This design comes from an exercise in tuning for small area on the open sky130 flow, not from production work.
RTL that was checked went through simulation tests only; none was proved equivalent to the original.
Some runs may be left out. An edit can pass the tests and still lose a function that they never use.
The RTL of runs 1 and 4 was laid out without a check of its function.

--- flow/config.mk ---
export PLATFORM = sky130hd
export DESIGN_NAME = tpumac
export DESIGN_NICKNAME = tpumac
export VERILOG_FILES = /design/flow/design.v
export SDC_FILE = /design/flow/constraint.sdc
export NUM_CORES = 4
export LEC_CHECK = 0
export CAP_MARGIN = 20
export CORE_MARGIN = 2
export CORE_UTILIZATION = 75
export GPL_TIMING_DRIVEN = 0
export SETUP_SLACK_MARGIN = -0.1
export SLEW_MARGIN = 20
--- flow/constraint.sdc ---
create_clock -name core_clock -period 5.2 [get_ports {clk}]
set_input_delay 1.0400 -clock core_clock [delete_from_list [all_inputs] [get_ports {clk}]]
set_output_delay 1.0400 -clock core_clock [all_outputs]
set_load 0.01 [all_outputs]
--- flow/design.v ---
module tpumac
 #(parameter BITS_AB=8,
   parameter BITS_C=16)
  (
   input clk, rst_n, WrEn, en,
   input signed [BITS_AB-1:0] Ain,
   input signed [BITS_AB-1:0] Bin,
   input signed [BITS_C-1:0] Cin,
   output reg signed [BITS_AB-1:0] Aout,
   output reg signed [BITS_AB-1:0] Bout,
   output reg signed [BITS_C-1:0] Cout
  );
  wire ld0, acc1, ag2, ag3, ag4, ag5, ag6, ag7, ag8, ag9, ldn10, mn11, mn12, mn13, mn14, mn15;
  wire mn16, mn17, mn18, mn19, mn20, mn21, mn22, mn23, mn24, mn25, mn26, pp27, pp28, pp29, pp30, pp31;
  wire pp32, pp33, pp34, pp35, pp36, pp37, pp38, pp39, pp40, pp41, pp42, pp43, pp44, pp45, pp46, pp47;
  wire pp48, pp49, pp50, pp51, pp52, pp53, pp54, pp55, pp56, pp57, pp58, pp59, pp60, pp61, pp62, pp63;
  wire pp64, pp65, pp66, pp67, pp68, pp69, pp70, pp71, pp72, pp73, pp74, pp75, pp76, pp77, pp78, pp79;
  wire pp80, pp81, pp82, pp83, pp84, pp85, pp86, pp87, pp88, pp89, pp90, pp91, s92, hc93, f94, f95;
  wire s96, hc97, f98, f99, f100, f101, s102, hc103, f104, f105, f106, f107, f108, f109, s110, hc111;
  wire f112, f113, f114, f115, f116, f117, f118, f119, s120, hc121, f122, f123, f124, f125, f126, f127;
  wire f128, f129, f130, f131, f132, f133, f134, f135, f136, f137, f138, f139, f140, f141, hs142, hc143;
  wire f144, f145, f146, f147, f148, f149, f150, f151, f152, f153, f154, f155, f156, f157, f158, f159;
  wire f160, f161, f162, f163, f164, f165, f166, f167, f168, f169, hs170, hc171, f172, f173, f174, f175;
  wire f176, f177, f178, f179, f180, f181, f182, f183, f184, f185, f186, f187, f188, f189, f190, f191;
  wire f192, f193, f194, f195, hs196, hc197, f198, f199, f200, f201, f202, f203, f204, f205, hs206, hc207;
  wire f208, f209, f210, f211, f212, f213, hs214, hc215, f216, f217, f218, f219, f220, f221, f222, f223;
  wire f224, f225, x226, x227, g228, p229, g230, p231, i232, g233, p234, i235, g236, p237, g238, p239;
  wire g240, p241, i242, i243, i244, G245, T246, T247, G248, T249, T250, G251, i252, G253, G254, i255;
  wire T256, i257, G258, T259, i261, G262, G263, G264, G265, G266, i267, G268, s270, s271, s272, s273;
  wire s274, s275, s276, s277, s278, s279;
  assign ld0 = en & WrEn;
  assign acc1 = ~WrEn & en;
  assign ag2 = Ain[0] & acc1;
  assign ag3 = Ain[1] & acc1;
  assign ag4 = Ain[2] & acc1;
  assign ag5 = Ain[3] & acc1;
  assign ag6 = Ain[4] & acc1;
  assign ag7 = Ain[5] & acc1;
  assign ag8 = Ain[6] & acc1;
  assign ag9 = Ain[7] & acc1;
  assign ldn10 = ~(en & WrEn);
  assign mn11 = ~((ld0 | Cout[0]) & (ldn10 | Cin[0]));
  assign mn12 = ~((ld0 | Cout[1]) & (ldn10 | Cin[1]));
  assign mn13 = ~((ld0 | Cout[2]) & (ldn10 | Cin[2]));
  assign mn14 = ~((ld0 | Cout[3]) & (ldn10 | Cin[3]));
  assign mn15 = ~((ld0 | Cout[4]) & (ldn10 | Cin[4]));
  assign mn16 = ~((ld0 | Cout[5]) & (ldn10 | Cin[5]));
  assign mn17 = ~((ld0 | Cout[6]) & (ldn10 | Cin[6]));
  assign mn18 = ~((ld0 | Cout[7]) & (ldn10 | Cin[7]));
  assign mn19 = ~((ld0 | Cout[8]) & (ldn10 | Cin[8]));
  assign mn20 = ~((ld0 | Cout[9]) & (ldn10 | Cin[9]));
  assign mn21 = ~((ld0 | Cout[10]) & (ldn10 | Cin[10]));
  assign mn22 = ~((ld0 | Cout[11]) & (ldn10 | Cin[11]));
  assign mn23 = ~((ld0 | Cout[12]) & (ldn10 | Cin[12]));
  assign mn24 = ~((ld0 | Cout[13]) & (ldn10 | Cin[13]));
  assign mn25 = ~((ld0 | Cout[14]) & (ldn10 | Cin[14]));
  assign mn26 = ~((ld0 | Cout[15]) & (ldn10 | Cin[15]));
  assign pp27 = ~(ag2 & Bin[0]);
  assign pp28 = ~(ag2 & Bin[1]);
  assign pp29 = ~(ag2 & Bin[2]);
  assign pp30 = ~(ag2 & Bin[3]);
  assign pp31 = ~(ag2 & Bin[4]);
  assign pp32 = ~(ag2 & Bin[5]);
  assign pp33 = ~(ag2 & Bin[6]);
  assign pp34 = ag2 & Bin[7];
  assign pp35 = ~(ag3 & Bin[0]);
  assign pp36 = ~(ag3 & Bin[1]);
  assign pp37 = ~(ag3 & Bin[2]);
  assign pp38 = ~(ag3 & Bin[3]);
  assign pp39 = ~(ag3 & Bin[4]);
  assign pp40 = ~(ag3 & Bin[5]);
  assign pp41 = ~(ag3 & Bin[6]);
  assign pp42 = ag3 & Bin[7];
  assign pp43 = ~(ag4 & Bin[0]);
  assign pp44 = ~(ag4 & Bin[1]);
  assign pp45 = ~(ag4 & Bin[2]);
  assign pp46 = ~(ag4 & Bin[3]);
  assign pp47 = ~(ag4 & Bin[4]);
  assign pp48 = ~(ag4 & Bin[5]);
  assign pp49 = ~(ag4 & Bin[6]);
  assign pp50 = ag4 & Bin[7];
  assign pp51 = ~(ag5 & Bin[0]);
  assign pp52 = ~(ag5 & Bin[1]);
  assign pp53 = ~(ag5 & Bin[2]);
  assign pp54 = ~(ag5 & Bin[3]);
  assign pp55 = ~(ag5 & Bin[4]);
  assign pp56 = ~(ag5 & Bin[5]);
  assign pp57 = ~(ag5 & Bin[6]);
  assign pp58 = ag5 & Bin[7];
  assign pp59 = ~(ag6 & Bin[0]);
  assign pp60 = ~(ag6 & Bin[1]);
  assign pp61 = ~(ag6 & Bin[2]);
  assign pp62 = ~(ag6 & Bin[3]);
  assign pp63 = ~(ag6 & Bin[4]);
  assign pp64 = ~(ag6 & Bin[5]);
  assign pp65 = ~(ag6 & Bin[6]);
  assign pp66 = ag6 & Bin[7];
  assign pp67 = ~(ag7 & Bin[0]);
  assign pp68 = ~(ag7 & Bin[1]);
  assign pp69 = ~(ag7 & Bin[2]);
  assign pp70 = ~(ag7 & Bin[3]);
  assign pp71 = ~(ag7 & Bin[4]);
  assign pp72 = ~(ag7 & Bin[5]);
  assign pp73 = ~(ag7 & Bin[6]);
  assign pp74 = ag7 & Bin[7];
  assign pp75 = ~(ag8 & Bin[0]);
  assign pp76 = ~(ag8 & Bin[1]);
  assign pp77 = ~(ag8 & Bin[2]);
  assign pp78 = ~(ag8 & Bin[3]);
  assign pp79 = ~(ag8 & Bin[4]);
  assign pp80 = ~(ag8 & Bin[5]);
  assign pp81 = ~(ag8 & Bin[6]);
  assign pp82 = ag8 & Bin[7];
  assign pp83 = ag9 & Bin[0];
  assign pp84 = ag9 & Bin[2];
  assign pp85 = ag9 & Bin[3];
  assign pp86 = ag9 & Bin[4];
  assign pp87 = ag9 & Bin[5];
  assign pp88 = ag9 & Bin[6];
  assign pp89 = ~(ag9 & Bin[7]);
  assign pp90 = ~(ag9 & Bin[1]);
  assign pp91 = ag9 & Bin[1];
  assign s92 = mn11 ^ pp27;
  assign hc93 = mn11 | pp27;
  assign f94 = mn12 ^ pp28 ^ pp35;
  assign f95 = (mn12 & pp28) | (mn12 & pp35) | (pp28 & pp35);
  assign s96 = hc93 ^ f94;
  assign hc97 = hc93 | f94;
  assign f98 = mn13 ^ pp29 ^ pp36;
  assign f99 = (mn13 & pp29) | (mn13 & pp36) | (pp29 & pp36);
  assign f100 = pp43 ^ f95 ^ f98;
  assign f101 = (pp43 & f95) | (pp43 & f98) | (f95 & f98);
  assign s102 = hc97 ^ f100;
  assign hc103 = hc97 | f100;
  assign f104 = mn14 ^ pp30 ^ pp37;
  assign f105 = (mn14 & pp30) | (mn14 & pp37) | (pp30 & pp37);
  assign f106 = pp44 ^ pp51 ^ f99;
  assign f107 = (pp44 & pp51) | (pp44 & f99) | (pp51 & f99);
  assign f108 = f104 ^ f101 ^ f106;
  assign f109 = (f104 & f101) | (f104 & f106) | (f101 & f106);
  assign s110 = hc103 ^ f108;
  assign hc111 = hc103 | f108;
  assign f112 = mn15 ^ pp31 ^ pp38;
  assign f113 = (mn15 & pp31) | (mn15 & pp38) | (pp31 & pp38);
  assign f114 = pp45 ^ pp52 ^ pp59;
  assign f115 = (pp45 & pp52) | (pp45 & pp59) | (pp52 & pp59);
  assign f116 = f105 ^ f112 ^ f114;
  assign f117 = (f105 & f112) | (f105 & f114) | (f112 & f114);
  assign f118 = f107 ^ f116 ^ f109;
  assign f119 = (f107 & f116) | (f107 & f109) | (f116 & f109);
  assign s120 = hc111 ^ f118;
  assign hc121 = hc111 | f118;
  assign f122 = mn16 ^ pp32 ^ pp39;
  assign f123 = (mn16 & pp32) | (mn16 & pp39) | (pp32 & pp39);
  assign f124 = pp46 ^ pp53 ^ pp60;
  assign f125 = (pp46 & pp53) | (pp46 & pp60) | (pp53 & pp60);
  assign f126 = pp67 ^ f113 ^ f115;
  assign f127 = (pp67 & f113) | (pp67 & f115) | (f113 & f115);
  assign f128 = f122 ^ f124 ^ f117;
  assign f129 = (f122 & f124) | (f122 & f117) | (f124 & f117);
  assign f130 = f126 ^ f128 ^ f119;
  assign f131 = (f126 & f128) | (f126 & f119) | (f128 & f119);
  assign f132 = mn17 ^ pp33 ^ pp40;
  assign f133 = (mn17 & pp33) | (mn17 & pp40) | (pp33 & pp40);
  assign f134 = pp47 ^ pp54 ^ pp61;
  assign f135 = (pp47 & pp54) | (pp47 & pp61) | (pp54 & pp61);
  assign f136 = pp68 ^ pp75 ^ f123;
  assign f137 = (pp68 & pp75) | (pp68 & f123) | (pp75 & f123);
  assign f138 = f125 ^ f132 ^ f134;
  assign f139 = (f125 & f132) | (f125 & f134) | (f132 & f134);
  assign f140 = f127 ^ f136 ^ f138;
  assign f141 = (f127 & f136) | (f127 & f138) | (f136 & f138);
  assign hs142 = ~(f129 ^ f140);
  assign hc143 = f129 | f140;
  assign f144 = mn18 ^ pp41 ^ pp48;
  assign f145 = (mn18 & pp41) | (mn18 & pp48) | (pp41 & pp48);
  assign f146 = pp55 ^ pp62 ^ pp69;
  assign f147 = (pp55 & pp62) | (pp55 & pp69) | (pp62 & pp69);
  assign f148 = pp76 ^ pp34 ^ pp83;
  assign f149 = (pp76 & pp34) | (pp76 & pp83) | (pp34 & pp83);
  assign f150 = f133 ^ f135 ^ f144;
  assign f151 = (f133 & f135) | (f133 & f144) | (f135 & f144);
  assign f152 = f146 ^ f148 ^ f137;
  assign f153 = (f146 & f148) | (f146 & f137) | (f148 & f137);
  assign f154 = f139 ^ f150 ^ f152;
  assign f155 = (f139 & f150) | (f139 & f152) | (f150 & f152);
  assign f156 = f141 ^ hc143 ^ f154;
  assign f157 = (f141 & hc143) | (f141 & f154) | (hc143 & f154);
  assign f158 = mn19 ^ pp49 ^ pp56;
  assign f159 = (mn19 & pp49) | (mn19 & pp56) | (pp49 & pp56);
  assign f160 = pp63 ^ pp70 ^ pp77;
  assign f161 = (pp63 & pp70) | (pp63 & pp77) | (pp70 & pp77);
  assign f162 = pp90 ^ pp42 ^ f145;
  assign f163 = (pp90 & pp42) | (pp90 & f145) | (pp42 & f145);
  assign f164 = f147 ^ f158 ^ f160;
  assign f165 = (f147 & f158) | (f147 & f160) | (f158 & f160);
  assign f166 = f149 ^ f151 ^ f162;
  assign f167 = (f149 & f151) | (f149 & f162) | (f151 & f162);
  assign f168 = f164 ^ f153 ^ f166;
  assign f169 = (f164 & f153) | (f164 & f166) | (f153 & f166);
  assign hs170 = ~(f155 ^ f168);
  assign hc171 = f155 | f168;
  assign f172 = mn20 ^ pp57 ^ pp64;
  assign f173 = (mn20 & pp57) | (mn20 & pp64) | (pp57 & pp64);
  assign f174 = pp71 ^ pp78 ^ pp50;
  assign f175 = (pp71 & pp78) | (pp71 & pp50) | (pp78 & pp50);
  assign f176 = pp84 ^ pp91 ^ f159;
  assign f177 = (pp84 & pp91) | (pp84 & f159) | (pp91 & f159);
  assign f178 = f161 ^ f172 ^ f174;
  assign f179 = (f161 & f172) | (f161 & f174) | (f172 & f174);
  assign f180 = f163 ^ f165 ^ f176;
  assign f181 = (f163 & f165) | (f163 & f176) | (f165 & f176);
  assign f182 = f178 ^ f167 ^ f180;
  assign f183 = (f178 & f167) | (f178 & f180) | (f167 & f180);
  assign f184 = f169 ^ f182 ^ hc171;
  assign f185 = (f169 & f182) | (f169 & hc171) | (f182 & hc171);
  assign f186 = mn21 ^ pp65 ^ pp72;
  assign f187 = (mn21 & pp65) | (mn21 & pp72) | (pp65 & pp72);
  assign f188 = pp79 ^ pp58 ^ pp85;
  assign f189 = (pp79 & pp58) | (pp79 & pp85) | (pp58 & pp85);
  assign f190 = f173 ^ f186 ^ f175;
  assign f191 = (f173 & f186) | (f173 & f175) | (f186 & f175);
  assign f192 = f188 ^ f177 ^ f190;
  assign f193 = (f188 & f177) | (f188 & f190) | (f177 & f190);
  assign f194 = f179 ^ f181 ^ f192;
  assign f195 = (f179 & f181) | (f179 & f192) | (f181 & f192);
  assign hs196 = ~(f183 ^ f194);
  assign hc197 = f183 | f194;
  assign f198 = mn22 ^ pp73 ^ pp80;
  assign f199 = (mn22 & pp73) | (mn22 & pp80) | (pp73 & pp80);
  assign f200 = pp66 ^ pp86 ^ f187;
  assign f201 = (pp66 & pp86) | (pp66 & f187) | (pp86 & f187);
  assign f202 = f198 ^ f189 ^ f200;
  assign f203 = (f198 & f189) | (f198 & f200) | (f189 & f200);
  assign f204 = f191 ^ f202 ^ f193;
  assign f205 = (f191 & f202) | (f191 & f193) | (f202 & f193);
  assign hs206 = ~(f195 ^ f204);
  assign hc207 = f195 | f204;
  assign f208 = mn23 ^ pp81 ^ pp74;
  assign f209 = (mn23 & pp81) | (mn23 & pp74) | (pp81 & pp74);
  assign f210 = pp87 ^ f199 ^ f208;
  assign f211 = (pp87 & f199) | (pp87 & f208) | (f199 & f208);
  assign f212 = f201 ^ f210 ^ f203;
  assign f213 = (f201 & f210) | (f201 & f203) | (f210 & f203);
  assign hs214 = ~(f212 ^ f205);
  assign hc215 = f212 | f205;
  assign f216 = mn24 ^ pp82 ^ pp88;
  assign f217 = (mn24 & pp82) | (mn24 & pp88) | (pp82 & pp88);
  assign f218 = f209 ^ f216 ^ f211;
  assign f219 = (f209 & f216) | (f209 & f211) | (f216 & f211);
  assign f220 = f218 ^ f213 ^ hc215;
  assign f221 = (f218 & f213) | (f218 & hc215) | (f213 & hc215);
  assign f222 = mn25 ^ pp89 ^ f217;
  assign f223 = (mn25 & pp89) | (mn25 & f217) | (pp89 & f217);
  assign f224 = f222 ^ f219 ^ f221;
  assign f225 = (f222 & f219) | (f222 & f221) | (f219 & f221);
  assign x226 = mn26 ^ f223;
  assign x227 = x226 ^ f225;
  assign g228 = ~(hc121 | f130);
  assign p229 = hc121 ^ f130;
  assign g230 = ~(hs142 | f131);
  assign p231 = hs142 ^ f131;
  assign i232 = ~f156;
  assign g233 = ~(hs170 | f157);
  assign p234 = hs170 ^ f157;
  assign i235 = ~f184;
  assign g236 = ~(hs196 | f185);
  assign p237 = hs196 ^ f185;
  assign g238 = ~(hs206 | hc197);
  assign p239 = hs206 ^ hc197;
  assign g240 = ~(hs214 | hc207);
  assign p241 = hs214 ^ hc207;
  assign i242 = ~f220;
  assign i243 = ~f224;
  assign i244 = ~x227;
  assign G245 = ~((p231 & g228) | g230);
  assign T246 = ~(p234 & i232);
  assign T247 = ~(p237 & i235);
  assign G248 = ~((p241 & g238) | g240);
  assign T249 = ~(p241 & p239);
  assign T250 = ~(f224 | f220);
  assign G251 = ~(f156 | G245);
  assign i252 = ~g233;
  assign G253 = ~((T246 | G245) & i252);
  assign G254 = ~((p239 & g236) | g238);
  assign i255 = ~T247;
  assign T256 = ~(p239 & i255);
  assign i257 = ~g236;
  assign G258 = ~((T249 | i257) & G248);
  assign T259 = ~(T249 | T247);
  assign i261 = ~G253;
  assign G262 = ~(f184 | i261);
  assign G263 = ~((i255 & G253) | g236);
  assign G264 = ~((T256 | i261) & G254);
  assign G265 = ~((T259 & G253) | G258);
  assign G266 = ~(f220 | G265);
  assign i267 = ~T250;
  assign G268 = ~(i267 | G265);
  assign s270 = p231 ^ g228;
  assign s271 = ~(i232 ^ G245);
  assign s272 = p234 ^ G251;
  assign s273 = i235 ^ G253;
  assign s274 = p237 ^ G262;
  assign s275 = ~(p239 ^ G263);
  assign s276 = p241 ^ G264;
  assign s277 = ~(i242 ^ G265);
  assign s278 = i243 ^ G266;
  assign s279 = ~(i244 ^ G268);
  always @(posedge clk, negedge rst_n) begin
    if (!rst_n) begin
      Aout <= '0;
      Bout <= '0;
      Cout <= '0;
    end else begin
      if (en) begin
        Aout <= Ain;
        Bout <= Bin;
      end
      Cout <= {s279, s278, s277, s276, s275, s274, s273, s272, s271, s270, p229, s120, s110, s102, s96, s92};
    end
  end
endmodule
--- flow/flow/run.sh ---
#!/bin/bash
# Own layout flow: the standard synthesis is run unchanged (it names the registers), then
# its combinational mapping is replaced by flow/netlist.v, the same circuit as rtl/tpumac.sv
# mapped cell for cell by gen/gen.py, after checking that both have the same registers (name
# and cell type). The rest is the standard layout, with the port buffers made of buf_1.
set -euo pipefail
R=orfs/results/${FLOW_PLATFORM}/tpumac/base
bash standard.sh synth > run_synth.log 2>&1
python3 flow/swap.py "$R/1_2_yosys.v" flow/netlist.v > run_swap.log 2>&1
rm -f "$R/1_synth.odb" "$R/1_synth.sdc"
export BUFFER_PORTS_ARGS="-buffer_cell sky130_fd_sc_hd__buf_1"
export CTS_ARGS="-sink_clustering_enable -repair_clock_nets -dont_use_dummy_load -root_buf sky130_fd_sc_hd__clkbuf_4 -buf_list {sky130_fd_sc_hd__clkbuf_4}"
bash standard.sh finish > run_finish.log 2>&1
--- flow/flow/netlist.v ---
// Generated by gen/gen.py: rtl/tpumac.sv mapped cell for cell onto sky130_fd_sc_hd.
module tpumac (clk, rst_n, WrEn, en, Ain, Bin, Cin, Aout, Bout, Cout);
  input clk, rst_n, WrEn, en;
  input [7:0] Ain;
  input [7:0] Bin;
  input [15:0] Cin;
  output [7:0] Aout;
  output [7:0] Bout;
  output [15:0] Cout;
  wire ld0, acc1, ag2, ag3, ag4, ag5, ag6, ag7, ag8, ag9, ldn10, mn11, mn12, mn13, mn14, mn15;
  wire mn16, mn17, mn18, mn19, mn20, mn21, mn22, mn23, mn24, mn25, mn26, pp27, pp28, pp29, pp30, pp31;
  wire pp32, pp33, pp34, pp35, pp36, pp37, pp38, pp39, pp40, pp41, pp42, pp43, pp44, pp45, pp46, pp47;
  wire pp48, pp49, pp50, pp51, pp52, pp53, pp54, pp55, pp56, pp57, pp58, pp59, pp60, pp61, pp62, pp63;
  wire pp64, pp65, pp66, pp67, pp68, pp69, pp70, pp71, pp72, pp73, pp74, pp75, pp76, pp77, pp78, pp79;
  wire pp80, pp81, pp82, pp83, pp84, pp85, pp86, pp87, pp88, pp89, pp90, pp91, s92, hc93, f94, f95;
  wire s96, hc97, f98, f99, f100, f101, s102, hc103, f104, f105, f106, f107, f108, f109, s110, hc111;
  wire f112, f113, f114, f115, f116, f117, f118, f119, s120, hc121, f122, f123, f124, f125, f126, f127;
  wire f128, f129, f130, f131, f132, f133, f134, f135, f136, f137, f138, f139, f140, f141, hs142, hc143;
  wire f144, f145, f146, f147, f148, f149, f150, f151, f152, f153, f154, f155, f156, f157, f158, f159;
  wire f160, f161, f162, f163, f164, f165, f166, f167, f168, f169, hs170, hc171, f172, f173, f174, f175;
  wire f176, f177, f178, f179, f180, f181, f182, f183, f184, f185, f186, f187, f188, f189, f190, f191;
  wire f192, f193, f194, f195, hs196, hc197, f198, f199, f200, f201, f202, f203, f204, f205, hs206, hc207;
  wire f208, f209, f210, f211, f212, f213, hs214, hc215, f216, f217, f218, f219, f220, f221, f222, f223;
  wire f224, f225, x226, x227, g228, p229, g230, p231, i232, g233, p234, i235, g236, p237, g238, p239;
  wire g240, p241, i242, i243, i244, G245, T246, T247, G248, T249, T250, G251, i252, G253, G254, i255;
  wire T256, i257, G258, T259, i261, G262, G263, G264, G265, G266, i267, G268, s270, s271, s272, s273;
  wire s274, s275, s276, s277, s278, s279;
  sky130_fd_sc_hd__and2_2 u0 (.A(en), .B(WrEn), .X(ld0));
  sky130_fd_sc_hd__and2b_1 u1 (.A_N(WrEn), .B(en), .X(acc1));
  sky130_fd_sc_hd__and2_1 u2 (.A(Ain[0]), .B(acc1), .X(ag2));
  sky130_fd_sc_hd__and2_1 u3 (.A(Ain[1]), .B(acc1), .X(ag3));
  sky130_fd_sc_hd__and2_1 u4 (.A(Ain[2]), .B(acc1), .X(ag4));
  sky130_fd_sc_hd__and2_1 u5 (.A(Ain[3]), .B(acc1), .X(ag5));
  sky130_fd_sc_hd__and2_1 u6 (.A(Ain[4]), .B(acc1), .X(ag6));
  sky130_fd_sc_hd__and2_1 u7 (.A(Ain[5]), .B(acc1), .X(ag7));
  sky130_fd_sc_hd__and2_1 u8 (.A(Ain[6]), .B(acc1), .X(ag8));
  sky130_fd_sc_hd__and2_1 u9 (.A(Ain[7]), .B(acc1), .X(ag9));
  sky130_fd_sc_hd__nand2_1 u10 (.A(en), .B(WrEn), .Y(ldn10));
  sky130_fd_sc_hd__o22ai_1 u11 (.A1(ld0), .A2(Cout[0]), .B1(ldn10), .B2(Cin[0]), .Y(mn11));
  sky130_fd_sc_hd__o22ai_1 u12 (.A1(ld0), .A2(Cout[1]), .B1(ldn10), .B2(Cin[1]), .Y(mn12));
  sky130_fd_sc_hd__o22ai_1 u13 (.A1(ld0), .A2(Cout[2]), .B1(ldn10), .B2(Cin[2]), .Y(mn13));
  sky130_fd_sc_hd__o22ai_1 u14 (.A1(ld0), .A2(Cout[3]), .B1(ldn10), .B2(Cin[3]), .Y(mn14));
  sky130_fd_sc_hd__o22ai_1 u15 (.A1(ld0), .A2(Cout[4]), .B1(ldn10), .B2(Cin[4]), .Y(mn15));
  sky130_fd_sc_hd__o22ai_1 u16 (.A1(ld0), .A2(Cout[5]), .B1(ldn10), .B2(Cin[5]), .Y(mn16));
  sky130_fd_sc_hd__o22ai_1 u17 (.A1(ld0), .A2(Cout[6]), .B1(ldn10), .B2(Cin[6]), .Y(mn17));
  sky130_fd_sc_hd__o22ai_1 u18 (.A1(ld0), .A2(Cout[7]), .B1(ldn10), .B2(Cin[7]), .Y(mn18));
  sky130_fd_sc_hd__o22ai_1 u19 (.A1(ld0), .A2(Cout[8]), .B1(ldn10), .B2(Cin[8]), .Y(mn19));
  sky130_fd_sc_hd__o22ai_1 u20 (.A1(ld0), .A2(Cout[9]), .B1(ldn10), .B2(Cin[9]), .Y(mn20));
  sky130_fd_sc_hd__o22ai_1 u21 (.A1(ld0), .A2(Cout[10]), .B1(ldn10), .B2(Cin[10]), .Y(mn21));
  sky130_fd_sc_hd__o22ai_1 u22 (.A1(ld0), .A2(Cout[11]), .B1(ldn10), .B2(Cin[11]), .Y(mn22));
  sky130_fd_sc_hd__o22ai_1 u23 (.A1(ld0), .A2(Cout[12]), .B1(ldn10), .B2(Cin[12]), .Y(mn23));
  sky130_fd_sc_hd__o22ai_1 u24 (.A1(ld0), .A2(Cout[13]), .B1(ldn10), .B2(Cin[13]), .Y(mn24));
  sky130_fd_sc_hd__o22ai_1 u25 (.A1(ld0), .A2(Cout[14]), .B1(ldn10), .B2(Cin[14]), .Y(mn25));
  sky130_fd_sc_hd__o22ai_1 u26 (.A1(ld0), .A2(Cout[15]), .B1(ldn10), .B2(Cin[15]), .Y(mn26));
  sky130_fd_sc_hd__nand2_1 u27 (.A(ag2), .B(Bin[0]), .Y(pp27));
  sky130_fd_sc_hd__nand2_1 u28 (.A(ag2), .B(Bin[1]), .Y(pp28));
  sky130_fd_sc_hd__nand2_1 u29 (.A(ag2), .B(Bin[2]), .Y(pp29));
  sky130_fd_sc_hd__nand2_1 u30 (.A(ag2), .B(Bin[3]), .Y(pp30));
  sky130_fd_sc_hd__nand2_1 u31 (.A(ag2), .B(Bin[4]), .Y(pp31));
  sky130_fd_sc_hd__nand2_1 u32 (.A(ag2), .B(Bin[5]), .Y(pp32));
  sky130_fd_sc_hd__nand2_1 u33 (.A(ag2), .B(Bin[6]), .Y(pp33));
  sky130_fd_sc_hd__and2_1 u34 (.A(ag2), .B(Bin[7]), .X(pp34));
  sky130_fd_sc_hd__nand2_1 u35 (.A(ag3), .B(Bin[0]), .Y(pp35));
  sky130_fd_sc_hd__nand2_1 u36 (.A(ag3), .B(Bin[1]), .Y(pp36));
  sky130_fd_sc_hd__nand2_1 u37 (.A(ag3), .B(Bin[2]), .Y(pp37));
  sky130_fd_sc_hd__nand2_1 u38 (.A(ag3), .B(Bin[3]), .Y(pp38));
  sky130_fd_sc_hd__nand2_1 u39 (.A(ag3), .B(Bin[4]), .Y(pp39));
  sky130_fd_sc_hd__nand2_1 u40 (.A(ag3), .B(Bin[5]), .Y(pp40));
  sky130_fd_sc_hd__nand2_1 u41 (.A(ag3), .B(Bin[6]), .Y(pp41));
  sky130_fd_sc_hd__and2_1 u42 (.A(ag3), .B(Bin[7]), .X(pp42));
  sky130_fd_sc_hd__nand2_1 u43 (.A(ag4), .B(Bin[0]), .Y(pp43));
  sky130_fd_sc_hd__nand2_1 u44 (.A(ag4), .B(Bin[1]), .Y(pp44));
  sky130_fd_sc_hd__nand2_1 u45 (.A(ag4), .B(Bin[2]), .Y(pp45));
  sky130_fd_sc_hd__nand2_1 u46 (.A(ag4), .B(Bin[3]), .Y(pp46));
  sky130_fd_sc_hd__nand2_1 u47 (.A(ag4), .B(Bin[4]), .Y(pp47));
  sky130_fd_sc_hd__nand2_1 u48 (.A(ag4), .B(Bin[5]), .Y(pp48));
  sky130_fd_sc_hd__nand2_1 u49 (.A(ag4), .B(Bin[6]), .Y(pp49));
  sky130_fd_sc_hd__and2_1 u50 (.A(ag4), .B(Bin[7]), .X(pp50));
  sky130_fd_sc_hd__nand2_1 u51 (.A(ag5), .B(Bin[0]), .Y(pp51));
  sky130_fd_sc_hd__nand2_1 u52 (.A(ag5), .B(Bin[1]), .Y(pp52));
  sky130_fd_sc_hd__nand2_1 u53 (.A(ag5), .B(Bin[2]), .Y(pp53));
  sky130_fd_sc_hd__nand2_1 u54 (.A(ag5), .B(Bin[3]), .Y(pp54));
  sky130_fd_sc_hd__nand2_1 u55 (.A(ag5), .B(Bin[4]), .Y(pp55));
  sky130_fd_sc_hd__nand2_1 u56 (.A(ag5), .B(Bin[5]), .Y(pp56));
  sky130_fd_sc_hd__nand2_1 u57 (.A(ag5), .B(Bin[6]), .Y(pp57));
  sky130_fd_sc_hd__and2_1 u58 (.A(ag5), .B(Bin[7]), .X(pp58));
  sky130_fd_sc_hd__nand2_1 u59 (.A(ag6), .B(Bin[0]), .Y(pp59));
  sky130_fd_sc_hd__nand2_1 u60 (.A(ag6), .B(Bin[1]), .Y(pp60));
  sky130_fd_sc_hd__nand2_1 u61 (.A(ag6), .B(Bin[2]), .Y(pp61));
  sky130_fd_sc_hd__nand2_1 u62 (.A(ag6), .B(Bin[3]), .Y(pp62));
  sky130_fd_sc_hd__nand2_1 u63 (.A(ag6), .B(Bin[4]), .Y(pp63));
  sky130_fd_sc_hd__nand2_1 u64 (.A(ag6), .B(Bin[5]), .Y(pp64));
  sky130_fd_sc_hd__nand2_1 u65 (.A(ag6), .B(Bin[6]), .Y(pp65));
  sky130_fd_sc_hd__and2_1 u66 (.A(ag6), .B(Bin[7]), .X(pp66));
  sky130_fd_sc_hd__nand2_1 u67 (.A(ag7), .B(Bin[0]), .Y(pp67));
  sky130_fd_sc_hd__nand2_1 u68 (.A(ag7), .B(Bin[1]), .Y(pp68));
  sky130_fd_sc_hd__nand2_1 u69 (.A(ag7), .B(Bin[2]), .Y(pp69));
  sky130_fd_sc_hd__nand2_1 u70 (.A(ag7), .B(Bin[3]), .Y(pp70));
  sky130_fd_sc_hd__nand2_1 u71 (.A(ag7), .B(Bin[4]), .Y(pp71));
  sky130_fd_sc_hd__nand2_1 u72 (.A(ag7), .B(Bin[5]), .Y(pp72));
  sky130_fd_sc_hd__nand2_1 u73 (.A(ag7), .B(Bin[6]), .Y(pp73));
  sky130_fd_sc_hd__and2_1 u74 (.A(ag7), .B(Bin[7]), .X(pp74));
  sky130_fd_sc_hd__nand2_1 u75 (.A(ag8), .B(Bin[0]), .Y(pp75));
  sky130_fd_sc_hd__nand2_1 u76 (.A(ag8), .B(Bin[1]), .Y(pp76));
  sky130_fd_sc_hd__nand2_1 u77 (.A(ag8), .B(Bin[2]), .Y(pp77));
  sky130_fd_sc_hd__nand2_1 u78 (.A(ag8), .B(Bin[3]), .Y(pp78));
  sky130_fd_sc_hd__nand2_1 u79 (.A(ag8), .B(Bin[4]), .Y(pp79));
  sky130_fd_sc_hd__nand2_1 u80 (.A(ag8), .B(Bin[5]), .Y(pp80));
  sky130_fd_sc_hd__nand2_1 u81 (.A(ag8), .B(Bin[6]), .Y(pp81));
  sky130_fd_sc_hd__and2_1 u82 (.A(ag8), .B(Bin[7]), .X(pp82));
  sky130_fd_sc_hd__and2_1 u83 (.A(ag9), .B(Bin[0]), .X(pp83));
  sky130_fd_sc_hd__and2_1 u84 (.A(ag9), .B(Bin[2]), .X(pp84));
  sky130_fd_sc_hd__and2_1 u85 (.A(ag9), .B(Bin[3]), .X(pp85));
  sky130_fd_sc_hd__and2_1 u86 (.A(ag9), .B(Bin[4]), .X(pp86));
  sky130_fd_sc_hd__and2_1 u87 (.A(ag9), .B(Bin[5]), .X(pp87));
  sky130_fd_sc_hd__and2_1 u88 (.A(ag9), .B(Bin[6]), .X(pp88));
  sky130_fd_sc_hd__nand2_1 u89 (.A(ag9), .B(Bin[7]), .Y(pp89));
  sky130_fd_sc_hd__nand2_1 u90 (.A(ag9), .B(Bin[1]), .Y(pp90));
  sky130_fd_sc_hd__and2_1 u91 (.A(ag9), .B(Bin[1]), .X(pp91));
  sky130_fd_sc_hd__xor2_1 u92 (.A(mn11), .B(pp27), .X(s92));
  sky130_fd_sc_hd__or2_1 u93 (.A(mn11), .B(pp27), .X(hc93));
  sky130_fd_sc_hd__fa_1 u94 (.A(mn12), .B(pp28), .CIN(pp35), .SUM(f94), .COUT(f95));
  sky130_fd_sc_hd__xor2_1 u95 (.A(hc93), .B(f94), .X(s96));
  sky130_fd_sc_hd__or2_1 u96 (.A(hc93), .B(f94), .X(hc97));
  sky130_fd_sc_hd__fa_1 u97 (.A(mn13), .B(pp29), .CIN(pp36), .SUM(f98), .COUT(f99));
  sky130_fd_sc_hd__fa_1 u98 (.A(pp43), .B(f95), .CIN(f98), .SUM(f100), .COUT(f101));
  sky130_fd_sc_hd__xor2_1 u99 (.A(hc97), .B(f100), .X(s102));
  sky130_fd_sc_hd__or2_1 u100 (.A(hc97), .B(f100), .X(hc103));
  sky130_fd_sc_hd__fa_1 u101 (.A(mn14), .B(pp30), .CIN(pp37), .SUM(f104), .COUT(f105));
  sky130_fd_sc_hd__fa_1 u102 (.A(pp44), .B(pp51), .CIN(f99), .SUM(f106), .COUT(f107));
  sky130_fd_sc_hd__fa_1 u103 (.A(f104), .B(f101), .CIN(f106), .SUM(f108), .COUT(f109));
  sky130_fd_sc_hd__xor2_1 u104 (.A(hc103), .B(f108), .X(s110));
  sky130_fd_sc_hd__or2_1 u105 (.A(hc103), .B(f108), .X(hc111));
  sky130_fd_sc_hd__fa_1 u106 (.A(mn15), .B(pp31), .CIN(pp38), .SUM(f112), .COUT(f113));
  sky130_fd_sc_hd__fa_1 u107 (.A(pp45), .B(pp52), .CIN(pp59), .SUM(f114), .COUT(f115));
  sky130_fd_sc_hd__fa_1 u108 (.A(f105), .B(f112), .CIN(f114), .SUM(f116), .COUT(f117));
  sky130_fd_sc_hd__fa_1 u109 (.A(f107), .B(f116), .CIN(f109), .SUM(f118), .COUT(f119));
  sky130_fd_sc_hd__xor2_1 u110 (.A(hc111), .B(f118), .X(s120));
  sky130_fd_sc_hd__or2_1 u111 (.A(hc111), .B(f118), .X(hc121));
  sky130_fd_sc_hd__fa_1 u112 (.A(mn16), .B(pp32), .CIN(pp39), .SUM(f122), .COUT(f123));
  sky130_fd_sc_hd__fa_1 u113 (.A(pp46), .B(pp53), .CIN(pp60), .SUM(f124), .COUT(f125));
  sky130_fd_sc_hd__fa_1 u114 (.A(pp67), .B(f113), .CIN(f115), .SUM(f126), .COUT(f127));
  sky130_fd_sc_hd__fa_1 u115 (.A(f122), .B(f124), .CIN(f117), .SUM(f128), .COUT(f129));
  sky130_fd_sc_hd__fa_1 u116 (.A(f126), .B(f128), .CIN(f119), .SUM(f130), .COUT(f131));
  sky130_fd_sc_hd__fa_1 u117 (.A(mn17), .B(pp33), .CIN(pp40), .SUM(f132), .COUT(f133));
  sky130_fd_sc_hd__fa_1 u118 (.A(pp47), .B(pp54), .CIN(pp61), .SUM(f134), .COUT(f135));
  sky130_fd_sc_hd__fa_1 u119 (.A(pp68), .B(pp75), .CIN(f123), .SUM(f136), .COUT(f137));
  sky130_fd_sc_hd__fa_1 u120 (.A(f125), .B(f132), .CIN(f134), .SUM(f138), .COUT(f139));
  sky130_fd_sc_hd__fa_1 u121 (.A(f127), .B(f136), .CIN(f138), .SUM(f140), .COUT(f141));
  sky130_fd_sc_hd__xnor2_1 u122 (.A(f129), .B(f140), .Y(hs142));
  sky130_fd_sc_hd__or2_1 u123 (.A(f129), .B(f140), .X(hc143));
  sky130_fd_sc_hd__fa_1 u124 (.A(mn18), .B(pp41), .CIN(pp48), .SUM(f144), .COUT(f145));
  sky130_fd_sc_hd__fa_1 u125 (.A(pp55), .B(pp62), .CIN(pp69), .SUM(f146), .COUT(f147));
  sky130_fd_sc_hd__fa_1 u126 (.A(pp76), .B(pp34), .CIN(pp83), .SUM(f148), .COUT(f149));
  sky130_fd_sc_hd__fa_1 u127 (.A(f133), .B(f135), .CIN(f144), .SUM(f150), .COUT(f151));
  sky130_fd_sc_hd__fa_1 u128 (.A(f146), .B(f148), .CIN(f137), .SUM(f152), .COUT(f153));
  sky130_fd_sc_hd__fa_1 u129 (.A(f139), .B(f150), .CIN(f152), .SUM(f154), .COUT(f155));
  sky130_fd_sc_hd__fa_1 u130 (.A(f141), .B(hc143), .CIN(f154), .SUM(f156), .COUT(f157));
  sky130_fd_sc_hd__fa_1 u131 (.A(mn19), .B(pp49), .CIN(pp56), .SUM(f158), .COUT(f159));
  sky130_fd_sc_hd__fa_1 u132 (.A(pp63), .B(pp70), .CIN(pp77), .SUM(f160), .COUT(f161));
  sky130_fd_sc_hd__fa_1 u133 (.A(pp90), .B(pp42), .CIN(f145), .SUM(f162), .COUT(f163));
  sky130_fd_sc_hd__fa_1 u134 (.A(f147), .B(f158), .CIN(f160), .SUM(f164), .COUT(f165));
  sky130_fd_sc_hd__fa_1 u135 (.A(f149), .B(f151), .CIN(f162), .SUM(f166), .COUT(f167));
  sky130_fd_sc_hd__fa_1 u136 (.A(f164), .B(f153), .CIN(f166), .SUM(f168), .COUT(f169));
  sky130_fd_sc_hd__xnor2_1 u137 (.A(f155), .B(f168), .Y(hs170));
  sky130_fd_sc_hd__or2_1 u138 (.A(f155), .B(f168), .X(hc171));
  sky130_fd_sc_hd__fa_1 u139 (.A(mn20), .B(pp57), .CIN(pp64), .SUM(f172), .COUT(f173));
  sky130_fd_sc_hd__fa_1 u140 (.A(pp71), .B(pp78), .CIN(pp50), .SUM(f174), .COUT(f175));
  sky130_fd_sc_hd__fa_1 u141 (.A(pp84), .B(pp91), .CIN(f159), .SUM(f176), .COUT(f177));
  sky130_fd_sc_hd__fa_1 u142 (.A(f161), .B(f172), .CIN(f174), .SUM(f178), .COUT(f179));
  sky130_fd_sc_hd__fa_1 u143 (.A(f163), .B(f165), .CIN(f176), .SUM(f180), .COUT(f181));
  sky130_fd_sc_hd__fa_1 u144 (.A(f178), .B(f167), .CIN(f180), .SUM(f182), .COUT(f183));
  sky130_fd_sc_hd__fa_1 u145 (.A(f169), .B(f182), .CIN(hc171), .SUM(f184), .COUT(f185));
  sky130_fd_sc_hd__fa_1 u146 (.A(mn21), .B(pp65), .CIN(pp72), .SUM(f186), .COUT(f187));
  sky130_fd_sc_hd__fa_1 u147 (.A(pp79), .B(pp58), .CIN(pp85), .SUM(f188), .COUT(f189));
  sky130_fd_sc_hd__fa_1 u148 (.A(f173), .B(f186), .CIN(f175), .SUM(f190), .COUT(f191));
  sky130_fd_sc_hd__fa_1 u149 (.A(f188), .B(f177), .CIN(f190), .SUM(f192), .COUT(f193));
  sky130_fd_sc_hd__fa_1 u150 (.A(f179), .B(f181), .CIN(f192), .SUM(f194), .COUT(f195));
  sky130_fd_sc_hd__xnor2_1 u151 (.A(f183), .B(f194), .Y(hs196));
  sky130_fd_sc_hd__or2_1 u152 (.A(f183), .B(f194), .X(hc197));
  sky130_fd_sc_hd__fa_1 u153 (.A(mn22), .B(pp73), .CIN(pp80), .SUM(f198), .COUT(f199));
  sky130_fd_sc_hd__fa_1 u154 (.A(pp66), .B(pp86), .CIN(f187), .SUM(f200), .COUT(f201));
  sky130_fd_sc_hd__fa_1 u155 (.A(f198), .B(f189), .CIN(f200), .SUM(f202), .COUT(f203));
  sky130_fd_sc_hd__fa_1 u156 (.A(f191), .B(f202), .CIN(f193), .SUM(f204), .COUT(f205));
  sky130_fd_sc_hd__xnor2_1 u157 (.A(f195), .B(f204), .Y(hs206));
  sky130_fd_sc_hd__or2_1 u158 (.A(f195), .B(f204), .X(hc207));
  sky130_fd_sc_hd__fa_1 u159 (.A(mn23), .B(pp81), .CIN(pp74), .SUM(f208), .COUT(f209));
  sky130_fd_sc_hd__fa_1 u160 (.A(pp87), .B(f199), .CIN(f208), .SUM(f210), .COUT(f211));
  sky130_fd_sc_hd__fa_1 u161 (.A(f201), .B(f210), .CIN(f203), .SUM(f212), .COUT(f213));
  sky130_fd_sc_hd__xnor2_1 u162 (.A(f212), .B(f205), .Y(hs214));
  sky130_fd_sc_hd__or2_1 u163 (.A(f212), .B(f205), .X(hc215));
  sky130_fd_sc_hd__fa_1 u164 (.A(mn24), .B(pp82), .CIN(pp88), .SUM(f216), .COUT(f217));
  sky130_fd_sc_hd__fa_1 u165 (.A(f209), .B(f216), .CIN(f211), .SUM(f218), .COUT(f219));
  sky130_fd_sc_hd__fa_1 u166 (.A(f218), .B(f213), .CIN(hc215), .SUM(f220), .COUT(f221));
  sky130_fd_sc_hd__fa_1 u167 (.A(mn25), .B(pp89), .CIN(f217), .SUM(f222), .COUT(f223));
  sky130_fd_sc_hd__fa_1 u168 (.A(f222), .B(f219), .CIN(f221), .SUM(f224), .COUT(f225));
  sky130_fd_sc_hd__xor2_1 u169 (.A(mn26), .B(f223), .X(x226));
  sky130_fd_sc_hd__xor2_1 u170 (.A(x226), .B(f225), .X(x227));
  sky130_fd_sc_hd__nor2_1 u171 (.A(hc121), .B(f130), .Y(g228));
  sky130_fd_sc_hd__xor2_1 u172 (.A(hc121), .B(f130), .X(p229));
  sky130_fd_sc_hd__nor2_1 u173 (.A(hs142), .B(f131), .Y(g230));
  sky130_fd_sc_hd__xor2_1 u174 (.A(hs142), .B(f131), .X(p231));
  sky130_fd_sc_hd__inv_1 u175 (.A(f156), .Y(i232));
  sky130_fd_sc_hd__nor2_1 u176 (.A(hs170), .B(f157), .Y(g233));
  sky130_fd_sc_hd__xor2_1 u177 (.A(hs170), .B(f157), .X(p234));
  sky130_fd_sc_hd__inv_1 u178 (.A(f184), .Y(i235));
  sky130_fd_sc_hd__nor2_1 u179 (.A(hs196), .B(f185), .Y(g236));
  sky130_fd_sc_hd__xor2_1 u180 (.A(hs196), .B(f185), .X(p237));
  sky130_fd_sc_hd__nor2_1 u181 (.A(hs206), .B(hc197), .Y(g238));
  sky130_fd_sc_hd__xor2_1 u182 (.A(hs206), .B(hc197), .X(p239));
  sky130_fd_sc_hd__nor2_1 u183 (.A(hs214), .B(hc207), .Y(g240));
  sky130_fd_sc_hd__xor2_1 u184 (.A(hs214), .B(hc207), .X(p241));
  sky130_fd_sc_hd__inv_1 u185 (.A(f220), .Y(i242));
  sky130_fd_sc_hd__inv_1 u186 (.A(f224), .Y(i243));
  sky130_fd_sc_hd__inv_1 u187 (.A(x227), .Y(i244));
  sky130_fd_sc_hd__a21oi_1 u188 (.A1(p231), .A2(g228), .B1(g230), .Y(G245));
  sky130_fd_sc_hd__nand2_1 u189 (.A(p234), .B(i232), .Y(T246));
  sky130_fd_sc_hd__nand2_1 u190 (.A(p237), .B(i235), .Y(T247));
  sky130_fd_sc_hd__a21oi_1 u191 (.A1(p241), .A2(g238), .B1(g240), .Y(G248));
  sky130_fd_sc_hd__nand2_1 u192 (.A(p241), .B(p239), .Y(T249));
  sky130_fd_sc_hd__nor2_1 u193 (.A(f224), .B(f220), .Y(T250));
  sky130_fd_sc_hd__nor2_1 u194 (.A(f156), .B(G245), .Y(G251));
  sky130_fd_sc_hd__inv_1 u195 (.A(g233), .Y(i252));
  sky130_fd_sc_hd__o21ai_1 u196 (.A1(T246), .A2(G245), .B1(i252), .Y(G253));
  sky130_fd_sc_hd__a21oi_1 u197 (.A1(p239), .A2(g236), .B1(g238), .Y(G254));
  sky130_fd_sc_hd__inv_1 u198 (.A(T247), .Y(i255));
  sky130_fd_sc_hd__nand2_1 u199 (.A(p239), .B(i255), .Y(T256));
  sky130_fd_sc_hd__inv_1 u200 (.A(g236), .Y(i257));
  sky130_fd_sc_hd__o21ai_1 u201 (.A1(T249), .A2(i257), .B1(G248), .Y(G258));
  sky130_fd_sc_hd__nor2_1 u202 (.A(T249), .B(T247), .Y(T259));
  sky130_fd_sc_hd__inv_1 u203 (.A(G253), .Y(i261));
  sky130_fd_sc_hd__nor2_1 u204 (.A(f184), .B(i261), .Y(G262));
  sky130_fd_sc_hd__a21oi_1 u205 (.A1(i255), .A2(G253), .B1(g236), .Y(G263));
  sky130_fd_sc_hd__o21ai_1 u206 (.A1(T256), .A2(i261), .B1(G254), .Y(G264));
  sky130_fd_sc_hd__a21oi_1 u207 (.A1(T259), .A2(G253), .B1(G258), .Y(G265));
  sky130_fd_sc_hd__nor2_1 u208 (.A(f220), .B(G265), .Y(G266));
  sky130_fd_sc_hd__inv_1 u209 (.A(T250), .Y(i267));
  sky130_fd_sc_hd__nor2_1 u210 (.A(i267), .B(G265), .Y(G268));
  sky130_fd_sc_hd__xor2_1 u211 (.A(p231), .B(g228), .X(s270));
  sky130_fd_sc_hd__xnor2_1 u212 (.A(i232), .B(G245), .Y(s271));
  sky130_fd_sc_hd__xor2_1 u213 (.A(p234), .B(G251), .X(s272));
  sky130_fd_sc_hd__xor2_1 u214 (.A(i235), .B(G253), .X(s273));
  sky130_fd_sc_hd__xor2_1 u215 (.A(p237), .B(G262), .X(s274));
  sky130_fd_sc_hd__xnor2_1 u216 (.A(p239), .B(G263), .Y(s275));
  sky130_fd_sc_hd__xor2_1 u217 (.A(p241), .B(G264), .X(s276));
  sky130_fd_sc_hd__xnor2_1 u218 (.A(i242), .B(G265), .Y(s277));
  sky130_fd_sc_hd__xor2_1 u219 (.A(i243), .B(G266), .X(s278));
  sky130_fd_sc_hd__xnor2_1 u220 (.A(i244), .B(G268), .Y(s279));
  wire rst_b;
  sky130_fd_sc_hd__buf_2 urst (.A(rst_n), .X(rst_b));
  wire en_b;
  sky130_fd_sc_hd__buf_2 uen (.A(en), .X(en_b));
  wire en_n;
  sky130_fd_sc_hd__inv_2 uenn (.A(en), .Y(en_n));
  wire d_Aout_0;
  sky130_fd_sc_hd__o22a_1 u221 (.A1(en_b), .A2(Aout[0]), .B1(en_n), .B2(Ain[0]), .X(d_Aout_0));
  sky130_fd_sc_hd__dfrtp_1 \Aout[0]$_DFFE_PN0P_  (.CLK(clk), .D(d_Aout_0), .Q(Aout[0]), .RESET_B(rst_b));
  wire d_Aout_1;
  sky130_fd_sc_hd__o22a_1 u222 (.A1(en_b), .A2(Aout[1]), .B1(en_n), .B2(Ain[1]), .X(d_Aout_1));
  sky130_fd_sc_hd__dfrtp_1 \Aout[1]$_DFFE_PN0P_  (.CLK(clk), .D(d_Aout_1), .Q(Aout[1]), .RESET_B(rst_b));
  wire d_Aout_2;
  sky130_fd_sc_hd__o22a_1 u223 (.A1(en_b), .A2(Aout[2]), .B1(en_n), .B2(Ain[2]), .X(d_Aout_2));
  sky130_fd_sc_hd__dfrtp_1 \Aout[2]$_DFFE_PN0P_  (.CLK(clk), .D(d_Aout_2), .Q(Aout[2]), .RESET_B(rst_b));
  wire d_Aout_3;
  sky130_fd_sc_hd__o22a_1 u224 (.A1(en_b), .A2(Aout[3]), .B1(en_n), .B2(Ain[3]), .X(d_Aout_3));
  sky130_fd_sc_hd__dfrtp_1 \Aout[3]$_DFFE_PN0P_  (.CLK(clk), .D(d_Aout_3), .Q(Aout[3]), .RESET_B(rst_b));
  wire d_Aout_4;
  sky130_fd_sc_hd__o22a_1 u225 (.A1(en_b), .A2(Aout[4]), .B1(en_n), .B2(Ain[4]), .X(d_Aout_4));
  sky130_fd_sc_hd__dfrtp_1 \Aout[4]$_DFFE_PN0P_  (.CLK(clk), .D(d_Aout_4), .Q(Aout[4]), .RESET_B(rst_b));
  wire d_Aout_5;
  sky130_fd_sc_hd__o22a_1 u226 (.A1(en_b), .A2(Aout[5]), .B1(en_n), .B2(Ain[5]), .X(d_Aout_5));
  sky130_fd_sc_hd__dfrtp_1 \Aout[5]$_DFFE_PN0P_  (.CLK(clk), .D(d_Aout_5), .Q(Aout[5]), .RESET_B(rst_b));
  wire d_Aout_6;
  sky130_fd_sc_hd__o22a_1 u227 (.A1(en_b), .A2(Aout[6]), .B1(en_n), .B2(Ain[6]), .X(d_Aout_6));
  sky130_fd_sc_hd__dfrtp_1 \Aout[6]$_DFFE_PN0P_  (.CLK(clk), .D(d_Aout_6), .Q(Aout[6]), .RESET_B(rst_b));
  wire d_Aout_7;
  sky130_fd_sc_hd__o22a_1 u228 (.A1(en_b), .A2(Aout[7]), .B1(en_n), .B2(Ain[7]), .X(d_Aout_7));
  sky130_fd_sc_hd__dfrtp_1 \Aout[7]$_DFFE_PN0P_  (.CLK(clk), .D(d_Aout_7), .Q(Aout[7]), .RESET_B(rst_b));
  wire d_Bout_0;
  sky130_fd_sc_hd__o22a_1 u229 (.A1(en_b), .A2(Bout[0]), .B1(en_n), .B2(Bin[0]), .X(d_Bout_0));
  sky130_fd_sc_hd__dfrtp_1 \Bout[0]$_DFFE_PN0P_  (.CLK(clk), .D(d_Bout_0), .Q(Bout[0]), .RESET_B(rst_b));
  wire d_Bout_1;
  sky130_fd_sc_hd__o22a_1 u230 (.A1(en_b), .A2(Bout[1]), .B1(en_n), .B2(Bin[1]), .X(d_Bout_1));
  sky130_fd_sc_hd__dfrtp_1 \Bout[1]$_DFFE_PN0P_  (.CLK(clk), .D(d_Bout_1), .Q(Bout[1]), .RESET_B(rst_b));
  wire d_Bout_2;
  sky130_fd_sc_hd__o22a_1 u231 (.A1(en_b), .A2(Bout[2]), .B1(en_n), .B2(Bin[2]), .X(d_Bout_2));
  sky130_fd_sc_hd__dfrtp_1 \Bout[2]$_DFFE_PN0P_  (.CLK(clk), .D(d_Bout_2), .Q(Bout[2]), .RESET_B(rst_b));
  wire d_Bout_3;
  sky130_fd_sc_hd__o22a_1 u232 (.A1(en_b), .A2(Bout[3]), .B1(en_n), .B2(Bin[3]), .X(d_Bout_3));
  sky130_fd_sc_hd__dfrtp_1 \Bout[3]$_DFFE_PN0P_  (.CLK(clk), .D(d_Bout_3), .Q(Bout[3]), .RESET_B(rst_b));
  wire d_Bout_4;
  sky130_fd_sc_hd__o22a_1 u233 (.A1(en_b), .A2(Bout[4]), .B1(en_n), .B2(Bin[4]), .X(d_Bout_4));
  sky130_fd_sc_hd__dfrtp_1 \Bout[4]$_DFFE_PN0P_  (.CLK(clk), .D(d_Bout_4), .Q(Bout[4]), .RESET_B(rst_b));
  wire d_Bout_5;
  sky130_fd_sc_hd__o22a_1 u234 (.A1(en_b), .A2(Bout[5]), .B1(en_n), .B2(Bin[5]), .X(d_Bout_5));
  sky130_fd_sc_hd__dfrtp_1 \Bout[5]$_DFFE_PN0P_  (.CLK(clk), .D(d_Bout_5), .Q(Bout[5]), .RESET_B(rst_b));
  wire d_Bout_6;
  sky130_fd_sc_hd__o22a_1 u235 (.A1(en_b), .A2(Bout[6]), .B1(en_n), .B2(Bin[6]), .X(d_Bout_6));
  sky130_fd_sc_hd__dfrtp_1 \Bout[6]$_DFFE_PN0P_  (.CLK(clk), .D(d_Bout_6), .Q(Bout[6]), .RESET_B(rst_b));
  wire d_Bout_7;
  sky130_fd_sc_hd__o22a_1 u236 (.A1(en_b), .A2(Bout[7]), .B1(en_n), .B2(Bin[7]), .X(d_Bout_7));
  sky130_fd_sc_hd__dfrtp_1 \Bout[7]$_DFFE_PN0P_  (.CLK(clk), .D(d_Bout_7), .Q(Bout[7]), .RESET_B(rst_b));
  sky130_fd_sc_hd__dfrtp_1 \Cout[0]$_DFF_PN0_  (.CLK(clk), .D(s92), .Q(Cout[0]), .RESET_B(rst_b));
  sky130_fd_sc_hd__dfrtp_1 \Cout[1]$_DFF_PN0_  (.CLK(clk), .D(s96), .Q(Cout[1]), .RESET_B(rst_b));
  sky130_fd_sc_hd__dfrtp_1 \Cout[2]$_DFF_PN0_  (.CLK(clk), .D(s102), .Q(Cout[2]), .RESET_B(rst_b));
  sky130_fd_sc_hd__dfrtp_1 \Cout[3]$_DFF_PN0_  (.CLK(clk), .D(s110), .Q(Cout[3]), .RESET_B(rst_b));
  sky130_fd_sc_hd__dfrtp_1 \Cout[4]$_DFF_PN0_  (.CLK(clk), .D(s120), .Q(Cout[4]), .RESET_B(rst_b));
  sky130_fd_sc_hd__dfrtp_1 \Cout[5]$_DFF_PN0_  (.CLK(clk), .D(p229), .Q(Cout[5]), .RESET_B(rst_b));
  sky130_fd_sc_hd__dfrtp_1 \Cout[6]$_DFF_PN0_  (.CLK(clk), .D(s270), .Q(Cout[6]), .RESET_B(rst_b));
  sky130_fd_sc_hd__dfrtp_1 \Cout[7]$_DFF_PN0_  (.CLK(clk), .D(s271), .Q(Cout[7]), .RESET_B(rst_b));
  sky130_fd_sc_hd__dfrtp_1 \Cout[8]$_DFF_PN0_  (.CLK(clk), .D(s272), .Q(Cout[8]), .RESET_B(rst_b));
  sky130_fd_sc_hd__dfrtp_1 \Cout[9]$_DFF_PN0_  (.CLK(clk), .D(s273), .Q(Cout[9]), .RESET_B(rst_b));
  sky130_fd_sc_hd__dfrtp_1 \Cout[10]$_DFF_PN0_  (.CLK(clk), .D(s274), .Q(Cout[10]), .RESET_B(rst_b));
  sky130_fd_sc_hd__dfrtp_1 \Cout[11]$_DFF_PN0_  (.CLK(clk), .D(s275), .Q(Cout[11]), .RESET_B(rst_b));
  sky130_fd_sc_hd__dfrtp_1 \Cout[12]$_DFF_PN0_  (.CLK(clk), .D(s276), .Q(Cout[12]), .RESET_B(rst_b));
  sky130_fd_sc_hd__dfrtp_1 \Cout[13]$_DFF_PN0_  (.CLK(clk), .D(s277), .Q(Cout[13]), .RESET_B(rst_b));
  sky130_fd_sc_hd__dfrtp_1 \Cout[14]$_DFF_PN0_  (.CLK(clk), .D(s278), .Q(Cout[14]), .RESET_B(rst_b));
  sky130_fd_sc_hd__dfrtp_1 \Cout[15]$_DFF_PN0_  (.CLK(clk), .D(s279), .Q(Cout[15]), .RESET_B(rst_b));
endmodule
--- flow/flow/swap.py ---
#!/usr/bin/env python3
"""swap.py STD_NETLIST NEW_NETLIST: check that NEW has exactly STD's registers (instance name and
cell type, drive strength aside) and the same ports, then write NEW over STD."""
import re, sys, shutil
std, new = sys.argv[1], sys.argv[2]
def regs(path):
    text = open(path).read()
    out = {}
    for m in re.finditer(r'(sky130_fd_sc_hd__(?:df|sdf|edf|dl|sedf)\w*?)_\d+\s+(\\\S+|\w+)\s*\(', text):
        out[m.group(2)] = m.group(1)
    ports = sorted(re.findall(r'^\s*(input|output)\s+(?:\[[^\]]*\]\s*)?([\w, ]+);', text, re.M))
    return out, text
rs, ts = regs(std)
rn, tn = regs(new)
print('standard synthesis registers:', len(rs))
print('netlist registers:', len(rn))
if rs != rn:
    for k in sorted(set(rs) | set(rn)):
        if rs.get(k) != rn.get(k):
            print('MISMATCH', k, rs.get(k), rn.get(k))
    sys.exit('register mismatch')
shutil.copyfile(new, std)
print('replaced', std)
--- flow/standard.sh ---
#!/bin/bash
# synth_recipe.tcl (not shown) runs the flow's synth.tcl, then flattens the netlist and writes it again
# the make line also repeats each setting of config.mk as NAME=value (left out here)
make -C /OpenROAD-flow-scripts/flow DESIGN_CONFIG=/design/flow/config.mk WORK_HOME=/design/flow/orfs CLKGATE_MAP_FILE= SYNTH_SCRIPT=/design/flow/synth_recipe.tcl "${@:-finish}"
**Run 1: signal wires by layer**

Scale: 8 px per um. Only two layers are drawn.
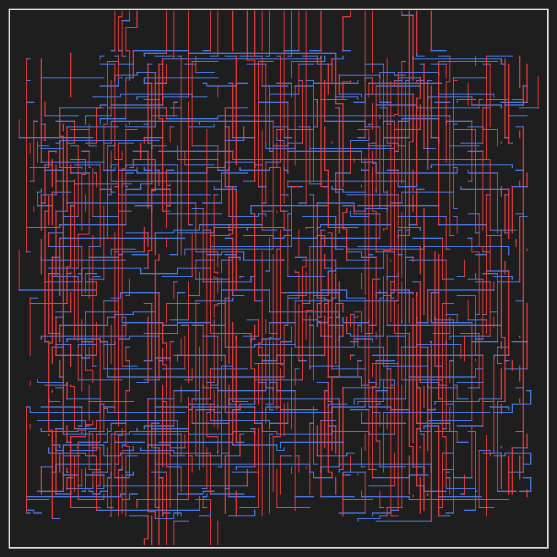
legend:
  metal 1:
    color: blue
    wire_length: 2600 um
  metal 2:
    color: red
    wire_length: 3990 um

**Run 1: track usage over the die**

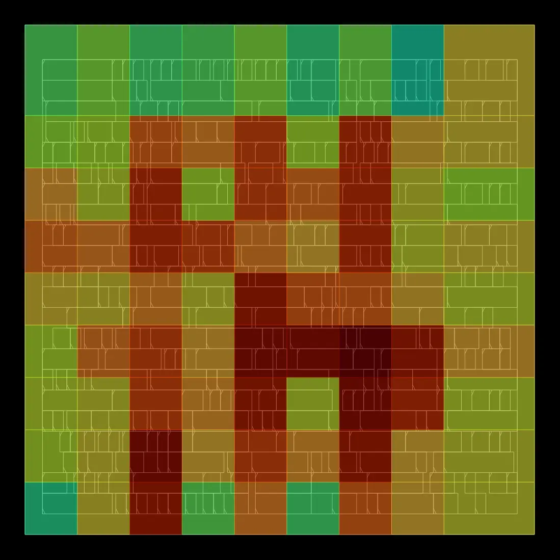
Total GRT Usage: 38.4%
final core occ: 89.5%
WL/cell: 19.1 um
met1 usage: 45.6%
met2 Use GR: 65.0%

**Run 1: the clock tree on the layout**

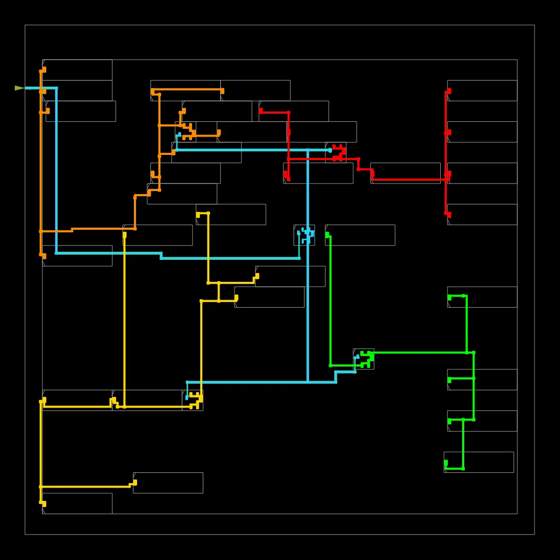
H-tree level count: 2
FFs & Latches: 32
Inserted Clock Buffers: 5
clk root buf: clkbuf_4
CTS Sinks: 32

==> impl_metrics.json, run 1 <==
{
  "crit_end": "Cout[14]",
  "antenna_found_initial": 0,
  "routed-via-count": 2417,
  "multi_input_area_um2": 2150,
  "wl_mm": 7.47,
  "wl_met2_mm": 3.99,
  "start_util_pct": 79.8,
  "path_clk_slew_ns": 0.11,
  "buffers": 68,
  "grt_pass1_vias": 2626,
  "p_seq_uw": 380,
  "seq_share_pct": 23.9,
  "die_area_um2": 4510,
  "finalCritPeriodShare_pct": 98.3,
  "power_uw": 1730,
  "status": "finished clean",
  "switchingPower_uw": 831,
  "timing.slew.headroom_pct": 51.1,
  "seq_area_um2": 801,
  "combPwrFrac_pct": 70.6,
  "rr_startpoint": "Cout[7]",
  "fin_crit_ns": 5.11,
  "fillers": 184,
  "crit_fanout": 8,
  "yosysWarnings": 1,
  "holdBufCountCts": 0,
  "crit_type": "in2reg",
  "top_layer_used": "met4",
  "p_clk_share_pct": 7.4,
  "finalWorstSetupSlack_ns": 0.0880,
  "min_to": "Aout[4]",
  "portBuffers": 66,
  "met1_length_mm": 2.60,
  "fp.dieW_um": 67.1,
  "hold_ws_ns": 0.509,
  "switching_share_pct": 48.1,
  "cts_tree": "done",
  "drc": 0,
  "inv_count": 11,
  "post_cts_buffers": 0,
  "antennaDiodeCount": 0,
  "placed_cells_incl_taps": 386,
  "r2r_slack_ns": 1.15,
  "leakage_uw": 0.00115,
  "syn-num-nets": 365,
  "irDropWorstVdd_uv": 599,
  "final_antenna_net_count": 0,
  "drv_slew": 0,
  "max_freq_ghz": 0.196,
  "cp_num_cells": 15,
  "cp_num_buf_inv": 1,
  "netlist_instances": 272,
  "reg2regPathDepth": 13,
  "p_seq_share_pct": 21.9,
  "internal_power_uw": 898,
  "place_congestion": 0.836,
  "tightestPinTransition_ns": 0.734,
  "cp.arrival_ns": 5.39,
  "first_pass_iters": 4,
  "holdCritStartpoint": "Aout[4]",
  "final_area_um2": 3350,
  "startpoint_type": "primary input",
  "reg_top3": "Cout (16), Aout (8), Bout (8)",
  "grt.met3_usage_pct": 9.00
}
**Run 1: layout detail**

Window x 27 to 67, y 0 to 40 um. Cells in gray, sequential cells in the stronger gray; small squares are vias.
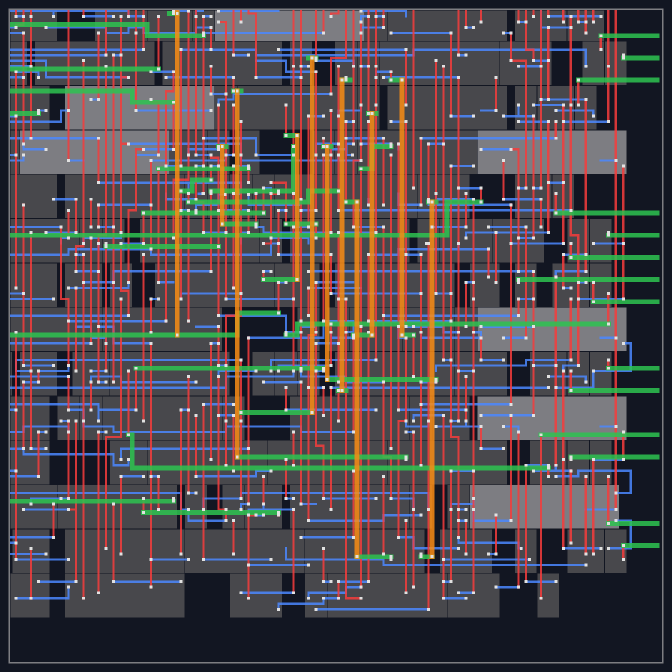

==> run 2: too many edits to list; what changed since run 1 <==
flow/design.v: 322 -> 319 lines; modules unchanged: 0
  tpumac: edited, 322 -> 319 lines
changed, not shown: flow/flow/netlist.v
**Run 2: layout detail**

Window x 27 to 67, y 0 to 40 um. Cells in gray, sequential cells in the stronger gray; small squares are vias.
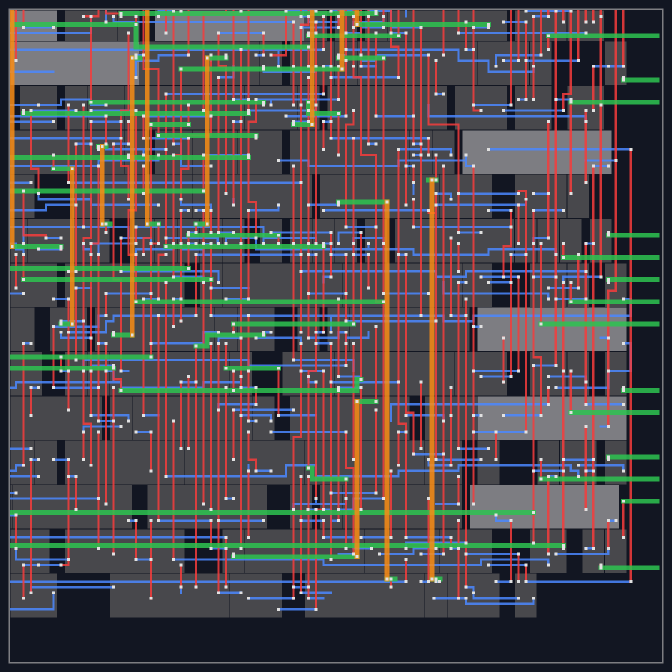
legend:
  metal 2:
    color: red
  metal 1:
    color: blue
  metal 4:
    color: orange
  metal 3:
    color: green
cells with their middle in the window: 127
most frequent: nand2_1 (35), fa_1 (31), buf_1 (14)
netlist names of flops here include: Cout (4)
sequential cells in the window: 6

**Run 2: the clock tree on the layout**

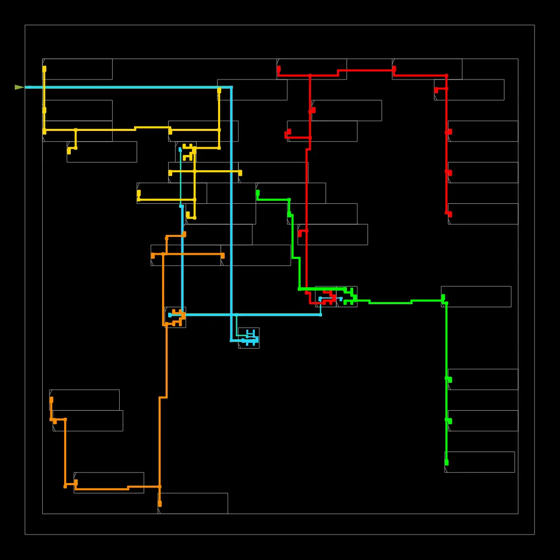

**Run 2: signal wires by layer**

Scale: 8 px per um. Only two layers are drawn.
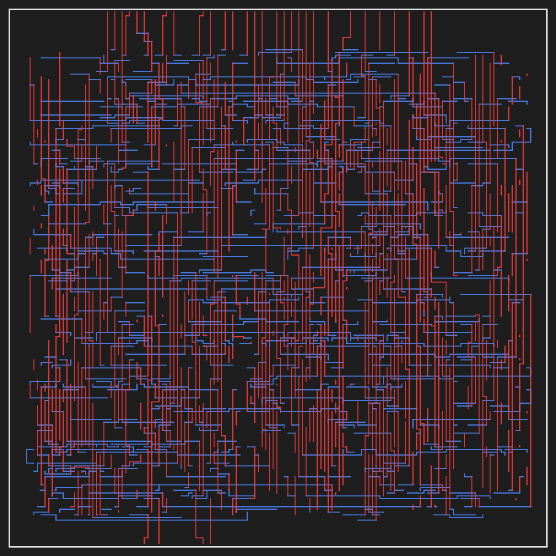
legend:
  metal 2:
    color: red
    wire_length: 3930 um
  metal 1:
    color: blue
    wire_length: 2520 um

==> run 2 against run 1 <==
Compared with the run above: still clean; synthesized cell count fell by 1.1%; cell area fell by 0.19%; clock skew fell by 0.0018 ns; non-clock buffer count did not move; worst hold slack got worse by 0.0050 ns.
==> impl_metrics.json, run 2 <==
{
  "status": "finished clean",
  "fillers": 185,
  "multi_input_gates": 227,
  "max_freq_ghz": 0.196,
  "drt-initial-drc-count": 183,
  "layout_commonest_cell": "buf_1",
  "worst_skew_pair.late_latency_ns": 0.32,
  "p_seq_uw": 379,
  "seq_cells": 32,
  "grt_max_degree": 33,
  "post_dp_cell_area_um2": 3290,
  "largest_reg_flops": 16,
  "crit_end": "Cout[12]",
  "yosysWarnings": 1,
  "final_antenna_net_count": 0,
  "grt.met3_usage_pct": 5.41,
  "startpoint_type": "primary input",
  "p_clk_share_pct": 7.2,
  "grt-busiest-layer": "met2",
  "path_clk_slew_ns": 0.10,
  "wl_met2_mm": 3.93,
  "num_tap_cells": 48,
  "clock-root-buffer": "clkbuf_4",
  "antennaDiodeCount": 0,
  "power.density_nw_per_um2": 510,
  "cp_num_cells": 16,
  "cts_sinks": 32,
  "holdCritStartpoint": "Aout[0]",
  "finalCritPeriodShare_pct": 98.0,
  "cts_resized": 0,
  "cp_num_buf_inv": 2,
  "worstSetupStartpoint": "en",
  "fin_nets": 435,
  "globalRoute.totalOverflow": 0,
  "numCtsBuffers": 5,
  "report.final.hold_viol_count": 0,
  "fp.dieW_um": 67.0,
  "rr_startpoint": "Cout[7]",
  "gr-usage-met1_pct": 44.5,
  "core_area_um2": 3740,
  "timing.slew.headroom_pct": 51.5,
  "crit_fanout": 8,
  "area_delta_synth_final_pct": 12.3,
  "nClkBuffers": 5,
  "whs_path_depth": 1,
  "post_cts_buffers": 0,
  "internal_power_uw": 885,
  "min_to": "Aout[0]",
  "final-nonclk-buf-share_pct": 7.71,
  "syn-num-nets": 362,
  "postLayoutCoreUtil_pct": 89.3,
  "drive_gt1_share_pct": 5.59,
  "grt_pass1_vias": 2539,
  "final_cell_mix": "66 x buf_1, 57 x fa_1, 55 x nand2_1",
  "start_util_pct": 79.5,
  "irDropWorstVdd_uv": 666,
  "reg_top3": "Cout (16), Aout (8), Bout (8)",
  "seq_area_um2": 801,
  "power_uw": 1710,
  "viasPerCell": 6.18,
  "cpPeakStageDelay_ns": 0.53,
  "routed-via-count": 2398,
  "drv_slew": 0,
  "final_area_um2": 3340,
  "hold_ws_ns": 0.504,
  "met1_length_mm": 2.52,
  "worstSetupEndpointType": "register",
  "place_congestion": 0.837,
  "largest_cell_class": "multi-input gates",
  "inv_count": 8,
  "portBuffers": 66,
  "combPwrFrac_pct": 70.6,
  "finClkSkew_ns": 0.0229,
  "antenna_found_initial": 0,
  "tightestPinTransition_ns": 0.727,
  "cts_tree": "done",
  "switchingPower_uw": 820,
  "switching_share_pct": 48.1,
  "netlist_instances": 269,
  "tns_ns": 0,
  "leakage_uw": 0.00114,
  "h-tree-depth": 2,
  "top_layer_used": "met4",
  "grt_pass1_wl_mm": 11.8,
  "die_y_um": 67.0,
  "finalWorstSetupSlack_ns": 0.104,
  "reg2regPathDepth": 13,
  "crit_type": "in2reg",
  "wl_met3_um": 650,
  "wl_mm": 7.33,
  "setup_viol": 0,
  "fin_crit_ns": 5.10,
  "holdBufCountCts": 0,
  "grt_use_total_pct": 36.8,
  "drc": 0,
  "wire_per_inst_um": 18.9,
  "cp.arrival_ns": 5.33,
  "p_seq_share_pct": 22.2,
  "r2r_slack_ns": 1.07,
  "grt_use_met2_pct": 66.1,
  "crit_path_frequent_cell": "fa_1",
  "seq_share_pct": 24.0,
  "clock_path_buffers": 2,
  "placed_cells_incl_taps": 383,
  "stdcell_count": 388,
  "regMostFlops": "Cout",
  "first_pass_iters": 4,
  "multi_input_area_um2": 2160,
  "buffers": 68,
  "die_area_um2": 4490
}
==> inputs of run 3 (changes only) <==
--- a/flow/config.mk
+++ b/flow/config.mk
@@ -8,6 +8,6 @@
 export CAP_MARGIN = 20
 export CORE_MARGIN = 2
 export CORE_UTILIZATION = 75
-export GPL_TIMING_DRIVEN = 0
+export GPL_TIMING_DRIVEN = 1
 export SETUP_SLACK_MARGIN = -0.1
 export SLEW_MARGIN = 20
==> run 3 against run 2 <==
Compared with the run above: the run now fails in 5_1_grt; area after synthesis did not move; synthesized cell count did not move.
==> impl_metrics.json, run 3 <==
{
  "status": "did not finish",
  "stop_stage": "5_1_grt",
  "stop_error": "[ERROR GRT-0232] Routing congestion too high. Check the congestion heatmap in the GUI.",
  "grt_max_degree": 33,
  "grt-busiest-layer": "met2",
  "clock-root-buffer": "clkbuf_4",
  "grt_use_total_pct": 75.6,
  "post_dp_cell_area_um2": 3450,
  "gr-usage-met1_pct": 72.5,
  "fp.dieW_um": 67.0,
  "netlist_instances": 269,
  "ioPinCount": 68,
  "holdBufCountCts": 0,
  "syn-num-nets": 362,
  "endpoint_type": "sequential cell input",
  "grt.met3_usage_pct": 57.3,
  "cts_resized": 2,
  "yosysWarnings": 1,
  "die_y_um": 67.0,
  "globalRoute.totalOverflow": 42,
  "grt-worst-endpoint": "Cout[12]$_DFF_PN0_/D",
  "synth.avg_cell_area_um2": 11.1,
  "clock_path_buffers": 2,
  "start_util_pct": 79.5,
  "portBuffers": 67,
  "grt_use_met2_pct": 93.6,
  "synthesis.area_um2": 2980,
  "row_count": 22,
  "h-tree-depth": 2,
  "dp_hpwl_mm": 7.60,
  "post_cts_buffers": 0,
  "placed_cells_incl_taps": 405,
  "place_congestion": 0.912,
  "post-place-ws_ns": -0.402,
  "numCtsBuffers": 5
}
## Run 4: large edit since run 3, in outline
flow/design.v: 319 -> 327 lines; modules unchanged: 0
  tpumac: edited, 319 -> 327 lines
changed, not shown: flow/flow/netlist.v
--- a/flow/config.mk
+++ b/flow/config.mk
@@ -9,5 +9,4 @@
 export CORE_MARGIN = 2
 export CORE_UTILIZATION = 75
-export GPL_TIMING_DRIVEN = 1
-export SETUP_SLACK_MARGIN = -0.1
+export GPL_TIMING_DRIVEN = 0
 export SLEW_MARGIN = 20
**Run 4: signal wires by layer**

Scale: 8 px per um. Only two layers are drawn.
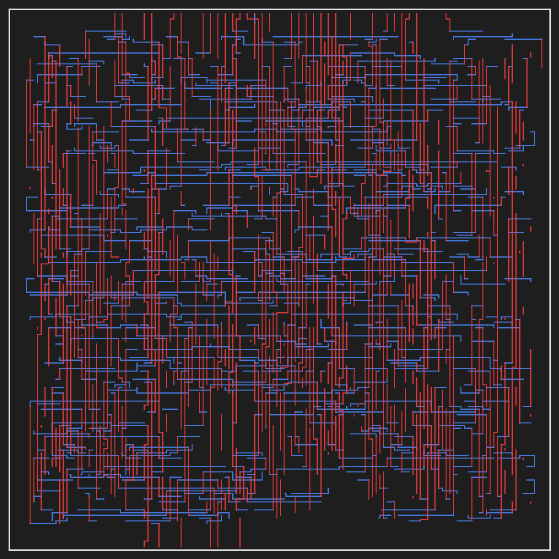
legend:
  metal 1:
    color: blue
    wire_length: 2610 um
  metal 2:
    color: red
    wire_length: 3840 um

**Run 4: layout detail**

Window x 27 to 67, y 0 to 40 um. Cells in gray, sequential cells in the stronger gray; small squares are vias.
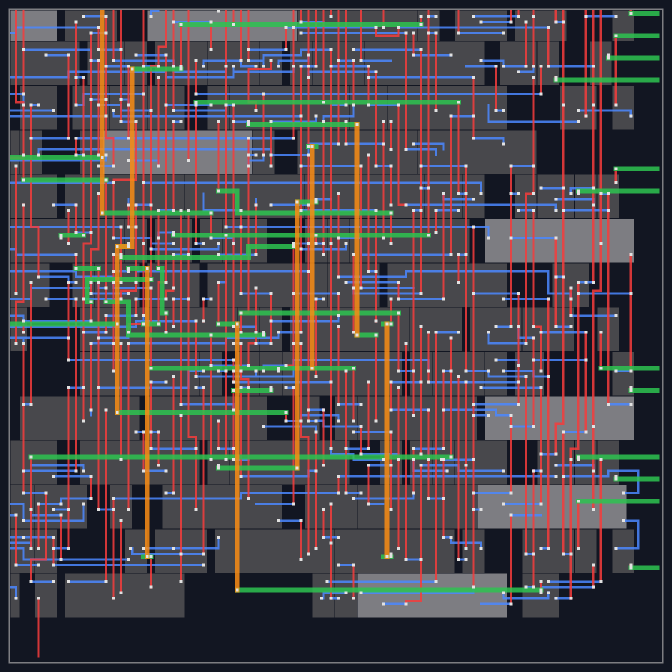
legend:
  metal 3:
    color: green
  metal 4:
    color: orange
  metal 2:
    color: red
  metal 1:
    color: blue
cells with their middle in the window: 120
sequential cells in the window: 6
most frequent: nand2_1 (29), fa_1 (28), buf_1 (13)
netlist names of flops here include: Cout (4), Bout (2)

==> run 4 against run 3 <==
Compared with the run above: now clean on timing, DRC and antenna; synthesized cell count increased by 3.7%; area after synthesis increased by 1.3%.
==> impl_metrics.json, run 4 <==
{
  "status": "finished clean",
  "cpPeakStageDelay_ns": 0.51,
  "hold_ws_ns": 0.502,
  "final-nonclk-buf-share_pct": 7.63,
  "whs_path_depth": 1,
  "syn-num-nets": 370,
  "cp_num_cells": 15,
  "layout_commonest_cell": "buf_1",
  "power_uw": 1570,
  "crit_path_frequent_cell": "fa_1",
  "drt-initial-drc-count": 151,
  "stdcell_count": 400,
  "post_dp_cell_area_um2": 3330,
  "tightestPinTransition_ns": 0.750,
  "startpoint_type": "primary input",
  "cts_sinks": 32,
  "portBuffers": 66,
  "netlist_instances": 279,
  "antenna_found_initial": 0,
  "drv_slew": 0,
  "clock-root-buffer": "clkbuf_4",
  "timing.slew.headroom_pct": 50.0,
  "finalWorstSetupSlack_ns": 0.275,
  "switchingPower_uw": 735,
  "seq_area_um2": 801,
  "combPwrFrac_pct": 67.7,
  "nClkBuffers": 5,
  "holdCritStartpoint": "Bout[5]",
  "finalCritPeriodShare_pct": 94.7,
  "tns_ns": 0,
  "viasPerCell": 6.09,
  "wl_mm": 7.13,
  "numCtsBuffers": 5,
  "wl_met2_mm": 3.84,
  "grt_pass1_vias": 2497,
  "min_to": "Bout[5]",
  "seq_cells": 32,
  "fillers": 234,
  "multi_input_area_um2": 2190,
  "yosysWarnings": 1,
  "inv_count": 8,
  "grt-busiest-layer": "met2",
  "num_tap_cells": 50,
  "first_pass_iters": 4,
  "p_clk_share_pct": 8.3,
  "gr-usage-met1_pct": 41.8,
  "irDropWorstVdd_uv": 578,
  "wl_met3_um": 429,
  "p_seq_uw": 376,
  "seq_share_pct": 23.7,
  "switching_share_pct": 47.0,
  "rr_startpoint": "Cout[10]",
  "post_cts_buffers": 0,
  "fin_nets": 443,
  "globalRoute.totalOverflow": 0,
  "grt.met3_usage_pct": 7.00,
  "fin_crit_ns": 4.93,
  "largest_reg_flops": 16,
  "cts_tree": "done",
  "cp.arrival_ns": 5.19,
  "place_congestion": 0.841,
  "max_freq_ghz": 0.203,
  "report.final.hold_viol_count": 0,
  "grt_pass1_wl_mm": 11.3,
  "fp.dieW_um": 67.4,
  "clock_path_buffers": 2,
  "worstSetupEndpointType": "register",
  "r2r_slack_ns": 1.30,
  "cts_resized": 0
}
**Run 4: where the registers sit**

Scale: 8 px per um. Other sequential cells in the stronger gray, the rest of the logic in the fainter gray.
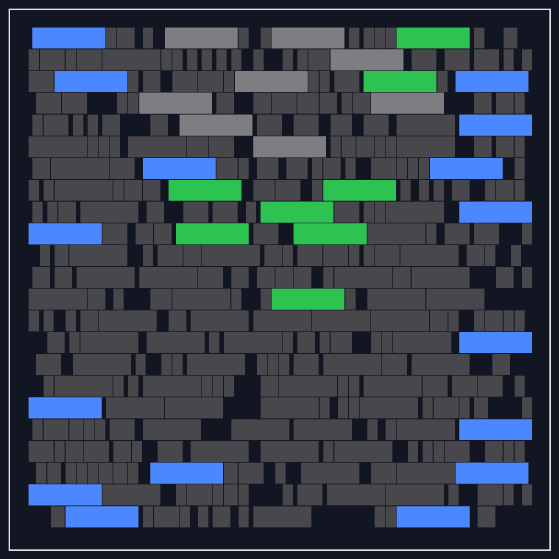
legend:
  Bout:
    color: green
    placed_flops: 8
  Cout:
    color: blue
    placed_flops: 16
    where: spread over the die


==> screenshots <==
Placement density heat map.
Scale: 6 px per um. The die is cut into 7 by 7 equal tiles; white is low, dark blue is high, 0 to 100% covered.
panel A
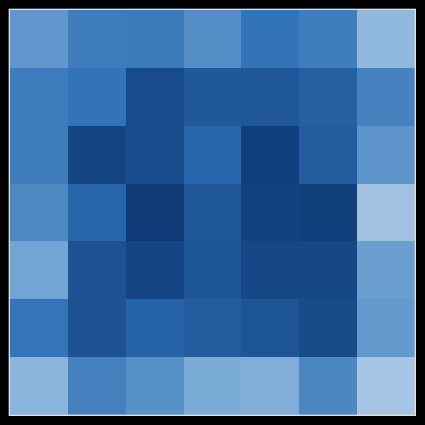
panel B
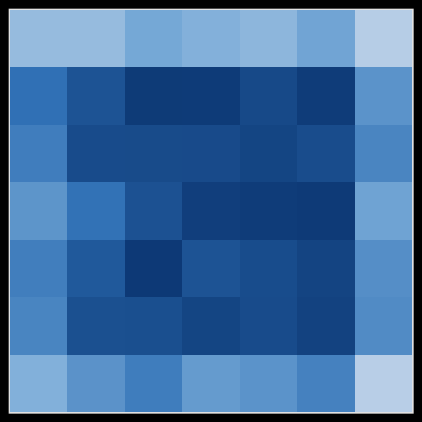
panel C
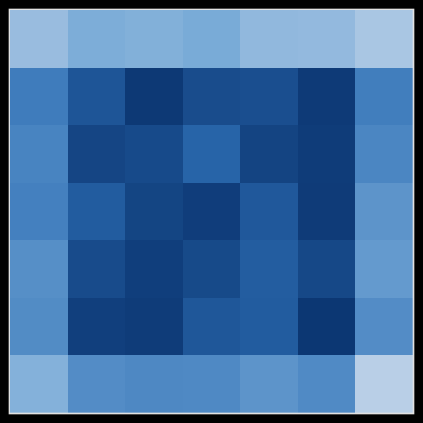
Panel A comes from run 4.
Panel B comes from run 2.
Panel C comes from run 1.

Key to panel A:
mean over tiles: 73%
tiles over 75% full: 49%
fullest tile: 96%

==> separate check: timing with driven ports <==
Ports are ideal in the flow. The routed layouts listed here were re-timed in OpenROAD. Step 1, drivers: a clkbuf_16 drives clk and a buf_2 each remaining input, both assumed. Step 2 adds t to the input delays and takes it off the output delays; t is the mean of the earliest and latest rising clock arrival at the registers after step 1. Input paths then give back, and output paths get back, about the clock's delay inside the block. Three values: ideal ports, drivers, drivers and shift; two values: the first two.
run	t, ns	slack for setup (ns)	worst register clock-pin slew, ns
run 1	0.355	0.088 / 0.090 / -0.265	0.11 / 0.11
run 2	0.338	0.104 / 0.109 / -0.229	0.10 / 0.10
run 4	0.352	0.275 / 0.262 / -0.090	0.11 / 0.11
Met with ideal ports but missed after step 2: setup timing in every run listed. The setup slack of run 4, which loses most, moves by -0.013 ns with the drivers and by -0.365 ns with both steps.
